Source: an optimization exercise on an open RTL-to-GDS flow (aim: small area and a short achievable clock period). Production flows keep margins and buffers that such runs may drop.
The RTL was checked by simulation tests, not by an equivalence proof against the original design.
The series may have gaps, and a smaller design here may also do less where the tests do not look.

==> flow/design.v <==
module SegmentDriver( Display, Number);
output[6:0] Display;
input[3:0] Number;
reg[6:0] Display;
always @*
case( Number )
	0: Display = 7'b1000000;
	1: Display = 7'b1111001;
	2: Display = 7'b0100100;
	3: Display = 7'b0110000;
	4: Display = 7'b0011001;
	5: Display = 7'b0010010;
	6: Display = 7'b0000011;
	7: Display = 7'b1111000;
	8: Display = 7'b0000000;
	9: Display = 7'b0011000;
	default: Display = 7'b0000110;
endcase
endmodule
module Keyboard(KeyData, kyClk, kyData, clk, rst);
input kyClk, kyData, clk, rst;
output[7:0] KeyData;
reg[7:0] KeyData;
reg[7:0] tempdata;
reg[31:0] cycles;
reg gotStart;
reg newKbClk;
reg [20:0] countKb;
reg[10:0] element;
reg keyup;
reg oldKbClk;
 always@(posedge clk)
 begin
	oldKbClk = newKbClk;
	if( rst )
	begin
		countKb = 0;
		newKbClk = 0;
		tempdata = 0;
		cycles = 0;
		gotStart = 0;
		element = 0;
		KeyData <= 0;
		keyup = 0;
	end
	else
	begin
	countKb = {countKb[19:0], kyClk};  
	if(countKb == 21'h00000f)  
	begin
		newKbClk = 1;
	end
	else
	if(countKb == 21'h000000)
		newKbClk = 0;
	else
		newKbClk = newKbClk;
	if( oldKbClk == 1 && newKbClk == 0 )
	begin
		if( (kyData == 0) )
		begin 
			 gotStart = 1;
		end
	   if ( (gotStart == 1) && (cycles < 9) && (cycles > 0))
		begin
			tempdata[element] = kyData;
			element = element +1;
		end
		if(cycles >= 10 )
		begin		
			cycles = 0;
			element = 0;
			if( gotStart == 1 )
			begin
				if( tempdata == 8'b11110000 )
				begin
					keyup = 1;
					KeyData <= 8'b11110000;
				end
				else if( keyup == 0 && tempdata != 8'b11110000 )
				begin
					KeyData <= tempdata;
				end
				else
				begin
					KeyData <= 8'b11110000;
					keyup = 0;
				end
			end
			gotStart = 0;
		end
		else
			cycles = cycles + 1;
	end
	end
 end
endmodule
module VGADriver(R, G, B, Vsync, Hsync, sysclk,curnum0, curnum1, curnum2, curnum3, KeyData, rst);
parameter PADDLE_STEP = 30*30*100;
parameter BALL_STEP = 30*30*75;
parameter WIN_TIME = 9000000;
parameter GOAL_STEP = 5;
input sysclk, rst;
input[7:0] KeyData;
output[3:0] curnum0, curnum1, curnum2, curnum3;
reg[3:0] curnum0, curnum1, curnum2, curnum3;
output[3:0] R, G, B;
reg[3:0] R, G, B;
output Vsync, Hsync;
reg Vsync, Hsync;
reg iclk;
reg[31:0] Vcount;
reg[31:0] Hcount;
reg aclk;
reg[31:0] count;
reg[31:0]  dx;
reg[31:0]  dy;
reg[31:0] X_top;
reg[31:0] Y_top;
localparam [31:0] X_width = 30;
localparam [31:0] Y_width = 30;
reg[31:0] A_inc;
reg[31:0] dxb;
reg[31:0] dyb;
reg[31:0] X_topb;
reg[31:0] Y_topb;
localparam [31:0] X_widthb = 30;
localparam [31:0] Y_widthb = 30;
reg[31:0] A_incb;
localparam [31:0] timeb = 75;
localparam [31:0] gravityb = 5;
reg [31:0] X_toplg;
localparam [31:0] X_widthg = 10;
localparam [31:0] Y_widthg = 30;
reg[31:0] X_toprg;
localparam [31:0] Y_topg = 0;
localparam [31:0] X_topc = 220;
localparam [31:0] X_widthc = 200;
localparam [31:0] Y_topc = 180;
localparam [31:0] Y_widthc = 20;
reg win;
reg[31:0] displaycount;
localparam [31:0] displaywin=WIN_TIME;  
always@(posedge sysclk)
begin
	if( rst )
		iclk <= 0;
	else
		iclk <= ~iclk;
end
always@(posedge sysclk)
begin
	if( rst )
	begin
		count = 0;
		aclk = 0;
	end
	else
	if( count > 20000 )
	begin
		aclk = ~aclk;
	end
	else
		count = count +1;
end
always@(posedge sysclk )
begin
	if( rst )
	begin
		Vcount = 0;
		Hcount = 0;
		Vsync = 0;
		Hsync = 0;
		R <= 0;
		G <= 0;
		B <= 0;
		dx = 0;
		dy = 0;
		X_top = 304;
		Y_top = 445;
		A_inc = 0;
		dxb = 1;
		dyb = 0;
		X_topb = 304;
		Y_topb = 300;
		A_incb = 0;
		X_toplg = 0;
		X_toprg = 630;
		win = 0;
		displaycount = 0;
		curnum0 = 0;
		curnum1 = 0;
		curnum2 = 0;
		curnum3 = 0;
	end
	else
	if( iclk == 0 )
	begin
	if( Vcount < 480 && Hcount < 640 )
		begin
		if( win == 0 )
		begin
			if( KeyData == 8'b00011100)  
				dx = -1;
			if( KeyData == 8'b00100011)  
				dx = 1;
			if( KeyData == 8'b00011101)  
				dy = -1;
			if( KeyData == 8'b00011011)  
				dy = 1;
			if( KeyData == 8'b11110000)  
			begin
				dx = 0;
				dy = 0;
			end
			if( ((X_top + X_width + dx) >= 639 || (X_top+dx <= 0)) )  
					dx = 0;
			if( ((Y_top + Y_width + dy) >= 479 || (Y_top+dy <= 0)) )  
					dy = 0;
			if( ((X_topb + X_widthb + dxb) >= 639 || (X_topb+dxb <= 0)) )  
					dxb = dxb*-1;
			if( ((Y_topb + Y_widthb + dyb) >= 479 || (Y_topb+dyb <= 0)) )  
					dyb = dyb*-1;
			if( (Y_topb + Y_widthb +dyb < 5)||(Y_topb +dyb > 475)|| (X_topb + X_widthb +dxb < 5)|| (X_topb+dxb > 635 ) )
			begin
					X_topb = 304;
					Y_topb = 400;
					dxb = -1;
			end
			if( (Y_topb > Y_topg) && (Y_topb < Y_topg+Y_widthg/10))
			begin
				if( (X_topb > X_toplg+X_widthg) && (X_topb+X_widthb < X_toprg) )
				begin
					X_toplg = X_toplg + GOAL_STEP;
					X_toprg = X_toprg - GOAL_STEP;
						X_top = 304;
						Y_top = 445;
						X_topb = 304;
						Y_topb = 300;
						dy = 0;
						dx = 0;
						dyb = 0;
						dxb = -1;
						curnum0 = curnum0 +1;
						if( curnum0 >= 10)	
							begin 
								curnum0 = 0;
								curnum1 = curnum1 +1;
							end
						if(curnum1 >= 10)
							begin
								curnum1 = 0;
								curnum2 = curnum2 +1;
							end
						if( curnum2 >= 10)
							begin
								curnum2 = 0;
								curnum3 = curnum3 + 1;
							end
						if( curnum3 >= 10 )
							begin
								curnum3 = 0;
						end
						if( (X_widthb+10) > ( X_toprg - (X_toplg + X_width)))
						begin
							win = 1;
						end
				end
			end
			if( ((Y_topb +dyb >= Y_top && Y_topb+dyb <= (Y_top+Y_width) )) ||
						((Y_topb+Y_width+dyb) >= Y_top) && ((Y_topb+Y_width +dyb <= Y_top+Y_width)) )  
			begin
					if( ((X_topb+dxb >= X_top && X_topb+dxb <= (X_top+X_width) )) ||
						((X_topb+X_width+dxb) >= X_top) && ((X_topb+X_width+dxb <= X_top+X_width)) )
						begin
							if( dyb == 0)
								dyb = dy;
							else
								dyb = dyb*-1;
								end
			end		
			if( ((X_topb+dxb >= X_top && X_topb+dxb <= (X_top+X_width) )) ||
						((X_topb+X_width+dxb) >= X_top) && ((X_topb+X_width+dxb <= X_top+X_width)) )	 
			begin
					if( ((Y_topb +dyb >= Y_top && Y_topb+dyb <= (Y_top+Y_width) )) ||
						((Y_topb+Y_width+dyb) >= Y_top) && ((Y_topb+Y_width +dyb <= Y_top+Y_width)) )
						begin
							if( dxb == 0)
								dxb = dx;
							else
								dxb = dxb*-1;
						end
			end
			if( ((Y_topb +dyb >= Y_topg && Y_topb+dyb <= (Y_topg+Y_widthg) )) ||
						((Y_topb+Y_width+dyb) >= Y_topg) && ((Y_topb+Y_width +dyb <= Y_topg+Y_widthg)) )  
			begin
					if( ((X_topb+dxb >= X_toplg && X_topb+dxb <= (X_toplg+X_widthg) )) ||
						((X_topb+X_width+dxb) >= X_toplg) && ((X_topb+X_width+dxb <= X_toplg+X_widthg)) )
						begin
							dyb = dyb*-1;
						end
			end
			if( ((X_topb+dxb >= X_toplg && X_topb+dxb <= (X_toplg+X_widthg) )) ||
						((X_topb+X_width+dxb) >= X_toplg) && ((X_topb+X_width+dxb <= X_toplg+X_widthg)) )	 
			begin
					if( ((Y_topb +dyb >= Y_topg && Y_topb+dyb <= (Y_topg+Y_widthg) )) ||
						((Y_topb+Y_width+dyb) >= Y_topg) && ((Y_topb+Y_width +dyb <= Y_topg+Y_widthg)) )
						begin
							dxb = dxb*-1;
						end
			end
			if( ((Y_topb +dyb >= Y_topg && Y_topb+dyb <= (Y_topg+Y_widthg) )) ||
						((Y_topb+Y_width+dyb) >= Y_topg) && ((Y_topb+Y_width +dyb <= Y_topg+Y_widthg)) )  
			begin
					if( ((X_topb+dxb >= X_toprg && X_topb+dxb <= (X_toprg+X_widthg) )) ||
						((X_topb+X_width+dxb) >= X_toprg) && ((X_topb+X_width+dxb <= X_toprg+X_widthg)) )
						begin
							dyb = dyb*-1;
						end
			end
			if( ((X_topb+dxb >= X_toprg && X_topb+dxb <= (X_toprg+X_widthg) )) ||
						((X_topb+X_width+dxb) >= X_toprg) && ((X_topb+X_width+dxb <= X_toprg+X_widthg)) )	 
			begin
					if( ((Y_topb +dyb >= Y_topg && Y_topb+dyb <= (Y_topg+Y_widthg) )) ||
						((Y_topb+Y_width+dyb) >= Y_topg) && ((Y_topb+Y_width +dyb <= Y_topg+Y_widthg)) )
						begin
							dxb = dxb*-1;
						end
			end
			if( ((Y_topb +dyb >= Y_topc && Y_topb+dyb <= (Y_topc+Y_widthc) )) ||
						((Y_topb+Y_width+dyb) >= Y_topc) && ((Y_topb+Y_width +dyb <= Y_topc+Y_widthc)) )  
			begin
					if( ((X_topb+dxb >= X_topc && X_topb+dxb <= (X_topc+X_widthc) )) ||
						((X_topb+X_width+dxb) >= X_topc) && ((X_topb+X_width+dxb <= X_topc+X_widthc)) )
						begin
							dyb = dyb *-1;
							dxb = dxb *-1;
						end
			end		
			if( ((X_topb+dxb >= X_topc && X_topb+dxb <= (X_topc+X_widthc) )) ||
						((X_topb+X_width+dxb) >= X_topc) && ((X_topb+X_width+dxb <= X_topc+X_widthc)) )	 
			begin
					if( ((Y_topb +dyb >= Y_topc && Y_topb+dyb <= (Y_topc+Y_widthc) )) ||
						((Y_topb+Y_width+dyb) >= Y_topc) && ((Y_topb+Y_width +dyb <= Y_topc+Y_widthc)) )
						begin
								dxb = dxb *-1;
								dyb = dyb *-1;
						end
			end
				if( A_inc >= PADDLE_STEP)
					begin
						X_top = X_top + dx;
						Y_top = Y_top + dy;
						A_inc = 0; 
					end
				else	
					A_inc = A_inc + 1;
				if( A_incb >= BALL_STEP)
					begin
						X_topb = X_topb + dxb;
						Y_topb = Y_topb + dyb;
						A_incb = 0; 
					end
				else	
					A_incb = A_incb + 1;
			R <= 4'b1100;
			G <= 4'b1100;
			B <= 4'b1100;
			if(Hcount >= 0 && Hcount < 5)
				begin
						R <= 4'b1001;
						G <= 4'b1100;
						B <= 4'b1111;
				end
			if( Hcount > 635 && Hcount < 640 )
			begin
						R <= 4'b1001;
						G <= 4'b1100;
						B <= 4'b1111;
			end
			if( Vcount >= 0 && Vcount < 5)
				begin
						R <= 4'b1001;
						G <= 4'b1100;
						B <= 4'b1111;
				end
			if( Vcount > 475 && Vcount < 480)
				begin
						R <= 4'b1001;
						G <= 4'b1100;
						B <= 4'b1111;
				end
			if( Hcount > X_toplg && Hcount < X_toplg + X_widthg )
			begin
				if( Vcount > Y_topg && Vcount < Y_topg + Y_widthg )
				begin
						R <= 4'b1111;
						G <= 4'b1111;
						B <= 4'b0000;
				end
			end
				if( Hcount > X_toprg && Hcount < X_toprg + X_widthg )
				begin
					if( Vcount > Y_topg && Vcount < Y_topg + Y_widthg )
					begin
						R <= 4'b1111;
						G <= 4'b1111;
						B <= 4'b0000;
					end
			end
			if( (Vcount > Y_topc && Vcount < (Y_widthc + Y_topc) ) && (Hcount > X_topc && Hcount < (X_widthc + X_topc) ) )
			begin
					R <= 4'b1111;
					G <= 4'b0000;
					B <= 4'b0000;
			end
			if( (Vcount > Y_top && Vcount < (Y_width + Y_top) ) && (Hcount > X_top && Hcount < (X_width + X_top) ) )
				begin
						R <= 4'b1001;
						G <= 4'b1111;
						B <= 4'b1111;
				end
			if( (Vcount > Y_topb && Vcount < (Y_widthb + Y_topb) ) && (Hcount > X_topb && Hcount < (X_widthb + X_topb) ) )
				begin
						R <= 4'b1111;
						G <= 4'b0110;
						B <= 4'b0000;
				end
		end	 
		else  
			begin
				if( displaycount > displaywin)
				begin
						win = 0;
						displaycount =0;
						X_toplg = 0;
						X_toprg = 630;
						X_top = 304;
						Y_top = 445;
						X_topb = 304;
						Y_topb = 300;
						dy = 0;
						dx = 0;
						dyb = 0;
						dxb = 1;
						curnum0 = 4'b0000;
						curnum1 = 4'b0000;
						curnum2 = 4'b0000;
						curnum3 = 4'b0000;
				end
				else
				begin
					displaycount = displaycount +1;
					R <= 4'b1111;
					G <= 4'b1111;
					B <= 4'b1111;
				end
			end  
		end
	else 	 
		begin
			R <= 4'b0000;
			G <= 4'b0000;
			B <= 4'b0000;
		end
	if( Hcount > 655 && Hcount < 752 )
	begin
		 Hsync = 0;
	end
	else
		Hsync = 1;
	if( Hcount >= 800 )
	begin
		Hcount = 0;
		Vcount = Vcount + 1;
	end
	if( Vcount > 490 && Vcount < 492)
	begin
		 Vsync = 0;
	end
	else  
		Vsync = 1;
	if( Vcount >= 525)
	begin
		Vcount = 0;
	end
	Hcount = Hcount + 1;
	end
end
endmodule
module MyMain( R, G, B,Vsync, Hsync,Display0, Display1, Display2, Display3, kyClk, kyData, clk,kd, c0, c1, c2, c3, rst);
output[3:0] R, G, B;
output Vsync, Hsync;
input kyClk, kyData, clk;
input rst;  
output[7:0] kd;
wire[7:0] KeyData;
output[ 6:0 ] Display0, Display1, Display2,Display3;
wire[3:0] curnum0, curnum1, curnum2, curnum3;
output[3:0] c0, c1, c2, c3;
assign kd = KeyData;
assign  c0 = curnum0;
assign c1 = curnum1;
assign c2 = curnum2;
assign c3 = curnum3;
SegmentDriver SegmD0(Display0, curnum0);
SegmentDriver SegmD1(Display1, curnum1);
SegmentDriver SegmD2(Display2, curnum2);
SegmentDriver SegmD3(Display3, curnum3);
Keyboard KBD(KeyData, kyClk, kyData, clk, rst);
VGADriver #(.PADDLE_STEP(63), .BALL_STEP(3), .WIN_TIME(20000), .GOAL_STEP(25))
            VGAD( R, G, B, Vsync, Hsync, clk, curnum0, curnum1, curnum2, curnum3, KeyData, rst);
endmodule
==> flow/run.sh <==
#!/bin/bash
# synth_recipe.tcl (not shown) runs the flow's synth.tcl, then flattens the netlist and writes it again
# the make line also repeats each setting of config.mk as NAME=value (left out here)
make -C /OpenROAD-flow-scripts/flow DESIGN_CONFIG=/design/flow/config.mk WORK_HOME=/design/flow/orfs CLKGATE_MAP_FILE= SYNTH_SCRIPT=/design/flow/synth_recipe.tcl finish
==> flow/config.mk <==
export PLATFORM = sky130hd
export DESIGN_NAME = MyMain
export DESIGN_NICKNAME = MyMain
export VERILOG_FILES = /design/flow/design.v
export SDC_FILE = /design/flow/constraint.sdc
export NUM_CORES = 4
export LEC_CHECK = 0
export CAP_MARGIN = 20
export CORE_MARGIN = 2
export CORE_UTILIZATION = 40
export SLEW_MARGIN = 20
==> flow/constraint.sdc <==
create_clock -name core_clock -period 125.0 [get_ports {clk}]
set_input_delay 25.0000 -clock core_clock [delete_from_list [all_inputs] [get_ports {clk}]]
set_output_delay 25.0000 -clock core_clock [all_outputs]
set_load 0.01 [all_outputs]
Run 1, signal wires on met1:
Supply wires on this layer in gray.
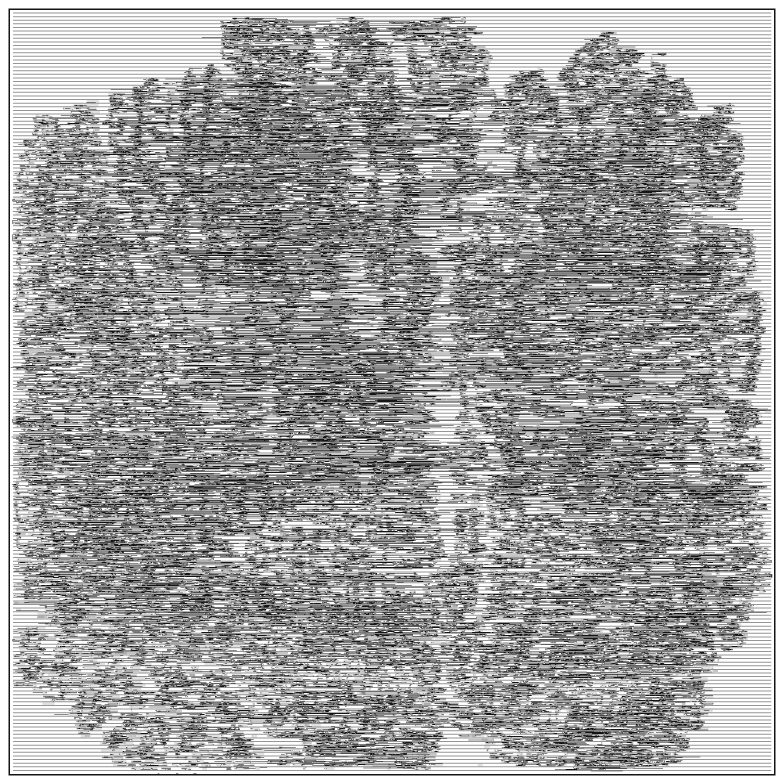
The layer carries 266 mm of wire. The wires run mostly horizontal. The layer holds 39% of the routed length. 20079 nets have wire on it.
vias post-DR: 144500
wirelength, routed: 679500 um

Run 1, signal wires on met2:
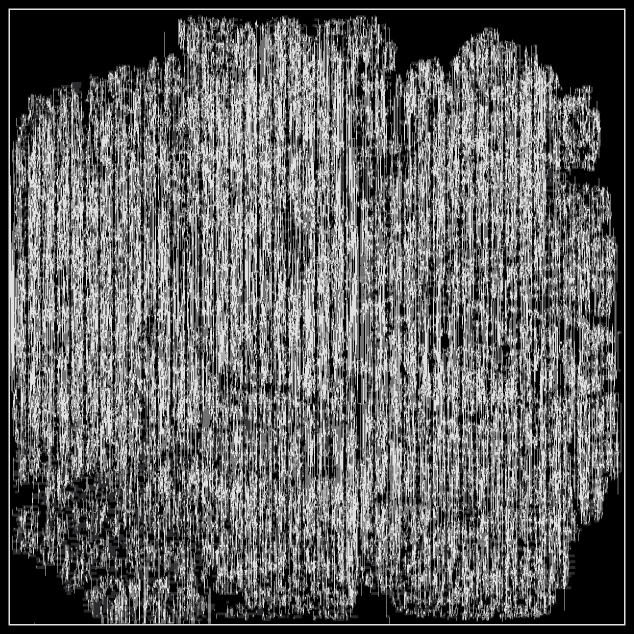
17019 nets have wire on it. The longest straight run is 213 um. The layer carries 287 mm of wire. The layer holds 42% of the routed length. The wires run mostly vertical.
global routing met2 resource utilization: 0.6065

Run 1, M3 wires:
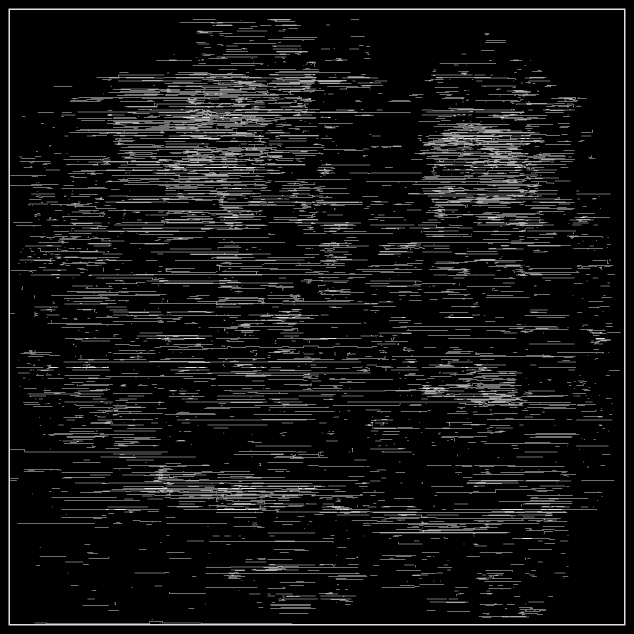
The layer holds 9.0% of the routed length. 2223 nets have wire on it. The layer carries 61.3 mm of wire.
met3 global-route usage: 0.07591

==> reports/summary.log, run 1 <==
INFO  global_route   groute.layer.met1.usage=0.4747
INFO  yosys          synth_largest_area_cell=ha_1
INFO  yosys          yosys-top-cells-area=ha_1 (22%), dfxtp_1 (9.5%), xnor2_1 (6.6%)
INFO  hold_path      min_delay_path_depth=1
INFO  timing         rsz0062_at_grt=false
INFO  run_status     outcome=complete, no violations
INFO  place          dpl.hpwl=557300um
INFO  critical_path  critPathSlowestCell=dfxtp_1
INFO  critical_path  worstSetupEndpoint=VGAD.G[0]
INFO  clock_network  cts_hold_repair.buffers=0
INFO  global_route   groute.usage.overall=0.3928
INFO  drt            drc=0
INFO  drt            post_drt_via_cell_ratio=6.314
INFO  floorplan      die_width=576.2um
INFO  critical_path  arrival=97.43ns
INFO  critical_path  r2r-end=VGAD.G[0]
INFO  floorplan      floorplan.initialDensity=0.4010
INFO  cells_and_area bufAreaShareNonClock=0.03365
INFO  floorplan      fp.dieArea=332000squm
INFO  cells_and_area stdcell_area=142600squm
INFO  cells_and_area flops_and_latches=620
INFO  yosys          synthFlopType=dfxtp_1
INFO  clock_network  clk-insertion-delay-late=0.87ns
INFO  cells_and_area multi_input_comb_area=112300squm
INFO  cells_and_area mostFrequentLayoutCell=ha_1
INFO  yosys          yosys-mux-area-fraction=0.01132
INFO  critical_path  worst_path_largest_cell_delay=1.12ns
INFO  cells_and_area post_route_cells_drive_above_1_share=0.05732
INFO  timing         maxSlewViolCount=0
INFO  critical_path  crit_family=compound AO/OA/AOI/OAI gates
INFO  yosys          synth_largest_type_area_fraction=0.2192
INFO  critical_path  setup.worst_path.class=flip-flop to flip-flop
INFO  timing         maxClockFrequency=0.01034GHz
Run 1, the metal 4 layer:
Supply wires on this layer in gray.
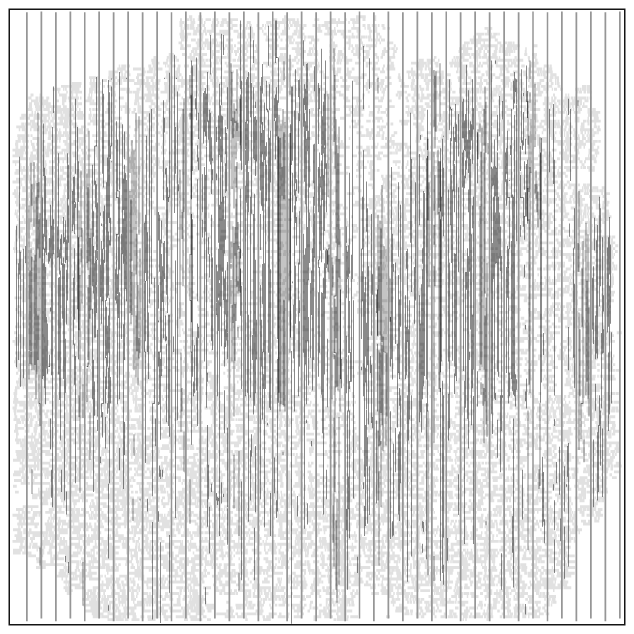

## Run 2: files that changed since run 1, shown whole
==> flow/design.v <==
module SegmentDriver( Display, Number);
output[6:0] Display;
input[3:0] Number;
reg[6:0] Display;
always @*
case( Number )
	0: Display = 7'b1000000;
	1: Display = 7'b1111001;
	2: Display = 7'b0100100;
	3: Display = 7'b0110000;
	4: Display = 7'b0011001;
	5: Display = 7'b0010010;
	6: Display = 7'b0000011;
	7: Display = 7'b1111000;
	8: Display = 7'b0000000;
	9: Display = 7'b0011000;
	default: Display = 7'b0000110;
endcase
endmodule
module Keyboard(KeyData, kyClk, kyData, clk, rst);
input kyClk, kyData, clk, rst;
output reg [7:0] KeyData;
reg [4:0] q;
reg       newKbClk;
reg [7:0] tempdata;
reg [3:0] cycles;      
reg [2:0] element;     
reg       gotStart;
reg       keyup;
reg [4:0] qn;
always @* begin
	if (!kyClk)
		qn = (q >= 5'd22) ? 5'd1 : (q == 5'd21) ? 5'd21 : q + 5'd1;
	else if (q < 5'd22)
		qn = (q >= 5'd17) ? 5'd24 : 5'd28;
	else
		qn = (q == 5'd28) ? 5'd28 : q + 5'd1;
end
wire fall = newKbClk && (qn == 5'd21);
wire gs = gotStart || !kyData;
always @(posedge clk) begin
	if (rst) begin
		q <= 5'd21;
		newKbClk <= 1'b0;
		tempdata <= 8'd0;
		cycles <= 4'd0;
		element <= 3'd0;
		gotStart <= 1'b0;
		KeyData <= 8'd0;
		keyup <= 1'b0;
	end else begin
		q <= qn;
		if (qn == 5'd27)
			newKbClk <= 1'b1;
		else if (qn == 5'd21)
			newKbClk <= 1'b0;
		if (fall) begin
			if (gs && cycles != 4'd0 && cycles < 4'd9) begin
				tempdata[element] <= kyData;
				element <= element + 3'd1;
			end
			if (cycles >= 4'd10) begin
				cycles <= 4'd0;
				element <= 3'd0;
				gotStart <= 1'b0;
				if (gs) begin
					if (tempdata == 8'hf0) begin
						keyup <= 1'b1;
						KeyData <= 8'hf0;
					end else if (!keyup)
						KeyData <= tempdata;
					else begin
						KeyData <= 8'hf0;
						keyup <= 1'b0;
					end
				end
			end else begin
				cycles <= cycles + 4'd1;
				gotStart <= gs;
			end
		end
	end
end
endmodule
module VGADriver(R, G, B, Vsync, Hsync, sysclk, curnum0, curnum1, curnum2, curnum3, KeyData, rst);
input sysclk, rst;
input [7:0] KeyData;
output [3:0] curnum0, curnum1, curnum2, curnum3;
output reg [3:0] R, G, B;
output reg Vsync, Hsync;
reg        iclk;
reg [9:0]  Hcount;       
reg [9:0]  Vcount;       
reg [1:0]  dx, dy;       
reg [9:0]  X_top;        
reg [8:0]  Y_top;        
reg [5:0]  A_inc;        
reg [1:0]  A_incb;       
reg [1:0]  dxb, dyb;
reg signed [10:0] X_topb;    
reg signed [9:0]  Y_topb;    
reg [3:0]  n;            
reg [8:0]  lg;           
reg        win;
reg [14:0] displaycount;     
assign curnum0 = (n >= 4'd10) ? n - 4'd10 : n;
assign curnum1 = {3'b000, n >= 4'd10};
assign curnum2 = 4'd0;
assign curnum3 = 4'd0;
function [1:0] neg2;
	input [1:0] d;
	neg2 = 2'b00 - d;
endfunction
function sel;
	input [1:0] d;
	input pm, p0, pp;
	sel = (d == 2'b01) ? pp : (d == 2'b11) ? pm : p0;
endfunction
wire draw = (Vcount < 10'd480) && (Hcount < 10'd640);
wire signed [1:0] sdxb = dxb, sdyb = dyb;
wire signed [11:0] slg = {3'b000, lg};
wire signed [11:0] e1 = X_topb + sdxb;
wire signed [10:0] f1 = Y_topb + sdyb;
wire flipx = (e1 >= 609) || (e1 == 0);
wire flipy = (f1 >= 449) || (f1 == 0);
wire [1:0] dxb1 = flipx ? neg2(dxb) : dxb;
wire [1:0] dyb1 = flipy ? neg2(dyb) : dyb;
wire signed [1:0] sdxb1 = dxb1, sdyb1 = dyb1;
wire signed [11:0] e2 = X_topb + sdxb1;
wire signed [10:0] f2 = Y_topb + sdyb1;
wire pushout = (e2 > 635) || (e2 < 0) || (f2 > 475) || (f2 < 0);
wire signed [10:0] X2 = pushout ? 11'sd304 : X_topb;    
wire signed [9:0]  Y2 = pushout ? 10'sd400 : Y_topb;    
wire [1:0] dxb2 = pushout ? 2'b11 : dxb1;
wire signed [11:0] XmL = X2 - slg;
wire signed [11:0] XpL = X2 + slg;
wire goalhit = (Y2 == 1 || Y2 == 2) && (XmL > 10) && (XpL < 600);
reg [1:0] kdx, kdy;
always @* begin
	kdx = dx;
	kdy = dy;
	if (KeyData == 8'h1c) kdx = 2'b11;
	if (KeyData == 8'h23) kdx = 2'b01;
	if (KeyData == 8'h1d) kdy = 2'b11;
	if (KeyData == 8'h1b) kdy = 2'b01;
	if (KeyData == 8'hf0) begin kdx = 2'b00; kdy = 2'b00; end
	if ((kdx == 2'b01 && X_top == 10'd608) || (kdx == 2'b11 && X_top == 10'd1)) kdx = 2'b00;
	if ((kdy == 2'b01 && Y_top == 9'd448) || (kdy == 2'b11 && Y_top == 9'd1)) kdy = 2'b00;
end
wire signed [10:0] X3 = goalhit ? 11'sd304 : X2;
wire signed [9:0]  Y3 = goalhit ? 10'sd300 : Y2;
wire [9:0] Xp3 = goalhit ? 10'd304 : X_top;
wire [8:0] Yp3 = goalhit ? 9'd445 : Y_top;
wire [8:0] lg3 = goalhit ? lg + 9'd25 : lg;
wire [1:0] dx3 = goalhit ? 2'b00 : kdx;
wire [1:0] dy3 = goalhit ? 2'b00 : kdy;
wire [1:0] dxb3 = goalhit ? 2'b11 : dxb2;
wire [1:0] dyb3 = goalhit ? 2'b00 : dyb1;
wire signed [11:0] sXp3 = {2'b00, Xp3};
wire signed [10:0] sYp3 = {2'b00, Yp3};
wire signed [11:0] slg3 = {3'b000, lg3};
wire signed [11:0] Dpx = X3 - sXp3;
wire signed [10:0] Dpy = Y3 - sYp3;
wire signed [11:0] Dlx = X3 - slg3;
wire signed [11:0] Drx = X3 + slg3 - 12'sd630;
wire px_m = (Dpx >= -29) && (Dpx <= 31);
wire px_0 = (Dpx >= -30) && (Dpx <= 30);
wire px_p = (Dpx >= -31) && (Dpx <= 29);
wire py_m = (Dpy >= -29) && (Dpy <= 31);
wire py_0 = (Dpy >= -30) && (Dpy <= 30);
wire py_p = (Dpy >= -31) && (Dpy <= 29);
wire lx_m = (Dlx >= 1 && Dlx <= 11) || (Dlx >= -29 && Dlx <= -19);
wire lx_0 = (Dlx >= 0 && Dlx <= 10) || (Dlx >= -30 && Dlx <= -20);
wire lx_p = (Dlx >= -1 && Dlx <= 9) || (Dlx >= -31 && Dlx <= -21);
wire rx_m = (Drx >= 1 && Drx <= 11) || (Drx >= -29 && Drx <= -19);
wire rx_0 = (Drx >= 0 && Drx <= 10) || (Drx >= -30 && Drx <= -20);
wire rx_p = (Drx >= -1 && Drx <= 9) || (Drx >= -31 && Drx <= -21);
wire gy_m = (Y3 <= 31);
wire gy_0 = (Y3 <= 30);
wire gy_p = (Y3 <= 29);
wire cx_m = (X3 >= 191) && (X3 <= 421);
wire cx_0 = (X3 >= 190) && (X3 <= 420);
wire cx_p = (X3 >= 189) && (X3 <= 419);
wire cy_m = (Y3 >= 151 && Y3 <= 171) || (Y3 >= 181 && Y3 <= 201);
wire cy_0 = (Y3 >= 150 && Y3 <= 170) || (Y3 >= 180 && Y3 <= 200);
wire cy_p = (Y3 >= 149 && Y3 <= 169) || (Y3 >= 179 && Y3 <= 199);
reg [1:0] cdxb, cdyb;
always @* begin
	cdxb = dxb3;
	cdyb = dyb3;
	if (sel(cdyb, py_m, py_0, py_p) && sel(cdxb, px_m, px_0, px_p))
		cdyb = (cdyb == 2'b00) ? dy3 : neg2(cdyb);
	if (sel(cdxb, px_m, px_0, px_p) && sel(cdyb, py_m, py_0, py_p))
		cdxb = (cdxb == 2'b00) ? dx3 : neg2(cdxb);
	if (sel(cdyb, gy_m, gy_0, gy_p) && sel(cdxb, lx_m, lx_0, lx_p))
		cdyb = neg2(cdyb);
	if (sel(cdxb, lx_m, lx_0, lx_p) && sel(cdyb, gy_m, gy_0, gy_p))
		cdxb = neg2(cdxb);
	if (sel(cdyb, gy_m, gy_0, gy_p) && sel(cdxb, rx_m, rx_0, rx_p))
		cdyb = neg2(cdyb);
	if (sel(cdxb, rx_m, rx_0, rx_p) && sel(cdyb, gy_m, gy_0, gy_p))
		cdxb = neg2(cdxb);
	if (sel(cdyb, cy_m, cy_0, cy_p) && sel(cdxb, cx_m, cx_0, cx_p)) begin
		cdyb = neg2(cdyb);
		cdxb = neg2(cdxb);
	end
	if (sel(cdxb, cx_m, cx_0, cx_p) && sel(cdyb, cy_m, cy_0, cy_p)) begin
		cdxb = neg2(cdxb);
		cdyb = neg2(cdyb);
	end
end
wire pmove = (A_inc == 6'd63);
wire bmove = (A_incb == 2'd3);
wire [9:0] Xp4 = pmove ? Xp3 + {{8{dx3[1]}}, dx3} : Xp3;
wire [8:0] Yp4 = pmove ? Yp3 + {{7{dy3[1]}}, dy3} : Yp3;
wire signed [10:0] X4 = bmove ? X3 + {{9{cdxb[1]}}, cdxb} : X3;
wire signed [9:0]  Y4 = bmove ? Y3 + {{8{cdyb[1]}}, cdyb} : Y3;
wire [9:0] Hc = Hcount;
wire [9:0] Vc = Vcount;
wire signed [11:0] sHc = {2'b00, Hc};
wire signed [10:0] sVc = {1'b0, Vc};
wire signed [11:0] hb = sHc - X4;
wire signed [10:0] vb = sVc - Y4;
wire ball_on = !X4[10] && !Y4[9] && hb >= 1 && hb <= 29 && vb >= 1 && vb <= 29;
wire [10:0] hp = {1'b0, Hc} - {1'b0, Xp4};
wire [9:0]  vp = {1'b0, Vc} - {1'b0, Yp4};
wire player_on = (Hc > Xp4) && (hp <= 29) && (Vc > {1'b0, Yp4}) && (vp <= 29);
wire center_on = (Vc > 180) && (Vc < 200) && (Hc > 220) && (Hc < 420);
wire [10:0] hl = {1'b0, Hc} - {2'b00, lg3};
wire [10:0] hr = {1'b0, Hc} + {2'b00, lg3};
wire post_on = (Vc > 0) && (Vc < 30) &&
	((Hc > lg3 && hl <= 9) || (hr > 630 && hr < 640));
wire border_on = (Hc < 5) || (Hc > 635 && Hc < 640) || (Vc < 5) || (Vc > 475 && Vc < 480);
always @(posedge sysclk) begin
	if (rst)
		iclk <= 1'b0;
	else
		iclk <= ~iclk;
end
always @(posedge sysclk) begin
	if (rst) begin
		Hcount <= 0;
		Vcount <= 0;
		dx <= 0;
		dy <= 0;
		X_top <= 304;
		Y_top <= 445;
		A_inc <= 0;
		A_incb <= 0;
		dxb <= 2'b01;
		dyb <= 0;
		X_topb <= 304;
		Y_topb <= 300;
		n <= 0;
		lg <= 0;
		win <= 0;
		displaycount <= 0;
	end else if (!iclk) begin
		if (draw) begin
			if (!win) begin
				dx <= dx3;
				dy <= dy3;
				dxb <= cdxb;
				dyb <= cdyb;
				X_top <= Xp4;
				Y_top <= Yp4;
				X_topb <= X4;
				Y_topb <= Y4;
				lg <= lg3;
				A_inc <= A_inc + 1'b1;
				A_incb <= A_incb + 1'b1;
				if (goalhit) begin
					n <= n + 1'b1;
					if (n == 4'd11) win <= 1'b1;
				end
			end else if (displaycount > 15'd20000) begin
				win <= 0;
				displaycount <= 0;
				lg <= 0;
				X_top <= 304;
				Y_top <= 445;
				X_topb <= 304;
				Y_topb <= 300;
				dx <= 0;
				dy <= 0;
				dyb <= 0;
				dxb <= 2'b01;
				n <= 0;
			end else
				displaycount <= displaycount + 1'b1;
		end
		if (Hcount >= 10'd800) begin
			Hcount <= 10'd1;
			Vcount <= (Vcount >= 10'd524) ? 10'd0 : Vcount + 1'b1;
		end else
			Hcount <= Hcount + 1'b1;
	end
end
always @(posedge sysclk) begin
	if (rst) begin
		Hsync <= 0; Vsync <= 0;
		R <= 0; G <= 0; B <= 0;
	end else if (!iclk) begin
		Hsync <= !(Hcount > 655 && Hcount < 752);
		Vsync <= !((Hcount >= 10'd800) ? (Vcount == 10'd490) : (Vcount == 10'd491));
		if (!draw) begin
			R <= 4'b0000; G <= 4'b0000; B <= 4'b0000;
		end else if (win) begin
			if (!(displaycount > 15'd20000)) begin
				R <= 4'b1111; G <= 4'b1111; B <= 4'b1111;
			end
		end else if (ball_on) begin
			R <= 4'b1111; G <= 4'b0110; B <= 4'b0000;
		end else if (player_on) begin
			R <= 4'b1001; G <= 4'b1111; B <= 4'b1111;
		end else if (center_on) begin
			R <= 4'b1111; G <= 4'b0000; B <= 4'b0000;
		end else if (post_on) begin
			R <= 4'b1111; G <= 4'b1111; B <= 4'b0000;
		end else if (border_on) begin
			R <= 4'b1001; G <= 4'b1100; B <= 4'b1111;
		end else begin
			R <= 4'b1100; G <= 4'b1100; B <= 4'b1100;
		end
	end
end
endmodule
module MyMain( R, G, B,Vsync, Hsync,Display0, Display1, Display2, Display3, kyClk, kyData, clk,kd, c0, c1, c2, c3, rst);
output[3:0] R, G, B;
output Vsync, Hsync;
input kyClk, kyData, clk;
input rst;  
output[7:0] kd;
wire[7:0] KeyData;
output[ 6:0 ] Display0, Display1, Display2,Display3;
wire[3:0] curnum0, curnum1, curnum2, curnum3;
output[3:0] c0, c1, c2, c3;
assign kd = KeyData;
assign c0 = curnum0;
assign c1 = curnum1;
assign c2 = curnum2;
assign c3 = curnum3;
SegmentDriver SegmD0(Display0, curnum0);
SegmentDriver SegmD1(Display1, curnum1);
SegmentDriver SegmD2(Display2, curnum2);
SegmentDriver SegmD3(Display3, curnum3);
Keyboard KBD(KeyData, kyClk, kyData, clk, rst);
VGADriver VGAD( R, G, B, Vsync, Hsync, clk, curnum0, curnum1, curnum2, curnum3, KeyData, rst);
endmodule
Run 2, the metal 4 layer:
Supply wires on this layer in gray.
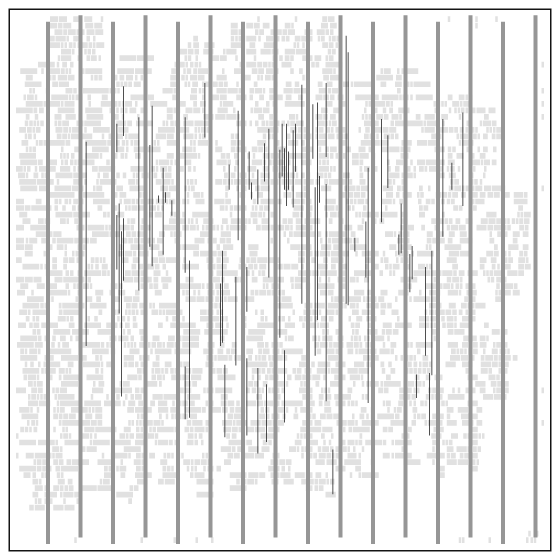
The layer carries 2460 um of wire. 56 nets have wire on it. The longest straight run is 112 um. The wires run mostly vertical. The layer holds 3.8% of the routed length.
wirelength, routed: 65280 um
vias post-DR: 20140

Run 2, signal wires on met2:
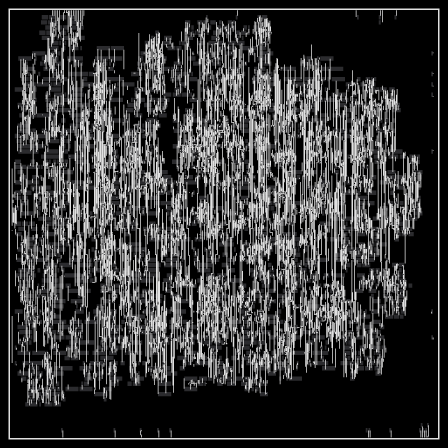
2453 nets have wire on it. The layer carries 29.4 mm of wire. The layer holds 45% of the routed length. The wires run mostly vertical. The longest straight run is 75.6 um.
global routing met2 resource utilization: 0.4152

Run 2, top view of the die:
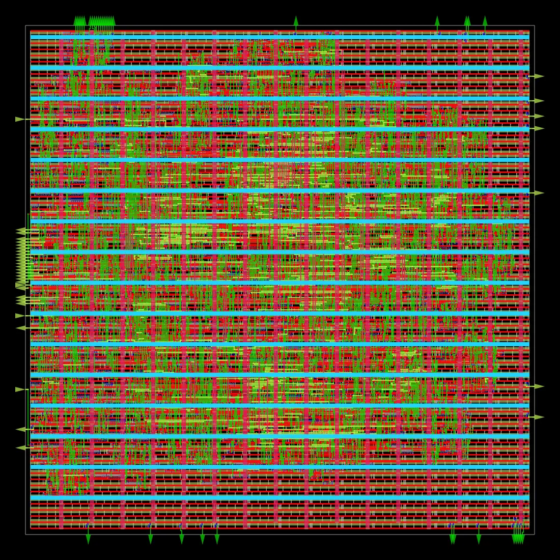
area of the die: 50840 sq um
post-layout instance count excluding filler cells: 3329
width of the chip: 225.5 um
die height: 225.5 um

Run 2, signal wires on met1:
Supply wires on this layer in gray.
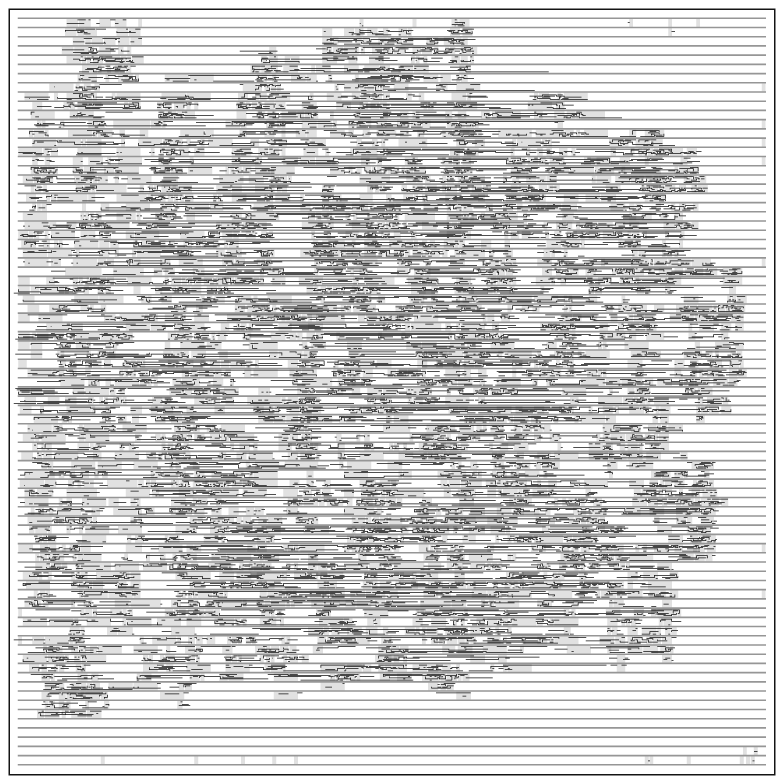
The layer carries 28.9 mm of wire. The layer holds 44% of the routed length. The longest straight run is 87.4 um. 2745 nets have wire on it.
met1 track demand over resource: 0.3386

==> reports/summary.log, run 2 <==
INFO  clock_network  cts_hold_repair.buffers=0
INFO  critical_path  r2r-end=VGAD.G[3]
INFO  critical_path  crit_family=compound AO/OA/AOI/OAI gates
INFO  hold_path      min_delay_path_depth=2
INFO  global_route   grt_max_degree=87
INFO  yosys          synth_largest_type_area_fraction=0.1520
INFO  timing         clock_skew=0.01297ns
INFO  cells_and_area multi_input_comb_area=15420squm
INFO  timing         maxClockFrequency=0.03483GHz
INFO  timing         relSlewSlack=0.2746
INFO  critical_path  reg2reg_depth=124
INFO  cells_and_area stdcell_area=21080squm
INFO  clock_network  cts_setup_buffers=0
INFO  yosys          yosys-top-cells-area=dfxtp_1 (15%), ha_1 (15%), nor2_1 (5.5%)
INFO  critical_path  worst_path_largest_cell_delay=0.80ns
INFO  cells_and_area num_antenna_cells=0
INFO  timing         rsz0062_at_grt=false
INFO  yosys          synth_largest_area_cell=dfxtp_1
INFO  drt            post_drt_via_cell_ratio=6.050
INFO  cells_and_area flops_and_latches=149
INFO  timing         maxSlewViolCount=0
INFO  critical_path  critPathSlowestCell=a311oi_1
INFO  floorplan      floorplan.initialDensity=0.4033
INFO  clock_network  h_tree_lvl_count=4
INFO  clock_network  clk-insertion-delay-late=0.46ns
INFO  critical_path  setup.worst_path.class=flip-flop to flip-flop
INFO  yosys          synthFlopType=dfxtp_1
INFO  run_status     outcome=complete, no violations
INFO  critical_path  worstSetupEndpoint=VGAD.G[3]
INFO  cells_and_area bufAreaShareNonClock=0.02861
INFO  global_route   gr-usage-met3=0.03168
INFO  critical_path  arrival=28.99ns
INFO  cells_and_area post_route_cells_drive_above_1_share=0.04728
INFO  drt            drc=0
INFO  yosys          yosys-mux-area-fraction=0.01569
INFO  place          dpl.hpwl=49550um
INFO  hold_path      worstHoldStart=VGAD.A_incb[1]
INFO  cells_and_area mostFrequentLayoutCell=nor2_1
Run 2, M3 wires:
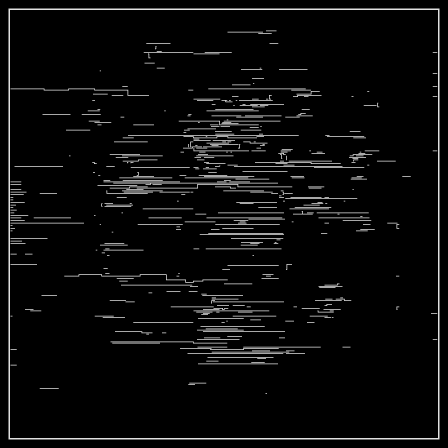

==> run 3: a larger rewrite; changed files in full <==
==> flow/design.v <==
module SegmentDriver( Display, Number);
output[6:0] Display;
input[3:0] Number;
reg[6:0] Display;
always @*
case( Number )
	0: Display = 7'b1000000;
	1: Display = 7'b1111001;
	2: Display = 7'b0100100;
	3: Display = 7'b0110000;
	4: Display = 7'b0011001;
	5: Display = 7'b0010010;
	6: Display = 7'b0000011;
	7: Display = 7'b1111000;
	8: Display = 7'b0000000;
	9: Display = 7'b0011000;
	default: Display = 7'b0000110;
endcase
endmodule
module Keyboard(KeyData, kyClk, kyData, clk, rst);
input kyClk, kyData, clk, rst;
output reg [7:0] KeyData;
reg [4:0] q;
reg       newKbClk;
reg [7:0] tempdata;
reg [3:0] cycles;      
reg [2:0] element;     
reg       gotStart;
reg       keyup;
reg [4:0] qn;
always @* begin
	if (!kyClk)
		qn = (q >= 5'd22) ? 5'd1 : (q == 5'd21) ? 5'd21 : q + 5'd1;
	else if (q < 5'd22)
		qn = (q >= 5'd17) ? 5'd24 : 5'd28;
	else
		qn = (q == 5'd28) ? 5'd28 : q + 5'd1;
end
wire fall = newKbClk && (qn == 5'd21);
wire gs = gotStart || !kyData;
always @(posedge clk) begin
	if (rst) begin
		q <= 5'd21;
		newKbClk <= 1'b0;
		tempdata <= 8'd0;
		cycles <= 4'd0;
		element <= 3'd0;
		gotStart <= 1'b0;
		KeyData <= 8'd0;
		keyup <= 1'b0;
	end else begin
		q <= qn;
		if (qn == 5'd27)
			newKbClk <= 1'b1;
		else if (qn == 5'd21)
			newKbClk <= 1'b0;
		if (fall) begin
			if (gs && cycles != 4'd0 && cycles < 4'd9) begin
				tempdata[element] <= kyData;
				element <= element + 3'd1;
			end
			if (cycles >= 4'd10) begin
				cycles <= 4'd0;
				element <= 3'd0;
				gotStart <= 1'b0;
				if (gs) begin
					if (tempdata == 8'hf0) begin
						keyup <= 1'b1;
						KeyData <= 8'hf0;
					end else if (!keyup)
						KeyData <= tempdata;
					else begin
						KeyData <= 8'hf0;
						keyup <= 1'b0;
					end
				end
			end else begin
				cycles <= cycles + 4'd1;
				gotStart <= gs;
			end
		end
	end
end
endmodule
module VGADriver(R, G, B, Vsync, Hsync, sysclk, curnum0, curnum1, curnum2, curnum3, KeyData, rst);
input sysclk, rst;
input [7:0] KeyData;
output [3:0] curnum0, curnum1, curnum2, curnum3;
output reg [3:0] R, G, B;
output reg Vsync, Hsync;
reg        iclk;
reg [9:0]  Hcount;           
reg [9:0]  Vcount;           
reg [1:0]  dx, dy;           
reg [9:0]  X_top;            
reg [8:0]  Y_top;            
reg [5:0]  A_inc;            
reg [1:0]  A_incb;           
reg [1:0]  dxb, dyb;         
reg signed [10:0] X_topb;    
reg signed [9:0]  Y_topb;    
reg [3:0]  n;                
reg [8:0]  lg;               
reg        win;
reg [14:0] displaycount;     
assign curnum0 = (n >= 4'd10) ? n - 4'd10 : n;
assign curnum1 = {3'b000, n >= 4'd10};
assign curnum2 = 4'd0;
assign curnum3 = 4'd0;
function [1:0] neg2;
	input [1:0] d;
	neg2 = 2'b00 - d;
endfunction
function sel;
	input [1:0] d;
	input pm, p0, pp;
	sel = (d == 2'b01) ? pp : (d == 2'b11) ? pm : p0;
endfunction
wire draw = (Vcount < 10'd480) && (Hcount < 10'd640);
wire signed [10:0] xb = X_topb;
wire signed [9:0]  yb = Y_topb;
wire flipx = sel(dxb, (xb >= 610) || (xb == 1), (xb >= 609) || (xb == 0), (xb >= 608) || (xb == -1));
wire flipy = sel(dyb, (yb >= 450) || (yb == 1), (yb >= 449) || (yb == 0), (yb >= 448) || (yb == -1));
wire [1:0] dxb1 = flipx ? neg2(dxb) : dxb;
wire [1:0] dyb1 = flipy ? neg2(dyb) : dyb;
wire outx = sel(dxb1, (xb < 1) || (xb > 636), (xb < 0) || (xb > 635), (xb < -1) || (xb > 634));
wire outy = sel(dyb1, (yb < 1) || (yb > 476), (yb < 0) || (yb > 475), (yb < -1) || (yb > 474));
wire P = outx || outy;       
wire signed [11:0] slg = {3'b000, lg};
wire signed [11:0] XmL = xb - slg;       
wire signed [11:0] XpL = xb + slg;       
wire Gl = !P && (yb == 1 || yb == 2) && (XmL > 10) && (XpL < 600);
reg [1:0] kdx, kdy;
always @* begin
	kdx = dx;
	kdy = dy;
	if (KeyData == 8'h1c) kdx = 2'b11;
	if (KeyData == 8'h23) kdx = 2'b01;
	if (KeyData == 8'h1d) kdy = 2'b11;
	if (KeyData == 8'h1b) kdy = 2'b01;
	if (KeyData == 8'hf0) begin kdx = 2'b00; kdy = 2'b00; end
	if ((kdx == 2'b01 && X_top == 10'd608) || (kdx == 2'b11 && X_top == 10'd1)) kdx = 2'b00;
	if ((kdy == 2'b01 && Y_top == 9'd448) || (kdy == 2'b11 && Y_top == 9'd1)) kdy = 2'b00;
end
wire [1:0] dx3 = Gl ? 2'b00 : kdx;
wire [1:0] dy3 = Gl ? 2'b00 : kdy;
wire signed [11:0] sXt = {2'b00, X_top};
wire signed [10:0] sYt = {2'b00, Y_top};
wire signed [10:0] xc = P ? 11'sd304 : xb;
wire signed [9:0]  yc = P ? 10'sd400 : yb;
wire signed [11:0] Dpx = xc - sXt;
wire signed [10:0] Dpy = yc - sYt;
wire px_m = (Dpx >= -29) && (Dpx <= 31);
wire px_0 = (Dpx >= -30) && (Dpx <= 30);
wire px_p = (Dpx >= -31) && (Dpx <= 29);
wire py_m = (Dpy >= -29) && (Dpy <= 31);
wire py_0 = (Dpy >= -30) && (Dpy <= 30);
wire py_p = (Dpy >= -31) && (Dpy <= 29);
wire lx_m = (XmL >= 1 && XmL <= 11) || (XmL >= -29 && XmL <= -19);
wire lx_0 = (XmL >= 0 && XmL <= 10) || (XmL >= -30 && XmL <= -20);
wire lx_p = (XmL >= -1 && XmL <= 9) || (XmL >= -31 && XmL <= -21);
wire rx_m = (XpL >= 631 && XpL <= 641) || (XpL >= 601 && XpL <= 611);
wire rx_0 = (XpL >= 630 && XpL <= 640) || (XpL >= 600 && XpL <= 610);
wire rx_p = (XpL >= 629 && XpL <= 639) || (XpL >= 599 && XpL <= 609);
wire gy_m = !P && (yb <= 31);
wire gy_0 = !P && (yb <= 30);
wire gy_p = !P && (yb <= 29);
wire cx_m = (xb >= 191) && (xb <= 421);
wire cx_0 = (xb >= 190) && (xb <= 420);
wire cx_p = (xb >= 189) && (xb <= 419);
wire cy_m = !P && ((yb >= 151 && yb <= 171) || (yb >= 181 && yb <= 201));
wire cy_0 = !P && ((yb >= 150 && yb <= 170) || (yb >= 180 && yb <= 200));
wire cy_p = !P && ((yb >= 149 && yb <= 169) || (yb >= 179 && yb <= 199));
reg [1:0] cdxb, cdyb;
always @* begin
	cdxb = P ? 2'b11 : dxb1;
	cdyb = dyb1;
	if (sel(cdyb, py_m, py_0, py_p) && sel(cdxb, px_m, px_0, px_p))
		cdyb = (cdyb == 2'b00) ? kdy : neg2(cdyb);
	if (sel(cdxb, px_m, px_0, px_p) && sel(cdyb, py_m, py_0, py_p))
		cdxb = (cdxb == 2'b00) ? kdx : neg2(cdxb);
	if (sel(cdyb, gy_m, gy_0, gy_p) && sel(cdxb, lx_m, lx_0, lx_p))
		cdyb = neg2(cdyb);
	if (sel(cdxb, lx_m, lx_0, lx_p) && sel(cdyb, gy_m, gy_0, gy_p))
		cdxb = neg2(cdxb);
	if (sel(cdyb, gy_m, gy_0, gy_p) && sel(cdxb, rx_m, rx_0, rx_p))
		cdyb = neg2(cdyb);
	if (sel(cdxb, rx_m, rx_0, rx_p) && sel(cdyb, gy_m, gy_0, gy_p))
		cdxb = neg2(cdxb);
	if (sel(cdyb, cy_m, cy_0, cy_p) && sel(cdxb, cx_m, cx_0, cx_p)) begin
		cdyb = neg2(cdyb);
		cdxb = neg2(cdxb);
	end
	if (sel(cdxb, cx_m, cx_0, cx_p) && sel(cdyb, cy_m, cy_0, cy_p)) begin
		cdxb = neg2(cdxb);
		cdyb = neg2(cdyb);
	end
	if (Gl) begin
		cdxb = 2'b11;
		cdyb = 2'b00;
	end
end
wire pmove = (A_inc == 6'd63);
wire bmove = (A_incb == 2'd3);
wire [1:0] sx = bmove ? cdxb : 2'b00;        
wire [1:0] sy = bmove ? cdyb : 2'b00;
wire [1:0] tx = pmove ? dx3 : 2'b00;         
wire [1:0] ty = pmove ? dy3 : 2'b00;
wire Rb = P || Gl;                            
wire [10:0] X3 = Rb ? 11'd304 : X_topb;
wire [9:0]  Y3 = P ? 10'd400 : Gl ? 10'd300 : Y_topb;
wire [10:0] X4 = X3 + {{9{sx[1]}}, sx};
wire [9:0]  Y4 = Y3 + {{8{sy[1]}}, sy};
wire [9:0]  Xp4 = (Gl ? 10'd304 : X_top) + {{8{tx[1]}}, tx};
wire [8:0]  Yp4 = (Gl ? 9'd445 : Y_top) + {{7{ty[1]}}, ty};
wire [9:0] Hc = Hcount;
wire [9:0] Vc = Vcount;
wire signed [11:0] sH = {2'b00, Hc};
wire signed [10:0] sV = {1'b0, Vc};
function win30;
	input [1:0] s;
	input signed [11:0] D;       
	win30 = sel(s, (D >= 0) && (D <= 28), (D >= 1) && (D <= 29), (D >= 2) && (D <= 30));
endfunction
wire signed [11:0] Hb = sH - xb;
wire signed [11:0] Vb = sV - yb;
wire signed [11:0] Hb0 = sH - 12'sd304;
wire signed [11:0] Vb0 = sV - (P ? 12'sd400 : 12'sd300);
wire ball_x = Rb ? win30(sx, Hb0) : (win30(sx, Hb) && !(xb == 0 && sx == 2'b11));
wire ball_y = Rb ? win30(sy, Vb0) : (win30(sy, Vb) && !(yb == 0 && sy == 2'b11));
wire signed [11:0] Hp = sH - sXt;
wire signed [11:0] Vp = sV - sYt;
wire pad_x = Gl ? (Hc > 10'd304 && Hc < 10'd334) : win30(tx, Hp);
wire pad_y = Gl ? (Vc > 10'd445 && Vc < 10'd475) : win30(ty, Vp);
wire center_on = (Vc > 180) && (Vc < 200) && (Hc > 220) && (Hc < 420);
wire signed [11:0] Hl = sH - slg;
wire [10:0] Hr = {1'b0, Hc} + {2'b00, lg};
wire post_h = Gl ? ((Hl >= 26 && Hl <= 34) || (Hr >= 606 && Hr <= 614))
                 : ((Hl >= 1 && Hl <= 9) || (Hr >= 631 && Hr <= 639));
wire post_on = (Vc > 0) && (Vc < 30) && post_h;
wire border_on = (Hc < 5) || (Hc > 635 && Hc < 640) || (Vc < 5) || (Vc > 475 && Vc < 480);
always @(posedge sysclk) begin
	if (rst)
		iclk <= 1'b0;
	else
		iclk <= ~iclk;
end
wire win_end = displaycount > 15'd20000;
always @(posedge sysclk) begin
	if (rst) begin
		Hcount <= 0;
		Vcount <= 0;
		dx <= 0;
		dy <= 0;
		X_top <= 304;
		Y_top <= 445;
		A_inc <= 0;
		A_incb <= 0;
		dxb <= 2'b01;
		dyb <= 0;
		X_topb <= 304;
		Y_topb <= 300;
		n <= 0;
		lg <= 0;
		win <= 0;
		displaycount <= 0;
	end else if (!iclk) begin
		if (draw) begin
			if (!win) begin
				dx <= dx3;
				dy <= dy3;
				dxb <= cdxb;
				dyb <= cdyb;
				X_top <= Xp4;
				Y_top <= Yp4;
				X_topb <= X4;
				Y_topb <= Y4;
				A_inc <= A_inc + 1'b1;
				A_incb <= A_incb + 1'b1;
				if (Gl) begin
					n <= n + 1'b1;
					lg <= lg + 9'd25;
					if (n == 4'd11) win <= 1'b1;
				end
			end else if (win_end) begin
				win <= 0;
				displaycount <= 0;
				lg <= 0;
				X_top <= 304;
				Y_top <= 445;
				X_topb <= 304;
				Y_topb <= 300;
				dx <= 0;
				dy <= 0;
				dyb <= 0;
				dxb <= 2'b01;
				n <= 0;
			end else
				displaycount <= displaycount + 1'b1;
		end
		if (Hcount >= 10'd800) begin
			Hcount <= 10'd1;
			Vcount <= (Vcount >= 10'd524) ? 10'd0 : Vcount + 1'b1;
		end else
			Hcount <= Hcount + 1'b1;
	end
end
always @(posedge sysclk) begin
	if (rst) begin
		Hsync <= 0; Vsync <= 0;
		R <= 0; G <= 0; B <= 0;
	end else if (!iclk) begin
		Hsync <= !(Hcount > 655 && Hcount < 752);
		Vsync <= !((Hcount >= 10'd800) ? (Vcount == 10'd490) : (Vcount == 10'd491));
		if (!draw) begin
			R <= 4'b0000; G <= 4'b0000; B <= 4'b0000;
		end else if (win) begin
			if (!win_end) begin
				R <= 4'b1111; G <= 4'b1111; B <= 4'b1111;
			end
		end else if (ball_x && ball_y) begin
			R <= 4'b1111; G <= 4'b0110; B <= 4'b0000;
		end else if (pad_x && pad_y) begin
			R <= 4'b1001; G <= 4'b1111; B <= 4'b1111;
		end else if (center_on) begin
			R <= 4'b1111; G <= 4'b0000; B <= 4'b0000;
		end else if (post_on) begin
			R <= 4'b1111; G <= 4'b1111; B <= 4'b0000;
		end else if (border_on) begin
			R <= 4'b1001; G <= 4'b1100; B <= 4'b1111;
		end else begin
			R <= 4'b1100; G <= 4'b1100; B <= 4'b1100;
		end
	end
end
endmodule
module MyMain( R, G, B,Vsync, Hsync,Display0, Display1, Display2, Display3, kyClk, kyData, clk,kd, c0, c1, c2, c3, rst);
output[3:0] R, G, B;
output Vsync, Hsync;
input kyClk, kyData, clk;
input rst;  
output[7:0] kd;
wire[7:0] KeyData;
output[ 6:0 ] Display0, Display1, Display2,Display3;
wire[3:0] curnum0, curnum1, curnum2, curnum3;
output[3:0] c0, c1, c2, c3;
assign kd = KeyData;
assign c0 = curnum0;
assign c1 = curnum1;
assign c2 = curnum2;
assign c3 = curnum3;
SegmentDriver SegmD0(Display0, curnum0);
SegmentDriver SegmD1(Display1, curnum1);
SegmentDriver SegmD2(Display2, curnum2);
SegmentDriver SegmD3(Display3, curnum3);
Keyboard KBD(KeyData, kyClk, kyData, clk, rst);
VGADriver VGAD( R, G, B, Vsync, Hsync, clk, curnum0, curnum1, curnum2, curnum3, KeyData, rst);
endmodule
Run 3, M3 wires:
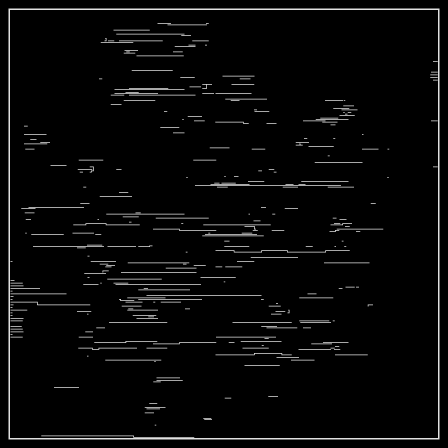
The layer carries 2870 um of wire. The longest straight run is 73.1 um. 201 nets have wire on it.
wirelength, routed: 56220 um
met3 global-route usage: 0.03666
vias post-DR: 18150

Run 3, signal wires on met1:
Supply wires on this layer in gray.
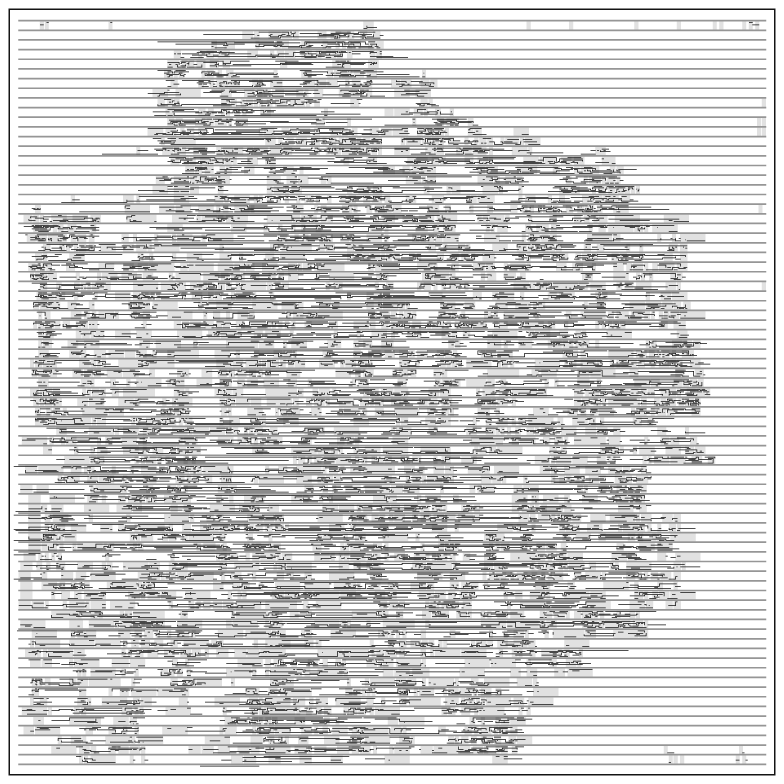
The layer holds 47% of the routed length. 2473 nets have wire on it.
met1 track demand over resource: 0.3235

==> reports/summary.log, run 3 <==
INFO  run_status     outcome=complete, no violations
INFO  critical_path  setup.worst_path.class=flip-flop to output pin
INFO  yosys          synth_largest_area_cell=dfxtp_1
INFO  cells_and_area final.clkbuf_count=20
INFO  clock_network  clk-insertion-delay-late=0.46ns
INFO  clock_network  cts_hold_repair.buffers=0
INFO  yosys          yosys_register_bits=149
INFO  cells_and_area mostFrequentLayoutCell=nor2_1
INFO  timing         clock_skew=0.01402ns
INFO  place          dpl.hpwl=42250um
INFO  timing         hold_viol=0
INFO  critical_path  critPathSlowestCell=clkdlybuf4s50_1
INFO  cells_and_area register_area=2983squm
INFO  timing         maxSlewViolCount=0
INFO  clock_network  h_tree_lvl_count=4
INFO  yosys          synth_simple_gate_area_frac=0.2666
INFO  yosys          yosys-top-cells-area=dfxtp_1 (17%), ha_1 (14%), nor2_1 (5.8%)
INFO  drt            post_drt_via_cell_ratio=6.003
INFO  floorplan      fp.dieArea=46290squm
INFO  floorplan      std_cell_rows=77
INFO  cells_and_area flops_and_latches=149
INFO  hold_path      worstHoldStart=VGAD.G[2]
INFO  cells_and_area num_antenna_cells=0
INFO  cells_and_area multi_input_comb_area=13700squm
INFO  floorplan      floorplan.die.height=215.2um
INFO  clock_network  cts_setup_buffers=0
INFO  global_route   grt_max_degree=60
INFO  floorplan      floorplan.initialDensity=0.4042
INFO  critical_path  worst_path_largest_cell_delay=0.56ns
INFO  drt            route.met2.wl=25240um
INFO  timing         maxClockFrequency=0.03564GHz
INFO  drt            drc=0
INFO  critical_path  cp.buffers_inverters=3
INFO  cells_and_area bufAreaShareNonClock=0.02716
INFO  critical_path  worstSetupEndpoint=Display0[1]
INFO  cells_and_area layout.cells.non_filler=3024
INFO  critical_path  crit_family=buffers and inverters
INFO  yosys          synthFlopType=dfxtp_1
INFO  yosys          synth_largest_type_area_fraction=0.1673
INFO  drt            detail_route.wirelength.met1=26500um
INFO  floorplan      die_width=215.2um
INFO  timing         rsz0062_at_grt=false
INFO  global_route   groute.usage.overall=0.2395
INFO  timing         final_min_period_over_clock_period=0.2244
INFO  hold_path      min_delay_path_depth=2
INFO  yosys          xor_xnor_portion_of_the_synthesized_cell_area=0.06188
INFO  yosys          yosys-mux-area-fraction=0.01445
INFO  critical_path  arrival=3.06ns
Run 3, signal wires on met2:
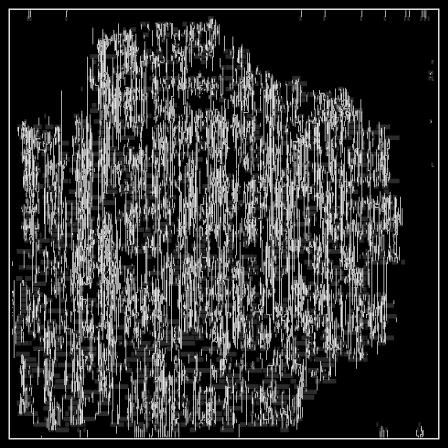
The layer carries 25.2 mm of wire. The layer holds 45% of the routed length. The longest straight run is 72.4 um. The wires run mostly vertical.
global routing met2 resource utilization: 0.3897

Run 3, top view of the die:
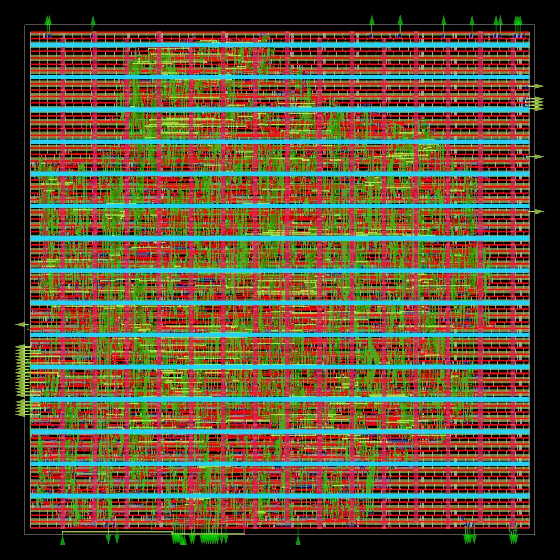
Boundary Pins: 70
final standard cell utilization of the core: 0.4342

Run 3, the metal 4 layer:
Supply wires on this layer in gray.
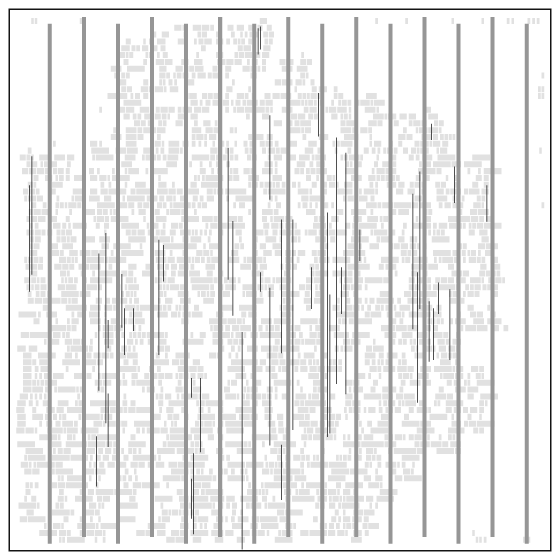

## Run 4: files that changed since run 3, shown whole
==> flow/design.v <==
module SegmentDriver( Display, Number);
output[6:0] Display;
input[3:0] Number;
reg[6:0] Display;
always @*
case( Number )
	0: Display = 7'b1000000;
	1: Display = 7'b1111001;
	2: Display = 7'b0100100;
	3: Display = 7'b0110000;
	4: Display = 7'b0011001;
	5: Display = 7'b0010010;
	6: Display = 7'b0000011;
	7: Display = 7'b1111000;
	8: Display = 7'b0000000;
	9: Display = 7'b0011000;
	default: Display = 7'b0000110;
endcase
endmodule
module Keyboard(KeyData, kyClk, kyData, clk, rst);
input kyClk, kyData, clk, rst;
output reg [7:0] KeyData;
reg [4:0] q;
reg       newKbClk;
reg [7:0] tempdata;
reg [3:0] cycles;      
reg [2:0] element;     
reg       gotStart;
reg       keyup;
wire [4:0] q0 = (q >= 5'd22) ? 5'd1 : (q == 5'd21) ? 5'd21 : q + 5'd1;
wire [4:0] q1 = (q < 5'd22) ? ((q >= 5'd17) ? 5'd24 : 5'd28) : (q == 5'd28) ? 5'd28 : q + 5'd1;
wire nk0 = newKbClk && !(q == 5'd20 || q == 5'd21);     
wire nk1 = newKbClk || (q == 5'd26);                     
wire pf = newKbClk && (q == 5'd20 || q == 5'd21);
wire mid = (cycles != 4'd0) && (cycles < 4'd9);      
wire last = (cycles >= 4'd10);
wire [7:0] td0 = mid ? (tempdata & ~(8'd1 << element)) : tempdata;
wire [7:0] td1 = (mid && gotStart) ? (tempdata | (8'd1 << element)) : tempdata;
wire [2:0] el0 = last ? 3'd0 : mid ? element + 3'd1 : element;
wire [2:0] el1 = last ? 3'd0 : (mid && gotStart) ? element + 3'd1 : element;
wire [3:0] cy_f = last ? 4'd0 : cycles + 4'd1;
wire gs0 = last ? 1'b0 : 1'b1;
wire gs1 = last ? 1'b0 : gotStart;
wire [7:0] kd_s = (tempdata == 8'hf0) ? 8'hf0 : keyup ? 8'hf0 : tempdata;
wire ku_s = (tempdata == 8'hf0) ? 1'b1 : keyup ? 1'b0 : keyup;
wire [7:0] kd0 = last ? kd_s : KeyData;
wire [7:0] kd1 = (last && gotStart) ? kd_s : KeyData;
wire ku0 = last ? ku_s : keyup;
wire ku1 = (last && gotStart) ? ku_s : keyup;
wire fall = pf && !kyClk;
always @(posedge clk) begin
	if (rst) begin
		q <= 5'd21;
		newKbClk <= 1'b0;
		tempdata <= 8'd0;
		cycles <= 4'd0;
		element <= 3'd0;
		gotStart <= 1'b0;
		KeyData <= 8'd0;
		keyup <= 1'b0;
	end else begin
		q <= kyClk ? q1 : q0;
		newKbClk <= kyClk ? nk1 : nk0;
		if (fall) begin
			tempdata <= kyData ? td1 : td0;
			element <= kyData ? el1 : el0;
			cycles <= cy_f;
			gotStart <= kyData ? gs1 : gs0;
			KeyData <= kyData ? kd1 : kd0;
			keyup <= kyData ? ku1 : ku0;
		end
	end
end
endmodule
module VGADriver(R, G, B, Vsync, Hsync, sysclk, curnum0, curnum1, curnum2, curnum3, Seg0, KeyData, rst);
input sysclk, rst;
input [7:0] KeyData;
output reg [3:0] curnum0;
output [3:0] curnum1, curnum2, curnum3;
output reg [6:0] Seg0;       
output reg [3:0] R, G, B;
output reg Vsync, Hsync;
reg        iclk;
reg [9:0]  HC;
reg [9:0]  VC;
reg [1:0]  dx, dy;           
reg [9:0]  XT;
reg [8:0]  YT;
reg [5:0]  A_inc;            
reg [1:0]  A_incb;           
reg [1:0]  dxb, dyb;         
reg [9:0]  XB;
reg [8:0]  YB;
reg        c1;               
reg [8:0]  LG;
reg        win;
reg [14:0] displaycount;     
assign curnum1 = {3'b000, c1};
assign curnum2 = 4'd0;
assign curnum3 = 4'd0;
function [1:0] neg2;
	input [1:0] d;
	neg2 = 2'b00 - d;
endfunction
function sel;
	input [1:0] d;
	input pm, p0, pp;
	sel = (d == 2'b01) ? pp : (d == 2'b11) ? pm : p0;
endfunction
function [6:0] seg7;
	input [3:0] v;
	case (v)
	0: seg7 = 7'b1000000;
	1: seg7 = 7'b1111001;
	2: seg7 = 7'b0100100;
	3: seg7 = 7'b0110000;
	4: seg7 = 7'b0011001;
	5: seg7 = 7'b0010010;
	6: seg7 = 7'b0000011;
	7: seg7 = 7'b1111000;
	8: seg7 = 7'b0000000;
	9: seg7 = 7'b0011000;
	default: seg7 = 7'b0000110;
	endcase
endfunction
wire draw = (VC < 10'd512) && (HC < 10'd676);
wire flipx = sel(dxb, (XB >= 614) || (XB == 5), (XB >= 613) || (XB == 4), (XB >= 612) || (XB == 3));
wire flipy = sel(dyb, (YB >= 482) || (YB == 33), (YB >= 481) || (YB == 32), (YB >= 480) || (YB == 31));
wire [1:0] dxb1 = flipx ? neg2(dxb) : dxb;
wire [1:0] dyb1 = flipy ? neg2(dyb) : dyb;
wire outx = sel(dxb1, (XB < 5) || (XB > 640), (XB < 4) || (XB > 639), (XB < 3) || (XB > 638));
wire outy = sel(dyb1, (YB < 33) || (YB > 508), (YB < 32) || (YB > 507), (YB < 31) || (YB > 506));
wire P = outx || outy;       
wire [10:0] XmL = {1'b0, XB} - {2'b00, LG};      
wire [9:0]  XpL = XB + {1'b0, LG};               
wire xml_hi = (XmL[10:6] == 5'b11111);           
wire xpl_hi = (XpL[9:6] == 4'b1010);             
wire Gl = !P && (YB == 9'd33 || YB == 9'd34) &&
	(!XmL[10] || XmL >= 11'd2026) && (XpL < 10'd641);
reg [1:0] kdx, kdy;
always @* begin
	kdx = dx;
	kdy = dy;
	if (KeyData == 8'h1c) kdx = 2'b11;
	if (KeyData == 8'h23) kdx = 2'b01;
	if (KeyData == 8'h1d) kdy = 2'b11;
	if (KeyData == 8'h1b) kdy = 2'b01;
	if (KeyData == 8'hf0) begin kdx = 2'b00; kdy = 2'b00; end
	if ((kdx == 2'b01 && XT == 10'd644) || (kdx == 2'b11 && XT == 10'd37)) kdx = 2'b00;
	if ((kdy == 2'b01 && YT == 9'd448) || (kdy == 2'b11 && YT == 9'd1)) kdy = 2'b00;
end
wire [1:0] dx3 = Gl ? 2'b00 : kdx;
wire [1:0] dy3 = Gl ? 2'b00 : kdy;
wire [9:0]  xc = P ? 10'd308 : XB;
wire [8:0]  yc = P ? 9'd432 : YB;
wire [10:0] Dpx = {1'b0, xc} - {1'b0, XT};       
wire [9:0]  Dpy = {1'b0, yc} - {1'b0, YT};       
wire dpx_hi = (Dpx[10:6] == 5'b11111);
wire dpy_hi = (Dpy[9:6] == 4'b0000);
wire px_m = dpx_hi && (Dpx[5:0] >= 3);
wire px_0 = dpx_hi && (Dpx[5:0] >= 2) && (Dpx[5:0] <= 62);
wire px_p = dpx_hi && (Dpx[5:0] >= 1) && (Dpx[5:0] <= 61);
wire py_m = dpy_hi && (Dpy[5:0] >= 3);
wire py_0 = dpy_hi && (Dpy[5:0] >= 2) && (Dpy[5:0] <= 62);
wire py_p = dpy_hi && (Dpy[5:0] >= 1) && (Dpy[5:0] <= 61);
function postwin;
	input [5:0] v;
	input [1:0] d;
	postwin = sel(d, (v >= 32 && v <= 42) || (v >= 2 && v <= 12),
	                 (v >= 31 && v <= 41) || (v >= 1 && v <= 11),
	                 (v >= 30 && v <= 40) || (v <= 10));
endfunction
wire lx_m = xml_hi && postwin(XmL[5:0], 2'b11);
wire lx_0 = xml_hi && postwin(XmL[5:0], 2'b00);
wire lx_p = xml_hi && postwin(XmL[5:0], 2'b01);
wire rx_m = xpl_hi && postwin(XpL[5:0], 2'b11);
wire rx_0 = xpl_hi && postwin(XpL[5:0], 2'b00);
wire rx_p = xpl_hi && postwin(XpL[5:0], 2'b01);
wire gy_m = !P && (YB <= 63);
wire gy_0 = !P && (YB <= 62);
wire gy_p = !P && (YB <= 61);
wire cx_m = (XB >= 195) && (XB <= 425);
wire cx_0 = (XB >= 194) && (XB <= 424);
wire cx_p = (XB >= 193) && (XB <= 423);
wire cy_m = !P && ((YB >= 183 && YB <= 203) || (YB >= 213 && YB <= 233));
wire cy_0 = !P && ((YB >= 182 && YB <= 202) || (YB >= 212 && YB <= 232));
wire cy_p = !P && ((YB >= 181 && YB <= 201) || (YB >= 211 && YB <= 231));
reg [1:0] cdxb, cdyb;
always @* begin
	cdxb = P ? 2'b11 : dxb1;
	cdyb = dyb1;
	if (sel(cdyb, py_m, py_0, py_p) && sel(cdxb, px_m, px_0, px_p))
		cdyb = (cdyb == 2'b00) ? kdy : neg2(cdyb);
	if (sel(cdxb, px_m, px_0, px_p) && sel(cdyb, py_m, py_0, py_p))
		cdxb = (cdxb == 2'b00) ? kdx : neg2(cdxb);
	if (sel(cdyb, gy_m, gy_0, gy_p) && sel(cdxb, lx_m, lx_0, lx_p))
		cdyb = neg2(cdyb);
	if (sel(cdxb, lx_m, lx_0, lx_p) && sel(cdyb, gy_m, gy_0, gy_p))
		cdxb = neg2(cdxb);
	if (sel(cdyb, gy_m, gy_0, gy_p) && sel(cdxb, rx_m, rx_0, rx_p))
		cdyb = neg2(cdyb);
	if (sel(cdxb, rx_m, rx_0, rx_p) && sel(cdyb, gy_m, gy_0, gy_p))
		cdxb = neg2(cdxb);
	if (sel(cdyb, cy_m, cy_0, cy_p) && sel(cdxb, cx_m, cx_0, cx_p)) begin
		cdyb = neg2(cdyb);
		cdxb = neg2(cdxb);
	end
	if (sel(cdxb, cx_m, cx_0, cx_p) && sel(cdyb, cy_m, cy_0, cy_p)) begin
		cdxb = neg2(cdxb);
		cdyb = neg2(cdyb);
	end
	if (Gl) begin
		cdxb = 2'b11;
		cdyb = 2'b00;
	end
end
wire pmove = (A_inc == 6'd63);
wire bmove = (A_incb == 2'd3);
wire [1:0] sx = bmove ? cdxb : 2'b00;        
wire [1:0] sy = bmove ? cdyb : 2'b00;
wire [1:0] tx = pmove ? dx3 : 2'b00;         
wire [1:0] ty = pmove ? dy3 : 2'b00;
wire Rb = P || Gl;                            
wire [9:0] X3 = Rb ? 10'd308 : XB;
wire [8:0] Y3 = P ? 9'd432 : Gl ? 9'd332 : YB;
wire [9:0] X4 = X3 + {{8{sx[1]}}, sx};
wire [8:0] Y4 = Y3 + {{7{sy[1]}}, sy};
wire [9:0] XT4 = (Gl ? 10'd340 : XT) + {{8{tx[1]}}, tx};
wire [8:0] YT4 = (Gl ? 9'd445 : YT) + {{7{ty[1]}}, ty};
function win30;
	input [1:0] s;
	input [4:0] v;       
	win30 = sel(s, (v <= 28), (v >= 1) && (v <= 29), (v >= 2) && (v <= 30));
endfunction
wire [10:0] Hb = {1'b0, HC} - {1'b0, XB};        
wire [9:0]  Vb = VC - {1'b0, YB};                
wire [10:0] Hp = {1'b0, HC} - {1'b0, XT};        
wire [9:0]  Vp = VC - {1'b0, YT};                
wire [9:0] sxw = {{8{sx[1]}}, sx};
wire [9:0] syw = {{8{sy[1]}}, sy};
wire [9:0] bxlo = 10'd341 + sxw, bxhi = 10'd369 + sxw;
wire [9:0] bylo = 10'd433 + syw, byhi = 10'd461 + syw;
wire ball_x = Rb ? ((HC >= bxlo) && (HC <= bxhi))
                 : (Hb[10:5] == 6'b000001 && win30(sx, Hb[4:0]) && !(XB == 10'd4 && sx == 2'b11));
wire ball_y = P  ? ((VC >= bylo) && (VC <= byhi))
            : Gl ? (VC >= 333 && VC <= 361)
                 : (Vb[9:5] == 5'b00000 && win30(sy, Vb[4:0]) && !(YB == 9'd32 && sy == 2'b11));
wire pad_x = Gl ? (HC >= 341 && HC <= 369) : (Hp[10:5] == 6'b000000 && win30(tx, Hp[4:0]));
wire pad_y = Gl ? (VC >= 478 && VC <= 506) : (Vp[9:5] == 5'b00001 && win30(ty, Vp[4:0]));
wire center_on = (VC > 212) && (VC < 232) && (HC > 256) && (HC < 456);
wire [9:0] Hl = HC - {1'b0, LG};                 
wire [9:0] Hr = HC + {1'b0, LG};                 
wire post_h = Gl ? ((Hl[9:6] == 4'b0000 && Hl[5:0] >= 25 && Hl[5:0] <= 33) ||
                    (Hr[9:6] == 4'b1010 && Hr[5:0] >= 39 && Hr[5:0] <= 47))
                 : ((Hl[9:6] == 4'b0000 && Hl[5:0] <= 8) ||
                    (Hr[9:6] == 4'b1011 && Hr[5:0] <= 8));
wire post_on = (VC > 32) && (VC < 62) && post_h;
wire border_on = (HC < 41) || (HC > 671) || (VC < 37) || (VC > 507);
always @(posedge sysclk) begin
	if (rst)
		iclk <= 1'b0;
	else
		iclk <= ~iclk;
end
wire win_end = displaycount > 15'd20000;
always @(posedge sysclk) begin
	if (rst) begin
		HC <= 10'd36;
		VC <= 10'd32;
		dx <= 0;
		dy <= 0;
		XT <= 10'd340;
		YT <= 9'd445;
		A_inc <= 0;
		A_incb <= 0;
		dxb <= 2'b01;
		dyb <= 0;
		XB <= 10'd308;
		YB <= 9'd332;
		curnum0 <= 0;
		c1 <= 0;
		Seg0 <= 7'b1000000;
		LG <= 9'd37;
		win <= 0;
		displaycount <= 0;
	end else if (!iclk) begin
		if (draw) begin
			if (!win) begin
				dx <= dx3;
				dy <= dy3;
				dxb <= cdxb;
				dyb <= cdyb;
				XT <= XT4;
				YT <= YT4;
				XB <= X4;
				YB <= Y4;
				A_inc <= A_inc + 1'b1;
				A_incb <= A_incb + 1'b1;
				if (Gl) begin
					if (curnum0 == 4'd9) begin
						curnum0 <= 4'd0;
						Seg0 <= seg7(4'd0);
						c1 <= 1'b1;
					end else begin
						curnum0 <= curnum0 + 1'b1;
						Seg0 <= seg7(curnum0 + 1'b1);
					end
					LG <= LG + 9'd25;
					if (c1 && curnum0 == 4'd1) win <= 1'b1;
				end
			end else if (win_end) begin
				win <= 0;
				displaycount <= 0;
				LG <= 9'd37;
				XT <= 10'd340;
				YT <= 9'd445;
				XB <= 10'd308;
				YB <= 9'd332;
				dx <= 0;
				dy <= 0;
				dyb <= 0;
				dxb <= 2'b01;
				curnum0 <= 0;
				c1 <= 0;
				Seg0 <= 7'b1000000;
			end else
				displaycount <= displaycount + 1'b1;
		end
		if (HC >= 10'd836) begin
			HC <= 10'd37;
			VC <= (VC >= 10'd556) ? 10'd32 : VC + 1'b1;
		end else
			HC <= HC + 1'b1;
	end
end
always @(posedge sysclk) begin
	if (rst) begin
		Hsync <= 0; Vsync <= 0;
		R <= 0; G <= 0; B <= 0;
	end else if (!iclk) begin
		Hsync <= !(HC > 691 && HC < 788);
		Vsync <= !((HC >= 10'd836) ? (VC == 10'd522) : (VC == 10'd523));
		if (!draw) begin
			R <= 4'b0000; G <= 4'b0000; B <= 4'b0000;
		end else if (win) begin
			if (!win_end) begin
				R <= 4'b1111; G <= 4'b1111; B <= 4'b1111;
			end
		end else if (ball_x && ball_y) begin
			R <= 4'b1111; G <= 4'b0110; B <= 4'b0000;
		end else if (pad_x && pad_y) begin
			R <= 4'b1001; G <= 4'b1111; B <= 4'b1111;
		end else if (center_on) begin
			R <= 4'b1111; G <= 4'b0000; B <= 4'b0000;
		end else if (post_on) begin
			R <= 4'b1111; G <= 4'b1111; B <= 4'b0000;
		end else if (border_on) begin
			R <= 4'b1001; G <= 4'b1100; B <= 4'b1111;
		end else begin
			R <= 4'b1100; G <= 4'b1100; B <= 4'b1100;
		end
	end
end
endmodule
module MyMain( R, G, B,Vsync, Hsync,Display0, Display1, Display2, Display3, kyClk, kyData, clk,kd, c0, c1, c2, c3, rst);
output[3:0] R, G, B;
output Vsync, Hsync;
input kyClk, kyData, clk;
input rst;  
output[7:0] kd;
wire[7:0] KeyData;
output[ 6:0 ] Display0, Display1, Display2,Display3;
wire[3:0] curnum0, curnum1, curnum2, curnum3;
output[3:0] c0, c1, c2, c3;
assign kd = KeyData;
assign c0 = curnum0;
assign c1 = curnum1;
assign c2 = curnum2;
assign c3 = curnum3;
SegmentDriver SegmD1(Display1, curnum1);
SegmentDriver SegmD2(Display2, curnum2);
SegmentDriver SegmD3(Display3, curnum3);
Keyboard KBD(KeyData, kyClk, kyData, clk, rst);
VGADriver VGAD( R, G, B, Vsync, Hsync, clk, curnum0, curnum1, curnum2, curnum3, Display0, KeyData, rst);
endmodule
Run 4, the metal 4 layer:
Supply wires on this layer in gray.
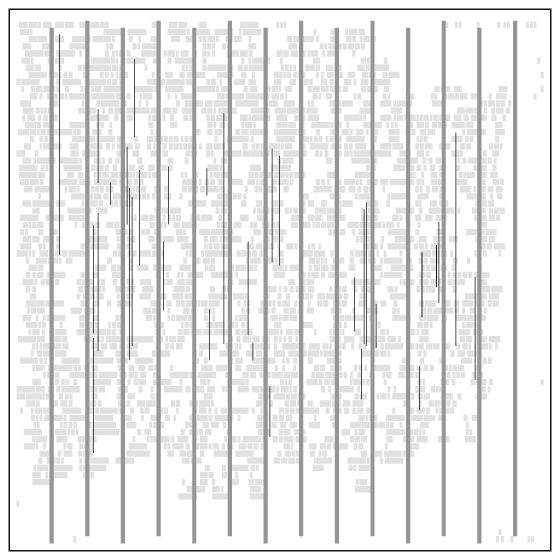
The layer carries 1150 um of wire. The longest straight run is 87.7 um. The layer holds 2.4% of the routed length. The wires run mostly vertical. 29 nets have wire on it.
vias post-DR: 15890
wirelength, routed: 48890 um

Run 4, signal wires on met2:
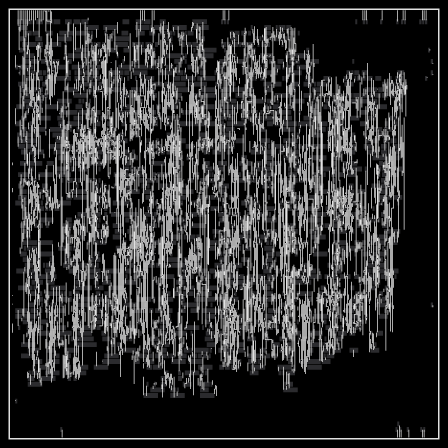
The layer carries 22.6 mm of wire. The layer holds 46% of the routed length. The longest straight run is 61.9 um. 1962 nets have wire on it.
global routing met2 resource utilization: 0.3923

==> reports/summary.log, run 4 <==
INFO  run_status     outcome=complete, no violations
INFO  cells_and_area mostFrequentLayoutCell=nor2_1
INFO  hold_path      worstHoldStart=VGAD.XT[1]
INFO  drt            detail_route.wirelength.met1=22440um
INFO  timing         hold_viol=0
INFO  cells_and_area layout.cells.non_filler=2708
INFO  critical_path  crit_family=simple AND/OR/NAND/NOR gates
INFO  critical_path  arrival=27.50ns
INFO  cells_and_area bufAreaShareNonClock=0.02922
INFO  yosys          yosys-mux-area-fraction=0.01894
INFO  clock_network  h_tree_lvl_count=4
INFO  critical_path  r2r-end=VGAD.G[0]
INFO  critical_path  reg2reg_depth=86
INFO  clock_network  cts_hold_repair.buffers=0
INFO  clock_network  cts_setup_buffers=0
INFO  yosys          synth_largest_type_area_fraction=0.1921
INFO  yosys          yosys-top-cells-area=dfxtp_1 (19%), ha_1 (15%), nor2_1 (5.6%)
INFO  cells_and_area final.clkbuf_count=18
INFO  critical_path  setup.worst_path.class=input pin to flip-flop
INFO  global_route   gr-usage-met3=0.02582
INFO  cells_and_area multi_input_comb_area=12070squm
INFO  floorplan      fp.dieArea=42270squm
INFO  floorplan      std_cell_rows=73
INFO  critical_path  worst_path_largest_cell_delay=0.56ns
INFO  timing         clock_skew=0.01550ns
INFO  yosys          synthFlopType=dfxtp_1
INFO  cells_and_area num_antenna_cells=0
INFO  yosys          synth_simple_gate_area_frac=0.2491
INFO  floorplan      floorplan.initialDensity=0.4072
Run 4, top view of the die:
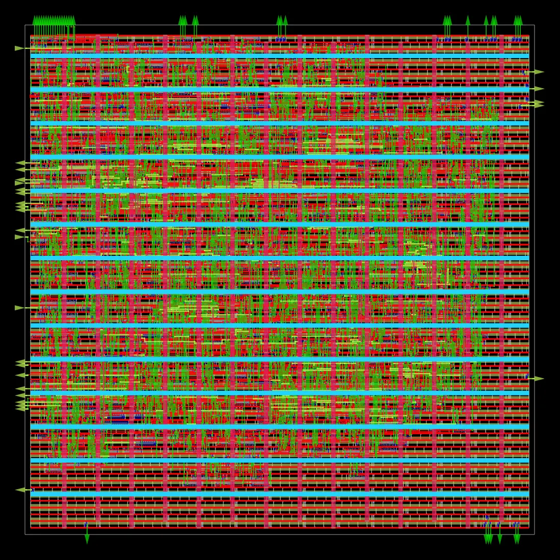
final standard cell utilization of the core: 0.4398
post-route cell area: 17550 sq um
width of the chip: 205.6 um

Run 4, signal wires on met1:
Supply wires on this layer in gray.
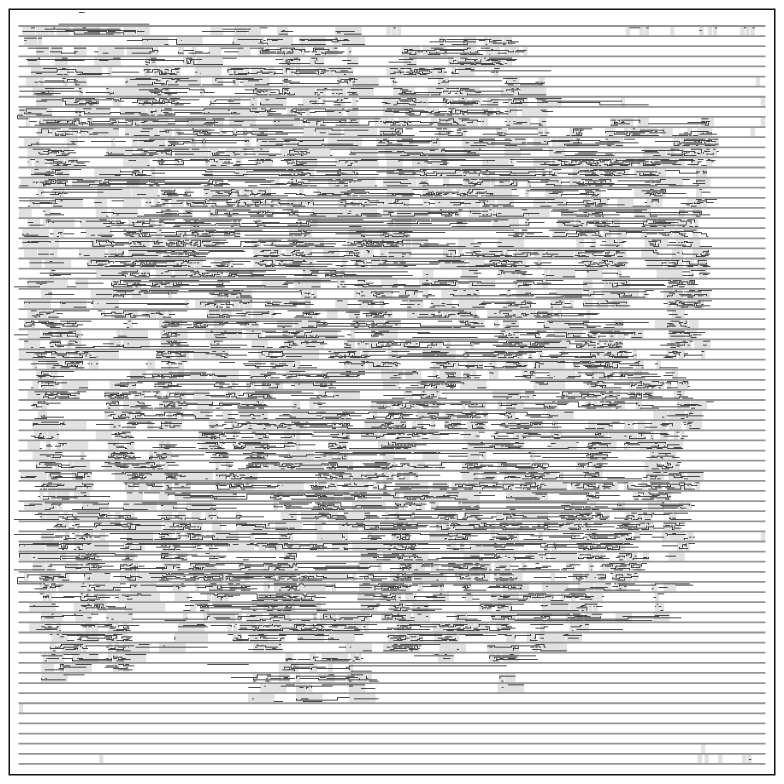
The layer holds 46% of the routed length. The longest straight run is 58.9 um.
met1 track demand over resource: 0.3139

Run 4, M3 wires:
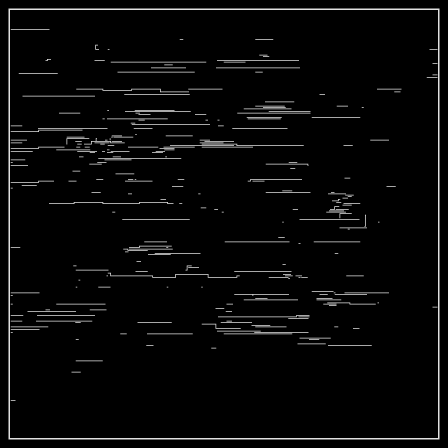

--- run 5 (changed files replaced; the others as in run 4) ---
==> flow/design.v <==
module SegmentDriver( Display, Number);
output[6:0] Display;
input[3:0] Number;
reg[6:0] Display;
always @*
case( Number )
	0: Display = 7'b1000000;
	1: Display = 7'b1111001;
	2: Display = 7'b0100100;
	3: Display = 7'b0110000;
	4: Display = 7'b0011001;
	5: Display = 7'b0010010;
	6: Display = 7'b0000011;
	7: Display = 7'b1111000;
	8: Display = 7'b0000000;
	9: Display = 7'b0011000;
	default: Display = 7'b0000110;
endcase
endmodule
module Keyboard(KeyData, kyClk, kyData, clk, rst);
input kyClk, kyData, clk, rst;
output reg [7:0] KeyData;
reg [4:0] q;
reg       newKbClk;
reg [7:0] tempdata;
reg [3:0] cycles;      
reg [2:0] element;     
reg       gotStart;
reg       keyup;
wire [4:0] q0 = (q >= 5'd22) ? 5'd1 : (q == 5'd21) ? 5'd21 : q + 5'd1;
wire [4:0] q1 = (q < 5'd22) ? ((q >= 5'd17) ? 5'd24 : 5'd28) : (q == 5'd28) ? 5'd28 : q + 5'd1;
wire nk0 = newKbClk && !(q == 5'd20 || q == 5'd21);     
wire nk1 = newKbClk || (q == 5'd26);                     
wire pf = newKbClk && (q == 5'd20 || q == 5'd21);
wire mid = (cycles != 4'd0) && (cycles < 4'd9);      
wire last = (cycles >= 4'd10);
wire [7:0] td0 = mid ? (tempdata & ~(8'd1 << element)) : tempdata;
wire [7:0] td1 = (mid && gotStart) ? (tempdata | (8'd1 << element)) : tempdata;
wire [2:0] el0 = last ? 3'd0 : mid ? element + 3'd1 : element;
wire [2:0] el1 = last ? 3'd0 : (mid && gotStart) ? element + 3'd1 : element;
wire [3:0] cy_f = last ? 4'd0 : cycles + 4'd1;
wire gs0 = last ? 1'b0 : 1'b1;
wire gs1 = last ? 1'b0 : gotStart;
wire [7:0] kd_s = (tempdata == 8'hf0) ? 8'hf0 : keyup ? 8'hf0 : tempdata;
wire ku_s = (tempdata == 8'hf0) ? 1'b1 : keyup ? 1'b0 : keyup;
wire [7:0] kd0 = last ? kd_s : KeyData;
wire [7:0] kd1 = (last && gotStart) ? kd_s : KeyData;
wire ku0 = last ? ku_s : keyup;
wire ku1 = (last && gotStart) ? ku_s : keyup;
wire fall = pf && !kyClk;
always @(posedge clk) begin
	if (rst) begin
		q <= 5'd21;
		newKbClk <= 1'b0;
		tempdata <= 8'd0;
		cycles <= 4'd0;
		element <= 3'd0;
		gotStart <= 1'b0;
		KeyData <= 8'd0;
		keyup <= 1'b0;
	end else begin
		q <= kyClk ? q1 : q0;
		newKbClk <= kyClk ? nk1 : nk0;
		if (fall) begin
			tempdata <= kyData ? td1 : td0;
			element <= kyData ? el1 : el0;
			cycles <= cy_f;
			gotStart <= kyData ? gs1 : gs0;
			KeyData <= kyData ? kd1 : kd0;
			keyup <= kyData ? ku1 : ku0;
		end
	end
end
endmodule
module VGADriver(R, G, B, Vsync, Hsync, sysclk, curnum0, curnum1, curnum2, curnum3, Seg0, KeyData, rst);
input sysclk, rst;
input [7:0] KeyData;
output reg [3:0] curnum0;
output [3:0] curnum1, curnum2, curnum3;
output reg [6:0] Seg0;       
output reg [3:0] R, G, B;
output reg Vsync, Hsync;
reg        iclk;
reg [9:0]  HC;
reg [9:0]  VC;
reg [1:0]  dx, dy;           
reg [9:0]  XT;
reg [8:0]  YT;
reg [5:0]  A_inc;            
reg [1:0]  dxb, dyb;         
reg [9:0]  XB;
reg [8:0]  YB;
reg        c1;               
reg [8:0]  LG;
reg [14:0] dcnt;             
assign curnum1 = {3'b000, c1};
assign curnum2 = 4'd0;
assign curnum3 = 4'd0;
wire win = c1 & curnum0[1];
function [14:0] add;
	input [14:0] x;
	input [14:0] y;
	input ci;
	integer i;
	reg c;
	begin
		c = ci;
		for (i = 0; i < 15; i = i + 1) begin
			add[i] = x[i] ^ y[i] ^ c;
			c = (x[i] & y[i]) | (c & (x[i] ^ y[i]));
		end
	end
endfunction
function [14:0] step;
	input [1:0] d;
	step = d[1] ? (d[0] ? 15'h7fff : 15'd1) : 15'd0;
endfunction
function sel;
	input [1:0] d;
	input pm, p0, pp;
	sel = d[1] ? (d[0] ? pm : pp) : p0;
endfunction
function [6:0] seg7;
	input [3:0] v;
	case (v)
	0: seg7 = 7'b1000000;
	1: seg7 = 7'b1111001;
	2: seg7 = 7'b0100100;
	3: seg7 = 7'b0110000;
	4: seg7 = 7'b0011001;
	5: seg7 = 7'b0010010;
	6: seg7 = 7'b0000011;
	7: seg7 = 7'b1111000;
	8: seg7 = 7'b0000000;
	9: seg7 = 7'b0011000;
	default: seg7 = 7'b0000110;
	endcase
endfunction
wire draw = (VC < 10'd512) && (HC < 10'd676);
wire flipx = sel(dxb, (XB >= 614) || (XB == 5), (XB >= 613) || (XB == 4), (XB >= 612) || (XB == 3));
wire flipy = sel(dyb, (YB >= 482) || (YB == 33), (YB >= 481) || (YB == 32), (YB >= 480) || (YB == 31));
wire [1:0] dxb1 = {dxb[1], dxb[0] ^ flipx};
wire [1:0] dyb1 = {dyb[1], dyb[0] ^ flipy};
wire outx = sel(dxb1, (XB < 5) || (XB > 640), (XB < 4) || (XB > 639), (XB < 3) || (XB > 638));
wire outy = sel(dyb1, (YB < 33) || (YB > 508), (YB < 32) || (YB > 507), (YB < 31) || (YB > 506));
wire P = outx || outy;       
wire [10:0] XmL = add({5'd0, XB}, ~{6'd0, LG}, 1'b1);   
wire [9:0]  XpL = add({5'd0, XB}, {6'd0, LG}, 1'b0);    
wire xml_hi = (XmL[10:6] == 5'b11111);           
wire xpl_hi = (XpL[9:6] == 4'b1010);             
wire Gl = !P && (YB == 9'd33 || YB == 9'd34) &&
	(!XmL[10] || XmL >= 11'd2026) && (XpL < 10'd641);
reg [1:0] kdx, kdy;
always @* begin
	kdx = dx;
	kdy = dy;
	if (KeyData == 8'h1c) kdx = 2'b11;
	if (KeyData == 8'h23) kdx = 2'b10;
	if (KeyData == 8'h1d) kdy = 2'b11;
	if (KeyData == 8'h1b) kdy = 2'b10;
	if (KeyData == 8'hf0) begin kdx = 2'b00; kdy = 2'b00; end
	if (kdx[1] && (kdx[0] ? XT == 10'd37 : XT == 10'd644)) kdx = 2'b00;
	if (kdy[1] && (kdy[0] ? YT == 9'd1 : YT == 9'd448)) kdy = 2'b00;
end
wire [1:0] dx3 = Gl ? 2'b00 : kdx;
wire [1:0] dy3 = Gl ? 2'b00 : kdy;
wire [9:0]  xc = P ? 10'd308 : XB;
wire [8:0]  yc = P ? 9'd432 : YB;
wire [10:0] Dpx = add({5'd0, xc}, ~{5'd0, XT}, 1'b1);   
wire [9:0]  Dpy = add({6'd0, yc}, ~{6'd0, YT}, 1'b1);   
wire dpx_hi = (Dpx[10:6] == 5'b11111);
wire dpy_hi = (Dpy[9:6] == 4'b0000);
wire px_m = dpx_hi && (Dpx[5:0] >= 3);
wire px_0 = dpx_hi && (Dpx[5:0] >= 2) && (Dpx[5:0] <= 62);
wire px_p = dpx_hi && (Dpx[5:0] >= 1) && (Dpx[5:0] <= 61);
wire py_m = dpy_hi && (Dpy[5:0] >= 3);
wire py_0 = dpy_hi && (Dpy[5:0] >= 2) && (Dpy[5:0] <= 62);
wire py_p = dpy_hi && (Dpy[5:0] >= 1) && (Dpy[5:0] <= 61);
function postwin;
	input [5:0] v;
	input [1:0] d;
	postwin = sel(d, (v >= 32 && v <= 42) || (v >= 2 && v <= 12),
	                 (v >= 31 && v <= 41) || (v >= 1 && v <= 11),
	                 (v >= 30 && v <= 40) || (v <= 10));
endfunction
wire lx_m = xml_hi && postwin(XmL[5:0], 2'b11);
wire lx_0 = xml_hi && postwin(XmL[5:0], 2'b00);
wire lx_p = xml_hi && postwin(XmL[5:0], 2'b10);
wire rx_m = xpl_hi && postwin(XpL[5:0], 2'b11);
wire rx_0 = xpl_hi && postwin(XpL[5:0], 2'b00);
wire rx_p = xpl_hi && postwin(XpL[5:0], 2'b10);
wire gy_m = !P && (YB <= 63);
wire gy_0 = !P && (YB <= 62);
wire gy_p = !P && (YB <= 61);
wire cx_m = (XB >= 195) && (XB <= 425);
wire cx_0 = (XB >= 194) && (XB <= 424);
wire cx_p = (XB >= 193) && (XB <= 423);
wire cy_m = !P && ((YB >= 183 && YB <= 203) || (YB >= 213 && YB <= 233));
wire cy_0 = !P && ((YB >= 182 && YB <= 202) || (YB >= 212 && YB <= 232));
wire cy_p = !P && ((YB >= 181 && YB <= 201) || (YB >= 211 && YB <= 231));
reg [1:0] cdxb, cdyb;
reg c;
always @* begin
	cdxb = P ? 2'b11 : dxb1;
	cdyb = dyb1;
	c = sel(cdyb, py_m, py_0, py_p) && sel(cdxb, px_m, px_0, px_p);
	if (c) cdyb = cdyb[1] ? {1'b1, ~cdyb[0]} : kdy;
	c = sel(cdxb, px_m, px_0, px_p) && sel(cdyb, py_m, py_0, py_p);
	if (c) cdxb = cdxb[1] ? {1'b1, ~cdxb[0]} : kdx;
	c = sel(cdyb, gy_m, gy_0, gy_p) && sel(cdxb, lx_m, lx_0, lx_p);
	cdyb[0] = cdyb[0] ^ c;
	c = sel(cdxb, lx_m, lx_0, lx_p) && sel(cdyb, gy_m, gy_0, gy_p);
	cdxb[0] = cdxb[0] ^ c;
	c = sel(cdyb, gy_m, gy_0, gy_p) && sel(cdxb, rx_m, rx_0, rx_p);
	cdyb[0] = cdyb[0] ^ c;
	c = sel(cdxb, rx_m, rx_0, rx_p) && sel(cdyb, gy_m, gy_0, gy_p);
	cdxb[0] = cdxb[0] ^ c;
	c = sel(cdyb, cy_m, cy_0, cy_p) && sel(cdxb, cx_m, cx_0, cx_p);
	cdyb[0] = cdyb[0] ^ c;
	cdxb[0] = cdxb[0] ^ c;
	c = sel(cdxb, cx_m, cx_0, cx_p) && sel(cdyb, cy_m, cy_0, cy_p);
	cdxb[0] = cdxb[0] ^ c;
	cdyb[0] = cdyb[0] ^ c;
	if (Gl) begin
		cdxb = 2'b11;
		cdyb = 2'b00;
	end
end
wire pmove = (A_inc == 6'd63);
wire bmove = (A_inc[1:0] == 2'd3);
wire [1:0] sx = bmove ? cdxb : 2'b00;        
wire [1:0] sy = bmove ? cdyb : 2'b00;
wire [1:0] tx = pmove ? dx3 : 2'b00;         
wire [1:0] ty = pmove ? dy3 : 2'b00;
wire [9:0] X3 = (P || Gl) ? 10'd308 : XB;
wire [8:0] Y3 = P ? 9'd432 : Gl ? 9'd332 : YB;
wire [9:0] XT3 = Gl ? 10'd340 : XT;
wire [8:0] YT3 = Gl ? 9'd445 : YT;
wire [8:0] LG3 = Gl ? add({6'd0, LG}, 15'd25, 1'b0) : LG;
wire [9:0] X4 = add({5'd0, X3}, step(sx), 1'b0);
wire [8:0] Y4 = add({6'd0, Y3}, step(sy), 1'b0);
wire [9:0] XT4 = add({5'd0, XT3}, step(tx), 1'b0);
wire [8:0] YT4 = add({6'd0, YT3}, step(ty), 1'b0);
function win30;
	input [1:0] s;
	input [4:0] v;       
	win30 = sel(s, (v <= 28), (v >= 1) && (v <= 29), (v >= 2) && (v <= 30));
endfunction
wire [10:0] Hb = add({5'd0, HC}, ~{5'd0, X3}, 1'b1);    
wire [9:0]  Vb = add({5'd0, VC}, ~{6'd0, Y3}, 1'b1);    
wire [10:0] Hp = add({5'd0, HC}, ~{5'd0, XT3}, 1'b1);   
wire [9:0]  Vp = add({5'd0, VC}, ~{6'd0, YT3}, 1'b1);   
wire ball_x = (Hb[10:5] == 6'b000001) && win30(sx, Hb[4:0]) && !(X3 == 10'd4 && sx == 2'b11);
wire ball_y = (Vb[9:5] == 5'b00000) && win30(sy, Vb[4:0]) && !(Y3 == 9'd32 && sy == 2'b11);
wire pad_x = (Hp[10:5] == 6'b000000) && win30(tx, Hp[4:0]);
wire pad_y = (Vp[9:5] == 5'b00001) && win30(ty, Vp[4:0]);
wire center_on = (VC > 212) && (VC < 232) && (HC > 256) && (HC < 456);
wire [9:0] Hl = add({5'd0, HC}, ~{6'd0, LG3}, 1'b1);    
wire [9:0] Hr = add({5'd0, HC}, {6'd0, LG3}, 1'b0);     
wire post_h = (Hl[9:6] == 4'b0000 && Hl[5:0] <= 8) || (Hr[9:6] == 4'b1011 && Hr[5:0] <= 8);
wire post_on = (VC > 32) && (VC < 62) && post_h;
wire border_on = (HC < 41) || (HC > 671) || (VC < 37) || (VC > 507);
always @(posedge sysclk) begin
	if (rst)
		iclk <= 1'b0;
	else
		iclk <= ~iclk;
end
wire win_end = (dcnt == 15'd3020);
always @(posedge sysclk) begin
	if (rst) begin
		HC <= 10'd36;
		VC <= 10'd32;
		dx <= 0;
		dy <= 0;
		XT <= 10'd340;
		YT <= 9'd445;
		A_inc <= 0;
		dxb <= 2'b10;
		dyb <= 0;
		XB <= 10'd308;
		YB <= 9'd332;
		curnum0 <= 0;
		c1 <= 0;
		Seg0 <= 7'b1000000;
		LG <= 9'd37;
		dcnt <= 0;
	end else if (!iclk) begin
		if (draw) begin
			if (!win) begin
				dx <= dx3;
				dy <= dy3;
				dxb <= cdxb;
				dyb <= cdyb;
				XT <= XT4;
				YT <= YT4;
				XB <= X4;
				YB <= Y4;
				LG <= LG3;
				A_inc <= add({9'd0, A_inc}, 15'd0, 1'b1);
				if (Gl) begin
					if (curnum0 == 4'd9) begin
						curnum0 <= 4'd0;
						Seg0 <= seg7(4'd0);
						c1 <= 1'b1;
					end else begin
						curnum0 <= add({11'd0, curnum0}, 15'd0, 1'b1);
						Seg0 <= seg7(add({11'd0, curnum0}, 15'd0, 1'b1));
					end
				end
			end else if (win_end) begin
				dcnt <= 0;
				LG <= 9'd37;
				XT <= 10'd340;
				YT <= 9'd445;
				XB <= 10'd308;
				YB <= 9'd332;
				dx <= 0;
				dy <= 0;
				dyb <= 0;
				dxb <= 2'b10;
				curnum0 <= 0;
				c1 <= 0;
				Seg0 <= 7'b1000000;
			end else
				dcnt <= {dcnt[13:0], ~(dcnt[14] ^ dcnt[13])};
		end
		if (HC >= 10'd836) begin
			HC <= 10'd37;
			VC <= (VC >= 10'd556) ? 10'd32 : add({5'd0, VC}, 15'd0, 1'b1);
		end else
			HC <= add({5'd0, HC}, 15'd0, 1'b1);
	end
end
always @(posedge sysclk) begin
	if (rst) begin
		Hsync <= 0; Vsync <= 0;
		R <= 0; G <= 0; B <= 0;
	end else if (!iclk) begin
		Hsync <= !(HC > 691 && HC < 788);
		Vsync <= !((HC >= 10'd836) ? (VC == 10'd522) : (VC == 10'd523));
		if (!draw) begin
			R <= 4'b0000; G <= 4'b0000; B <= 4'b0000;
		end else if (win) begin
			if (!win_end) begin
				R <= 4'b1111; G <= 4'b1111; B <= 4'b1111;
			end
		end else if (ball_x && ball_y) begin
			R <= 4'b1111; G <= 4'b0110; B <= 4'b0000;
		end else if (pad_x && pad_y) begin
			R <= 4'b1001; G <= 4'b1111; B <= 4'b1111;
		end else if (center_on) begin
			R <= 4'b1111; G <= 4'b0000; B <= 4'b0000;
		end else if (post_on) begin
			R <= 4'b1111; G <= 4'b1111; B <= 4'b0000;
		end else if (border_on) begin
			R <= 4'b1001; G <= 4'b1100; B <= 4'b1111;
		end else begin
			R <= 4'b1100; G <= 4'b1100; B <= 4'b1100;
		end
	end
end
endmodule
module MyMain( R, G, B,Vsync, Hsync,Display0, Display1, Display2, Display3, kyClk, kyData, clk,kd, c0, c1, c2, c3, rst);
output[3:0] R, G, B;
output Vsync, Hsync;
input kyClk, kyData, clk;
input rst;  
output[7:0] kd;
wire[7:0] KeyData;
output[ 6:0 ] Display0, Display1, Display2,Display3;
wire[3:0] curnum0, curnum1, curnum2, curnum3;
output[3:0] c0, c1, c2, c3;
assign kd = KeyData;
assign c0 = curnum0;
assign c1 = curnum1;
assign c2 = curnum2;
assign c3 = curnum3;
SegmentDriver SegmD1(Display1, curnum1);
SegmentDriver SegmD2(Display2, curnum2);
SegmentDriver SegmD3(Display3, curnum3);
Keyboard KBD(KeyData, kyClk, kyData, clk, rst);
VGADriver VGAD( R, G, B, Vsync, Hsync, clk, curnum0, curnum1, curnum2, curnum3, Display0, KeyData, rst);
endmodule
Run 5, M3 wires:
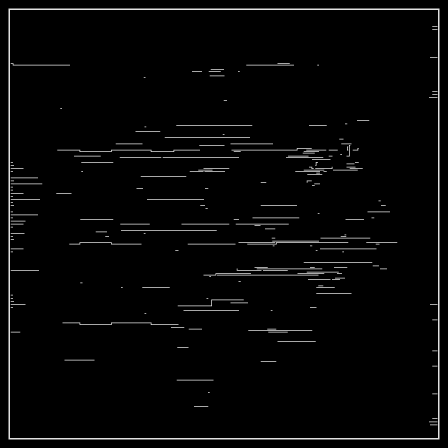
The layer holds 4.5% of the routed length. The wires run mostly horizontal. The longest straight run is 44.4 um.
met3 global-route usage: 0.02943
vias post-DR: 12010

Run 5, signal wires on met2:
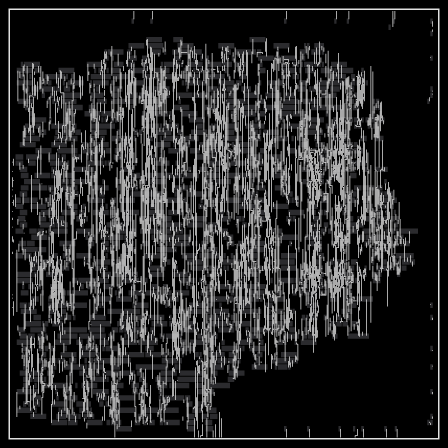
The layer holds 46% of the routed length. The wires run mostly vertical. 1523 nets have wire on it. The longest straight run is 62.2 um. The layer carries 17000 um of wire.
global routing met2 resource utilization: 0.3351
wirelength, routed: 36950 um

==> reports/summary.log, run 5 <==
INFO  critical_path  arrival=27.64ns
INFO  clock_network  cts_setup_buffers=0
INFO  cells_and_area multi_input_comb_area=9557squm
INFO  clock_network  h_tree_lvl_count=4
INFO  cells_and_area post_route_cells_drive_above_1_share=0.05813
INFO  cells_and_area stdcell_area=14750squm
INFO  drt            detail_route.wirelength.met1=17260um
INFO  global_route   groute.usage.overall=0.2105
INFO  timing         maxSlewViolCount=0
INFO  cells_and_area register_area=3063squm
INFO  drt            post_drt_via_cell_ratio=5.629
INFO  timing         maxClockFrequency=0.03656GHz
INFO  clock_network  cts_hold_repair.buffers=0
INFO  floorplan      die_width=188.5um
INFO  yosys          yosys-top-cells-area=dfxtp_1 (22%), fa_1 (16%), ha_1 (6.1%)
INFO  clock_network  clk-insertion-delay-late=0.44ns
INFO  run_status     outcome=complete, no violations
INFO  drt            drc=0
INFO  timing         hold_viol=0
INFO  timing         final_min_period_over_clock_period=0.2188
INFO  global_route   grt_max_degree=80
INFO  yosys          synth_largest_type_area_fraction=0.2250
INFO  cells_and_area num_antenna_cells=0
INFO  critical_path  cp.buffers_inverters=1
INFO  timing         relSlewSlack=0.3500
INFO  drt            route.met2.wl=16980um
INFO  yosys          yosys-mux-area-fraction=0.01562
INFO  cells_and_area flops_and_latches=153
Run 5, top view of the die:
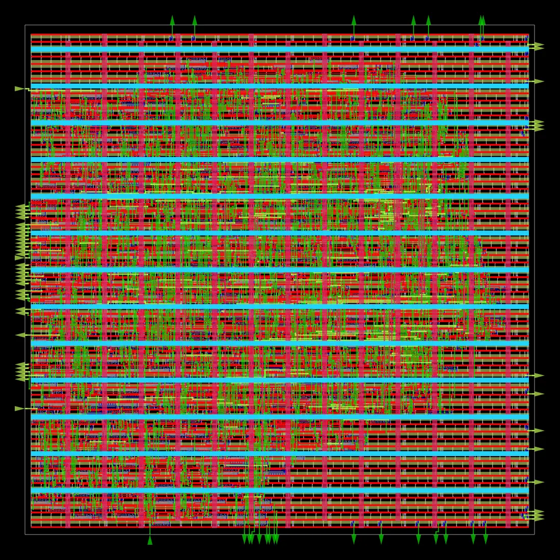
post-layout instance count excluding filler cells: 2134
number of core rows: 67
area of the die: 35530 sq um
final standard cell utilization of the core: 0.4398
die height: 188.5 um

Run 5, signal wires on met1:
Supply wires on this layer in gray.
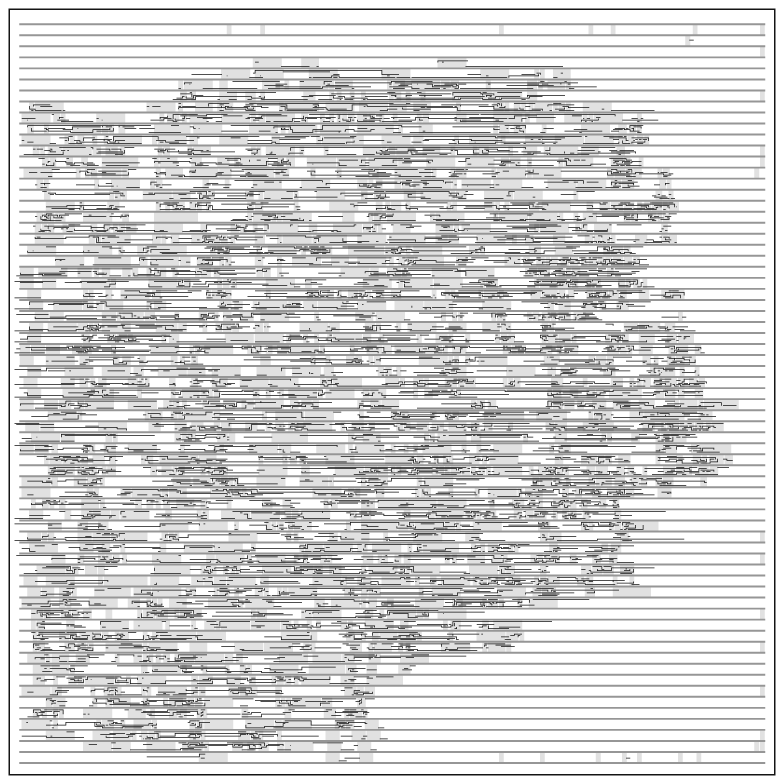
The wires run mostly horizontal. 1725 nets have wire on it. The layer holds 47% of the routed length. The layer carries 17300 um of wire. The longest straight run is 58.0 um.
met1 track demand over resource: 0.2926

Run 5, the metal 4 layer:
Supply wires on this layer in gray.
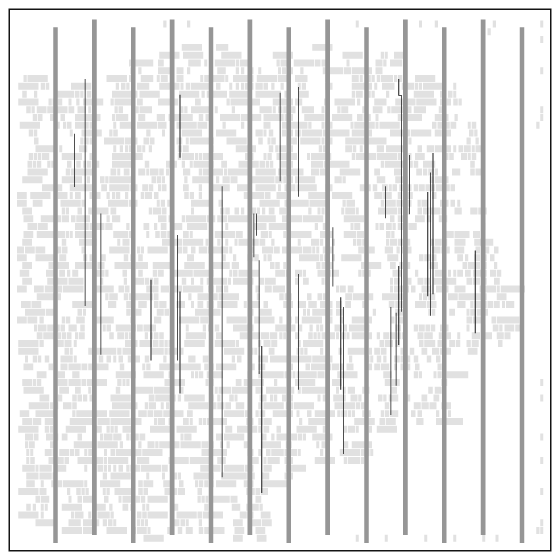

==> inputs of run 6 (changes only) <==
--- a/flow/design.v
+++ b/flow/design.v
@@ -29,2 +29,4 @@
 reg       keyup;
+reg       fall_r;      
+reg       kyd_r;       
 wire [4:0] q0 = (q >= 5'd22) ? 5'd1 : (q == 5'd21) ? 5'd21 : q + 5'd1;
@@ -34,19 +36,11 @@
 wire pf = newKbClk && (q == 5'd20 || q == 5'd21);
-wire mid = (cycles != 4'd0) && (cycles < 4'd9);      
-wire last = (cycles >= 4'd10);
-wire [7:0] td0 = mid ? (tempdata & ~(8'd1 << element)) : tempdata;
-wire [7:0] td1 = (mid && gotStart) ? (tempdata | (8'd1 << element)) : tempdata;
-wire [2:0] el0 = last ? 3'd0 : mid ? element + 3'd1 : element;
-wire [2:0] el1 = last ? 3'd0 : (mid && gotStart) ? element + 3'd1 : element;
-wire [3:0] cy_f = last ? 4'd0 : cycles + 4'd1;
-wire gs0 = last ? 1'b0 : 1'b1;
-wire gs1 = last ? 1'b0 : gotStart;
-wire [7:0] kd_s = (tempdata == 8'hf0) ? 8'hf0 : keyup ? 8'hf0 : tempdata;
-wire ku_s = (tempdata == 8'hf0) ? 1'b1 : keyup ? 1'b0 : keyup;
-wire [7:0] kd0 = last ? kd_s : KeyData;
-wire [7:0] kd1 = (last && gotStart) ? kd_s : KeyData;
-wire ku0 = last ? ku_s : keyup;
-wire ku1 = (last && gotStart) ? ku_s : keyup;
 wire fall = pf && !kyClk;
+wire mid = (cycles != 4'd0) && (cycles < 4'd9);      
+wire last = (cycles >= 4'd10);                       
+wire [7:0] kd_s = (tempdata == 8'hf0 || keyup) ? 8'hf0 : tempdata;
+wire ku_s = (tempdata == 8'hf0);
+wire kd_en = fall && last && (gotStart || !kyData);
+wire gs = gotStart || !kyd_r;
 always @(posedge clk) begin
+	kyd_r <= kyData;
 	if (rst) begin
@@ -60,2 +54,3 @@
 		keyup <= 1'b0;
+		fall_r <= 1'b0;
 	end else begin
@@ -63,9 +58,20 @@
 		newKbClk <= kyClk ? nk1 : nk0;
-		if (fall) begin
-			tempdata <= kyData ? td1 : td0;
-			element <= kyData ? el1 : el0;
-			cycles <= cy_f;
-			gotStart <= kyData ? gs1 : gs0;
-			KeyData <= kyData ? kd1 : kd0;
-			keyup <= kyData ? ku1 : ku0;
+		fall_r <= fall;
+		if (kd_en)
+			KeyData <= kd_s;
+		if (fall_r) begin
+			if (gs && mid) begin
+				tempdata[element] <= kyd_r;
+				element <= element + 3'd1;
+			end
+			if (last) begin
+				cycles <= 4'd0;
+				element <= 3'd0;
+				gotStart <= 1'b0;
+				if (gs)
+					keyup <= ku_s;
+			end else begin
+				cycles <= cycles + 4'd1;
+				gotStart <= gs;
+			end
 		end
@@ -80,3 +86,6 @@
 output reg [6:0] Seg0;       
-output reg [3:0] R, G, B;
+output reg [3:0] R, G;
+output [3:0] B;
+reg [1:0] Bq;                
+assign B = {Bq[1], Bq[1], Bq[0], Bq[0]};
 output reg Vsync, Hsync;
@@ -194,7 +203,8 @@
 wire gy_p = !P && (YB <= 61);
-wire cx_m = (XB >= 195) && (XB <= 425);
-wire cx_0 = (XB >= 194) && (XB <= 424);
-wire cx_p = (XB >= 193) && (XB <= 423);
-wire cy_m = !P && ((YB >= 183 && YB <= 203) || (YB >= 213 && YB <= 233));
+wire cx_lo = (XB >= 194), cx_hi = (XB <= 424);
+wire cx_0 = cx_lo && cx_hi;
+wire cx_m = cx_lo && (XB != 194) && (cx_hi || XB == 425);
+wire cx_p = (cx_lo || XB == 193) && cx_hi && (XB != 424);
 wire cy_0 = !P && ((YB >= 182 && YB <= 202) || (YB >= 212 && YB <= 232));
+wire cy_m = !P && ((YB >= 183 && YB <= 203) || (YB >= 213 && YB <= 233));
 wire cy_p = !P && ((YB >= 181 && YB <= 201) || (YB >= 211 && YB <= 231));
@@ -337,3 +347,3 @@
 		Hsync <= 0; Vsync <= 0;
-		R <= 0; G <= 0; B <= 0;
+		R <= 0; G <= 0; Bq <= 0;
 	end else if (!iclk) begin
@@ -342,19 +352,19 @@
 		if (!draw) begin
-			R <= 4'b0000; G <= 4'b0000; B <= 4'b0000;
+			R <= 4'b0000; G <= 4'b0000; Bq <= 2'b00;
 		end else if (win) begin
 			if (!win_end) begin
-				R <= 4'b1111; G <= 4'b1111; B <= 4'b1111;
+				R <= 4'b1111; G <= 4'b1111; Bq <= 2'b11;
 			end
 		end else if (ball_x && ball_y) begin
-			R <= 4'b1111; G <= 4'b0110; B <= 4'b0000;
+			R <= 4'b1111; G <= 4'b0110; Bq <= 2'b00;
 		end else if (pad_x && pad_y) begin
-			R <= 4'b1001; G <= 4'b1111; B <= 4'b1111;
+			R <= 4'b1001; G <= 4'b1111; Bq <= 2'b11;
 		end else if (center_on) begin
-			R <= 4'b1111; G <= 4'b0000; B <= 4'b0000;
+			R <= 4'b1111; G <= 4'b0000; Bq <= 2'b00;
 		end else if (post_on) begin
-			R <= 4'b1111; G <= 4'b1111; B <= 4'b0000;
+			R <= 4'b1111; G <= 4'b1111; Bq <= 2'b00;
 		end else if (border_on) begin
-			R <= 4'b1001; G <= 4'b1100; B <= 4'b1111;
+			R <= 4'b1001; G <= 4'b1100; Bq <= 2'b11;
 		end else begin
-			R <= 4'b1100; G <= 4'b1100; B <= 4'b1100;
+			R <= 4'b1100; G <= 4'b1100; Bq <= 2'b10;
 		end
--- a/flow/config.mk
+++ b/flow/config.mk
@@ -10,2 +10,5 @@
 export CORE_UTILIZATION = 40
+export CTS_BUF_LIST = sky130_fd_sc_hd__clkbuf_8
+export CTS_CLUSTER_DIAMETER = 100
+export CTS_CLUSTER_SIZE = 40
 export SLEW_MARGIN = 20
Run 6, the metal 4 layer:
Supply wires on this layer in gray.
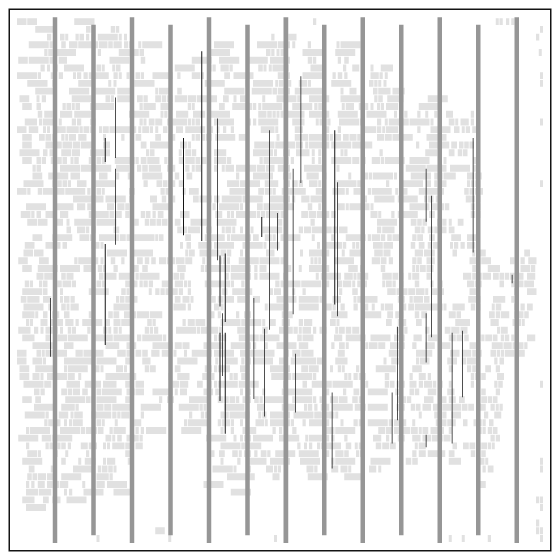
The layer holds 2.5% of the routed length. The longest straight run is 70.0 um. 28 nets have wire on it. The wires run mostly vertical.
vias post-DR: 12770
wirelength, routed: 40510 um

Run 6, M3 wires:
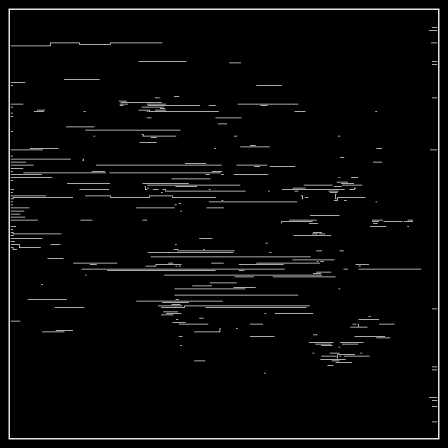
The wires run mostly horizontal. The layer holds 6.3% of the routed length.
met3 global-route usage: 0.03478

==> reports/summary.log, run 6 <==
INFO  cells_and_area flops_and_latches=155
INFO  critical_path  reg2reg_depth=53
INFO  global_route   groute.usage.overall=0.2283
INFO  timing         maxSlewViolCount=0
INFO  yosys          yosys-top-cells-area=dfxtp_1 (22%), fa_1 (16%), ha_1 (5.8%)
INFO  global_route   grt_max_degree=80
INFO  hold_path      min_delay_path_depth=2
INFO  floorplan      die_width=190.4um
INFO  clock_network  h_tree_lvl_count=4
INFO  drt            drc=0
INFO  floorplan      floorplan.initialDensity=0.4045
INFO  cells_and_area bufAreaShareNonClock=0.03280
INFO  floorplan      boundary_pins=70
INFO  cells_and_area mostFrequentLayoutCell=nor2_1
INFO  yosys          yosys_register_bits=155
INFO  yosys          yosys-mux-area-fraction=0.01098
INFO  critical_path  arrival=1.61ns
INFO  clock_network  clk-insertion-delay-late=0.47ns
INFO  drt            route.met2.wl=18560um
INFO  cells_and_area post_route_cells_drive_above_1_share=0.05402
INFO  critical_path  worstSetupEndpoint=c0[0]
INFO  run_status     outcome=complete, no violations
INFO  timing         relSlewSlack=0.3189
INFO  cells_and_area num_antenna_cells=1
Run 6, top view of the die:
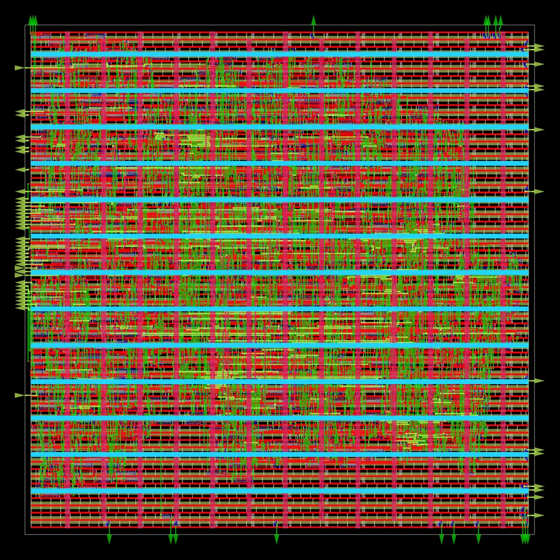
number of core rows: 68
post-route cell area: 14950 sq um
area of the die: 36270 sq um
post-layout instance count excluding filler cells: 2196
final standard cell utilization of the core: 0.4350

Run 6, signal wires on met2:
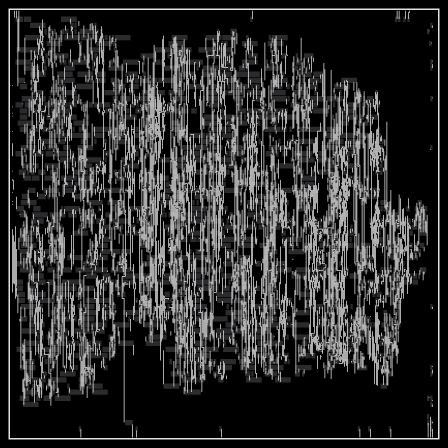
The layer holds 46% of the routed length. The layer carries 18600 um of wire. The wires run mostly vertical. 1577 nets have wire on it. The longest straight run is 63.9 um.
global routing met2 resource utilization: 0.3655

Run 6, signal wires on met1:
Supply wires on this layer in gray.
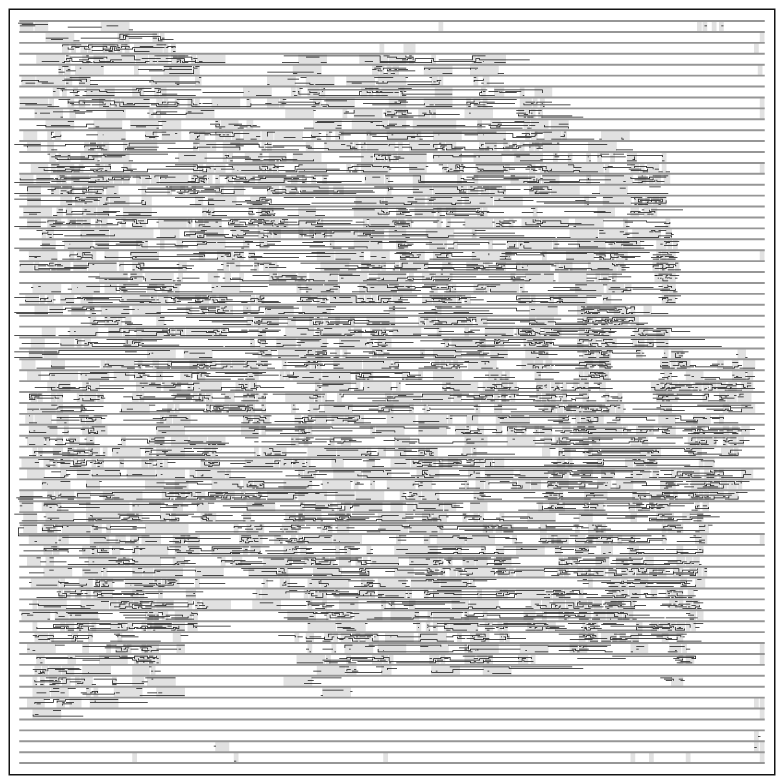

==> inputs of run 7 (changes only) <==
--- a/flow/config.mk
+++ b/flow/config.mk
@@ -9,3 +9,3 @@
 export CORE_MARGIN = 2
-export CORE_UTILIZATION = 40
+export CORE_UTILIZATION = 65
 export CTS_BUF_LIST = sky130_fd_sc_hd__clkbuf_8
@@ -13,2 +13,3 @@
 export CTS_CLUSTER_SIZE = 40
+export PLACE_DENSITY = 0.8
 export SLEW_MARGIN = 20
Run 7, signal wires on met1:
Supply wires on this layer in gray.
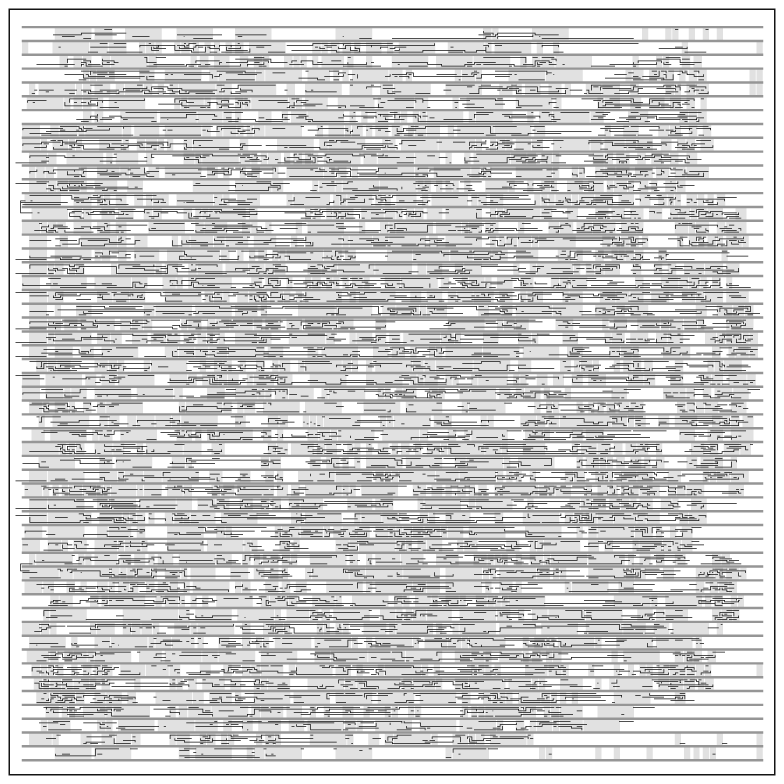
The longest straight run is 59.3 um. 1782 nets have wire on it.
met1 track demand over resource: 0.4438
vias post-DR: 12880

Run 7, top view of the die:
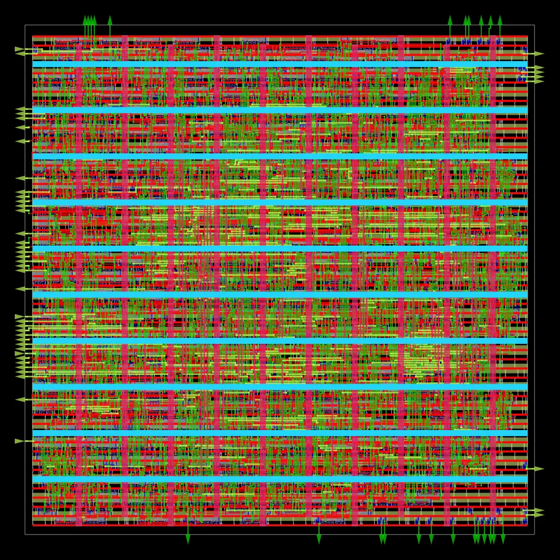
die height: 150.3 um
post-route cell area: 14640 sq um
width of the chip: 150.3 um
wirelength, routed: 37860 um

==> reports/summary.log, run 7 <==
INFO  critical_path  reg2reg_depth=52
INFO  clock_network  clk-insertion-delay-late=0.48ns
INFO  clock_network  h_tree_lvl_count=4
INFO  drt            route.met2.wl=17400um
INFO  critical_path  setup.worst_path.class=flip-flop to output pin
INFO  run_status     outcome=complete, no violations
INFO  clock_network  cts_setup_buffers=0
INFO  critical_path  crit_family=buffers and inverters
INFO  floorplan      floorplan.initialDensity=0.6614
INFO  clock_network  cts_hold_repair.buffers=0
INFO  yosys          yosys-top-cells-area=dfxtp_1 (22%), fa_1 (16%), ha_1 (5.8%)
INFO  floorplan      std_cell_rows=53
INFO  floorplan      boundary_pins=70
INFO  yosys          xor_xnor_portion_of_the_synthesized_cell_area=0.02196
INFO  hold_path      worstHoldStart=KBD.newKbClk
INFO  place          dpl.hpwl=28160um
INFO  cells_and_area mostFrequentLayoutCell=nor2_1
INFO  critical_path  critPathSlowestCell=clkdlybuf4s50_1
INFO  cells_and_area final_util=0.6963
INFO  cells_and_area final.clkbuf_count=18
INFO  yosys          yosys_register_bits=155
INFO  timing         maxClockFrequency=0.03756GHz
INFO  yosys          synthFlopType=dfxtp_1
INFO  yosys          synth_largest_type_area_fraction=0.2232
INFO  critical_path  worst_path_largest_cell_delay=0.61ns
INFO  critical_path  cp.buffers_inverters=1
INFO  cells_and_area layout.cells.non_filler=2015
INFO  cells_and_area num_antenna_cells=0
INFO  critical_path  r2r-end=VGAD.XB[9]
Run 7, the metal 4 layer:
Supply wires on this layer in gray.
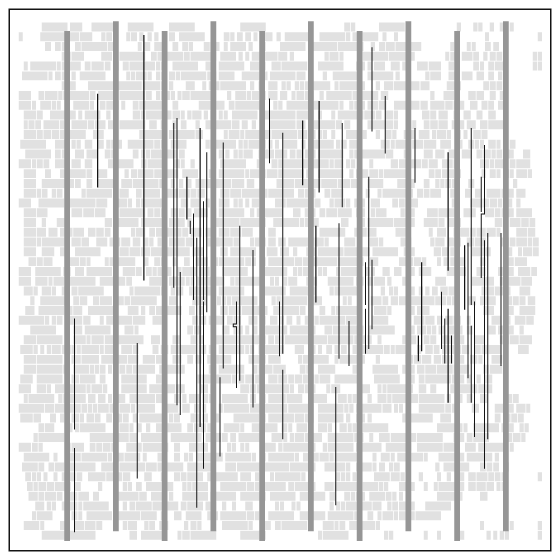
49 nets have wire on it. The layer holds 4.7% of the routed length.

Run 7, signal wires on met2:
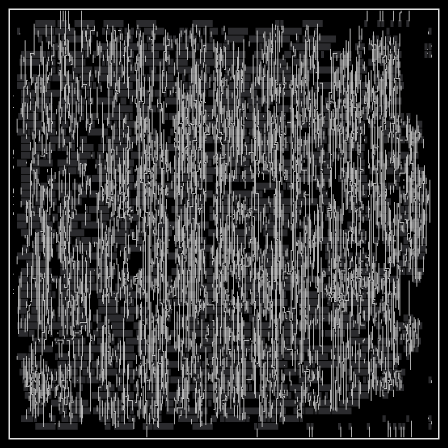
The layer carries 17400 um of wire. The wires run mostly vertical. The layer holds 46% of the routed length. The longest straight run is 53.7 um.
global routing met2 resource utilization: 0.5571

port drivers added, routing unchanged:
No port has a modelled driver above. Below, the same layouts with a new extraction and two added sets of constraints.
Step 1, drivers: a clkbuf_16 drives clk and a buf_2 each remaining input, both assumed.
Step 2 times the ports against the registers' clock, not the clock port: input delays grow and output delays shrink by t, the midpoint of the rising clock arrivals with the driver on.
Slacks: ideal / step 1 / step 2; pairs: ideal / step 1.
| run | t (ns) | setup slack, ns | worst slew at a driven data input, ns |
|---|---|---|---|
| run 1 | 0.920 | 28.271 / 28.271 / 28.271 | 0.05 |
| run 2 | 0.504 | 96.285 / 96.285 / 96.285 | 0.04 |
| run 3 | 0.498 | 96.944 / 96.895 / 96.690 | 0.03 |
| run 4 | 0.500 | 97.799 / 97.831 / 97.331 | 0.03 |
| run 5 | 0.481 | 97.647 / 97.673 / 97.192 | 0.03 |
| run 6 | 0.509 | 98.390 / 98.348 / 97.937 | 0.04 |
| run 7 | 0.517 | 98.377 / 98.334 / 98.065 | 0.04 |
After both steps every run listed still meets setup and hold. The setup slack of run 4, which loses most, moves by +0.032 ns with the drivers and by -0.468 ns with both steps.
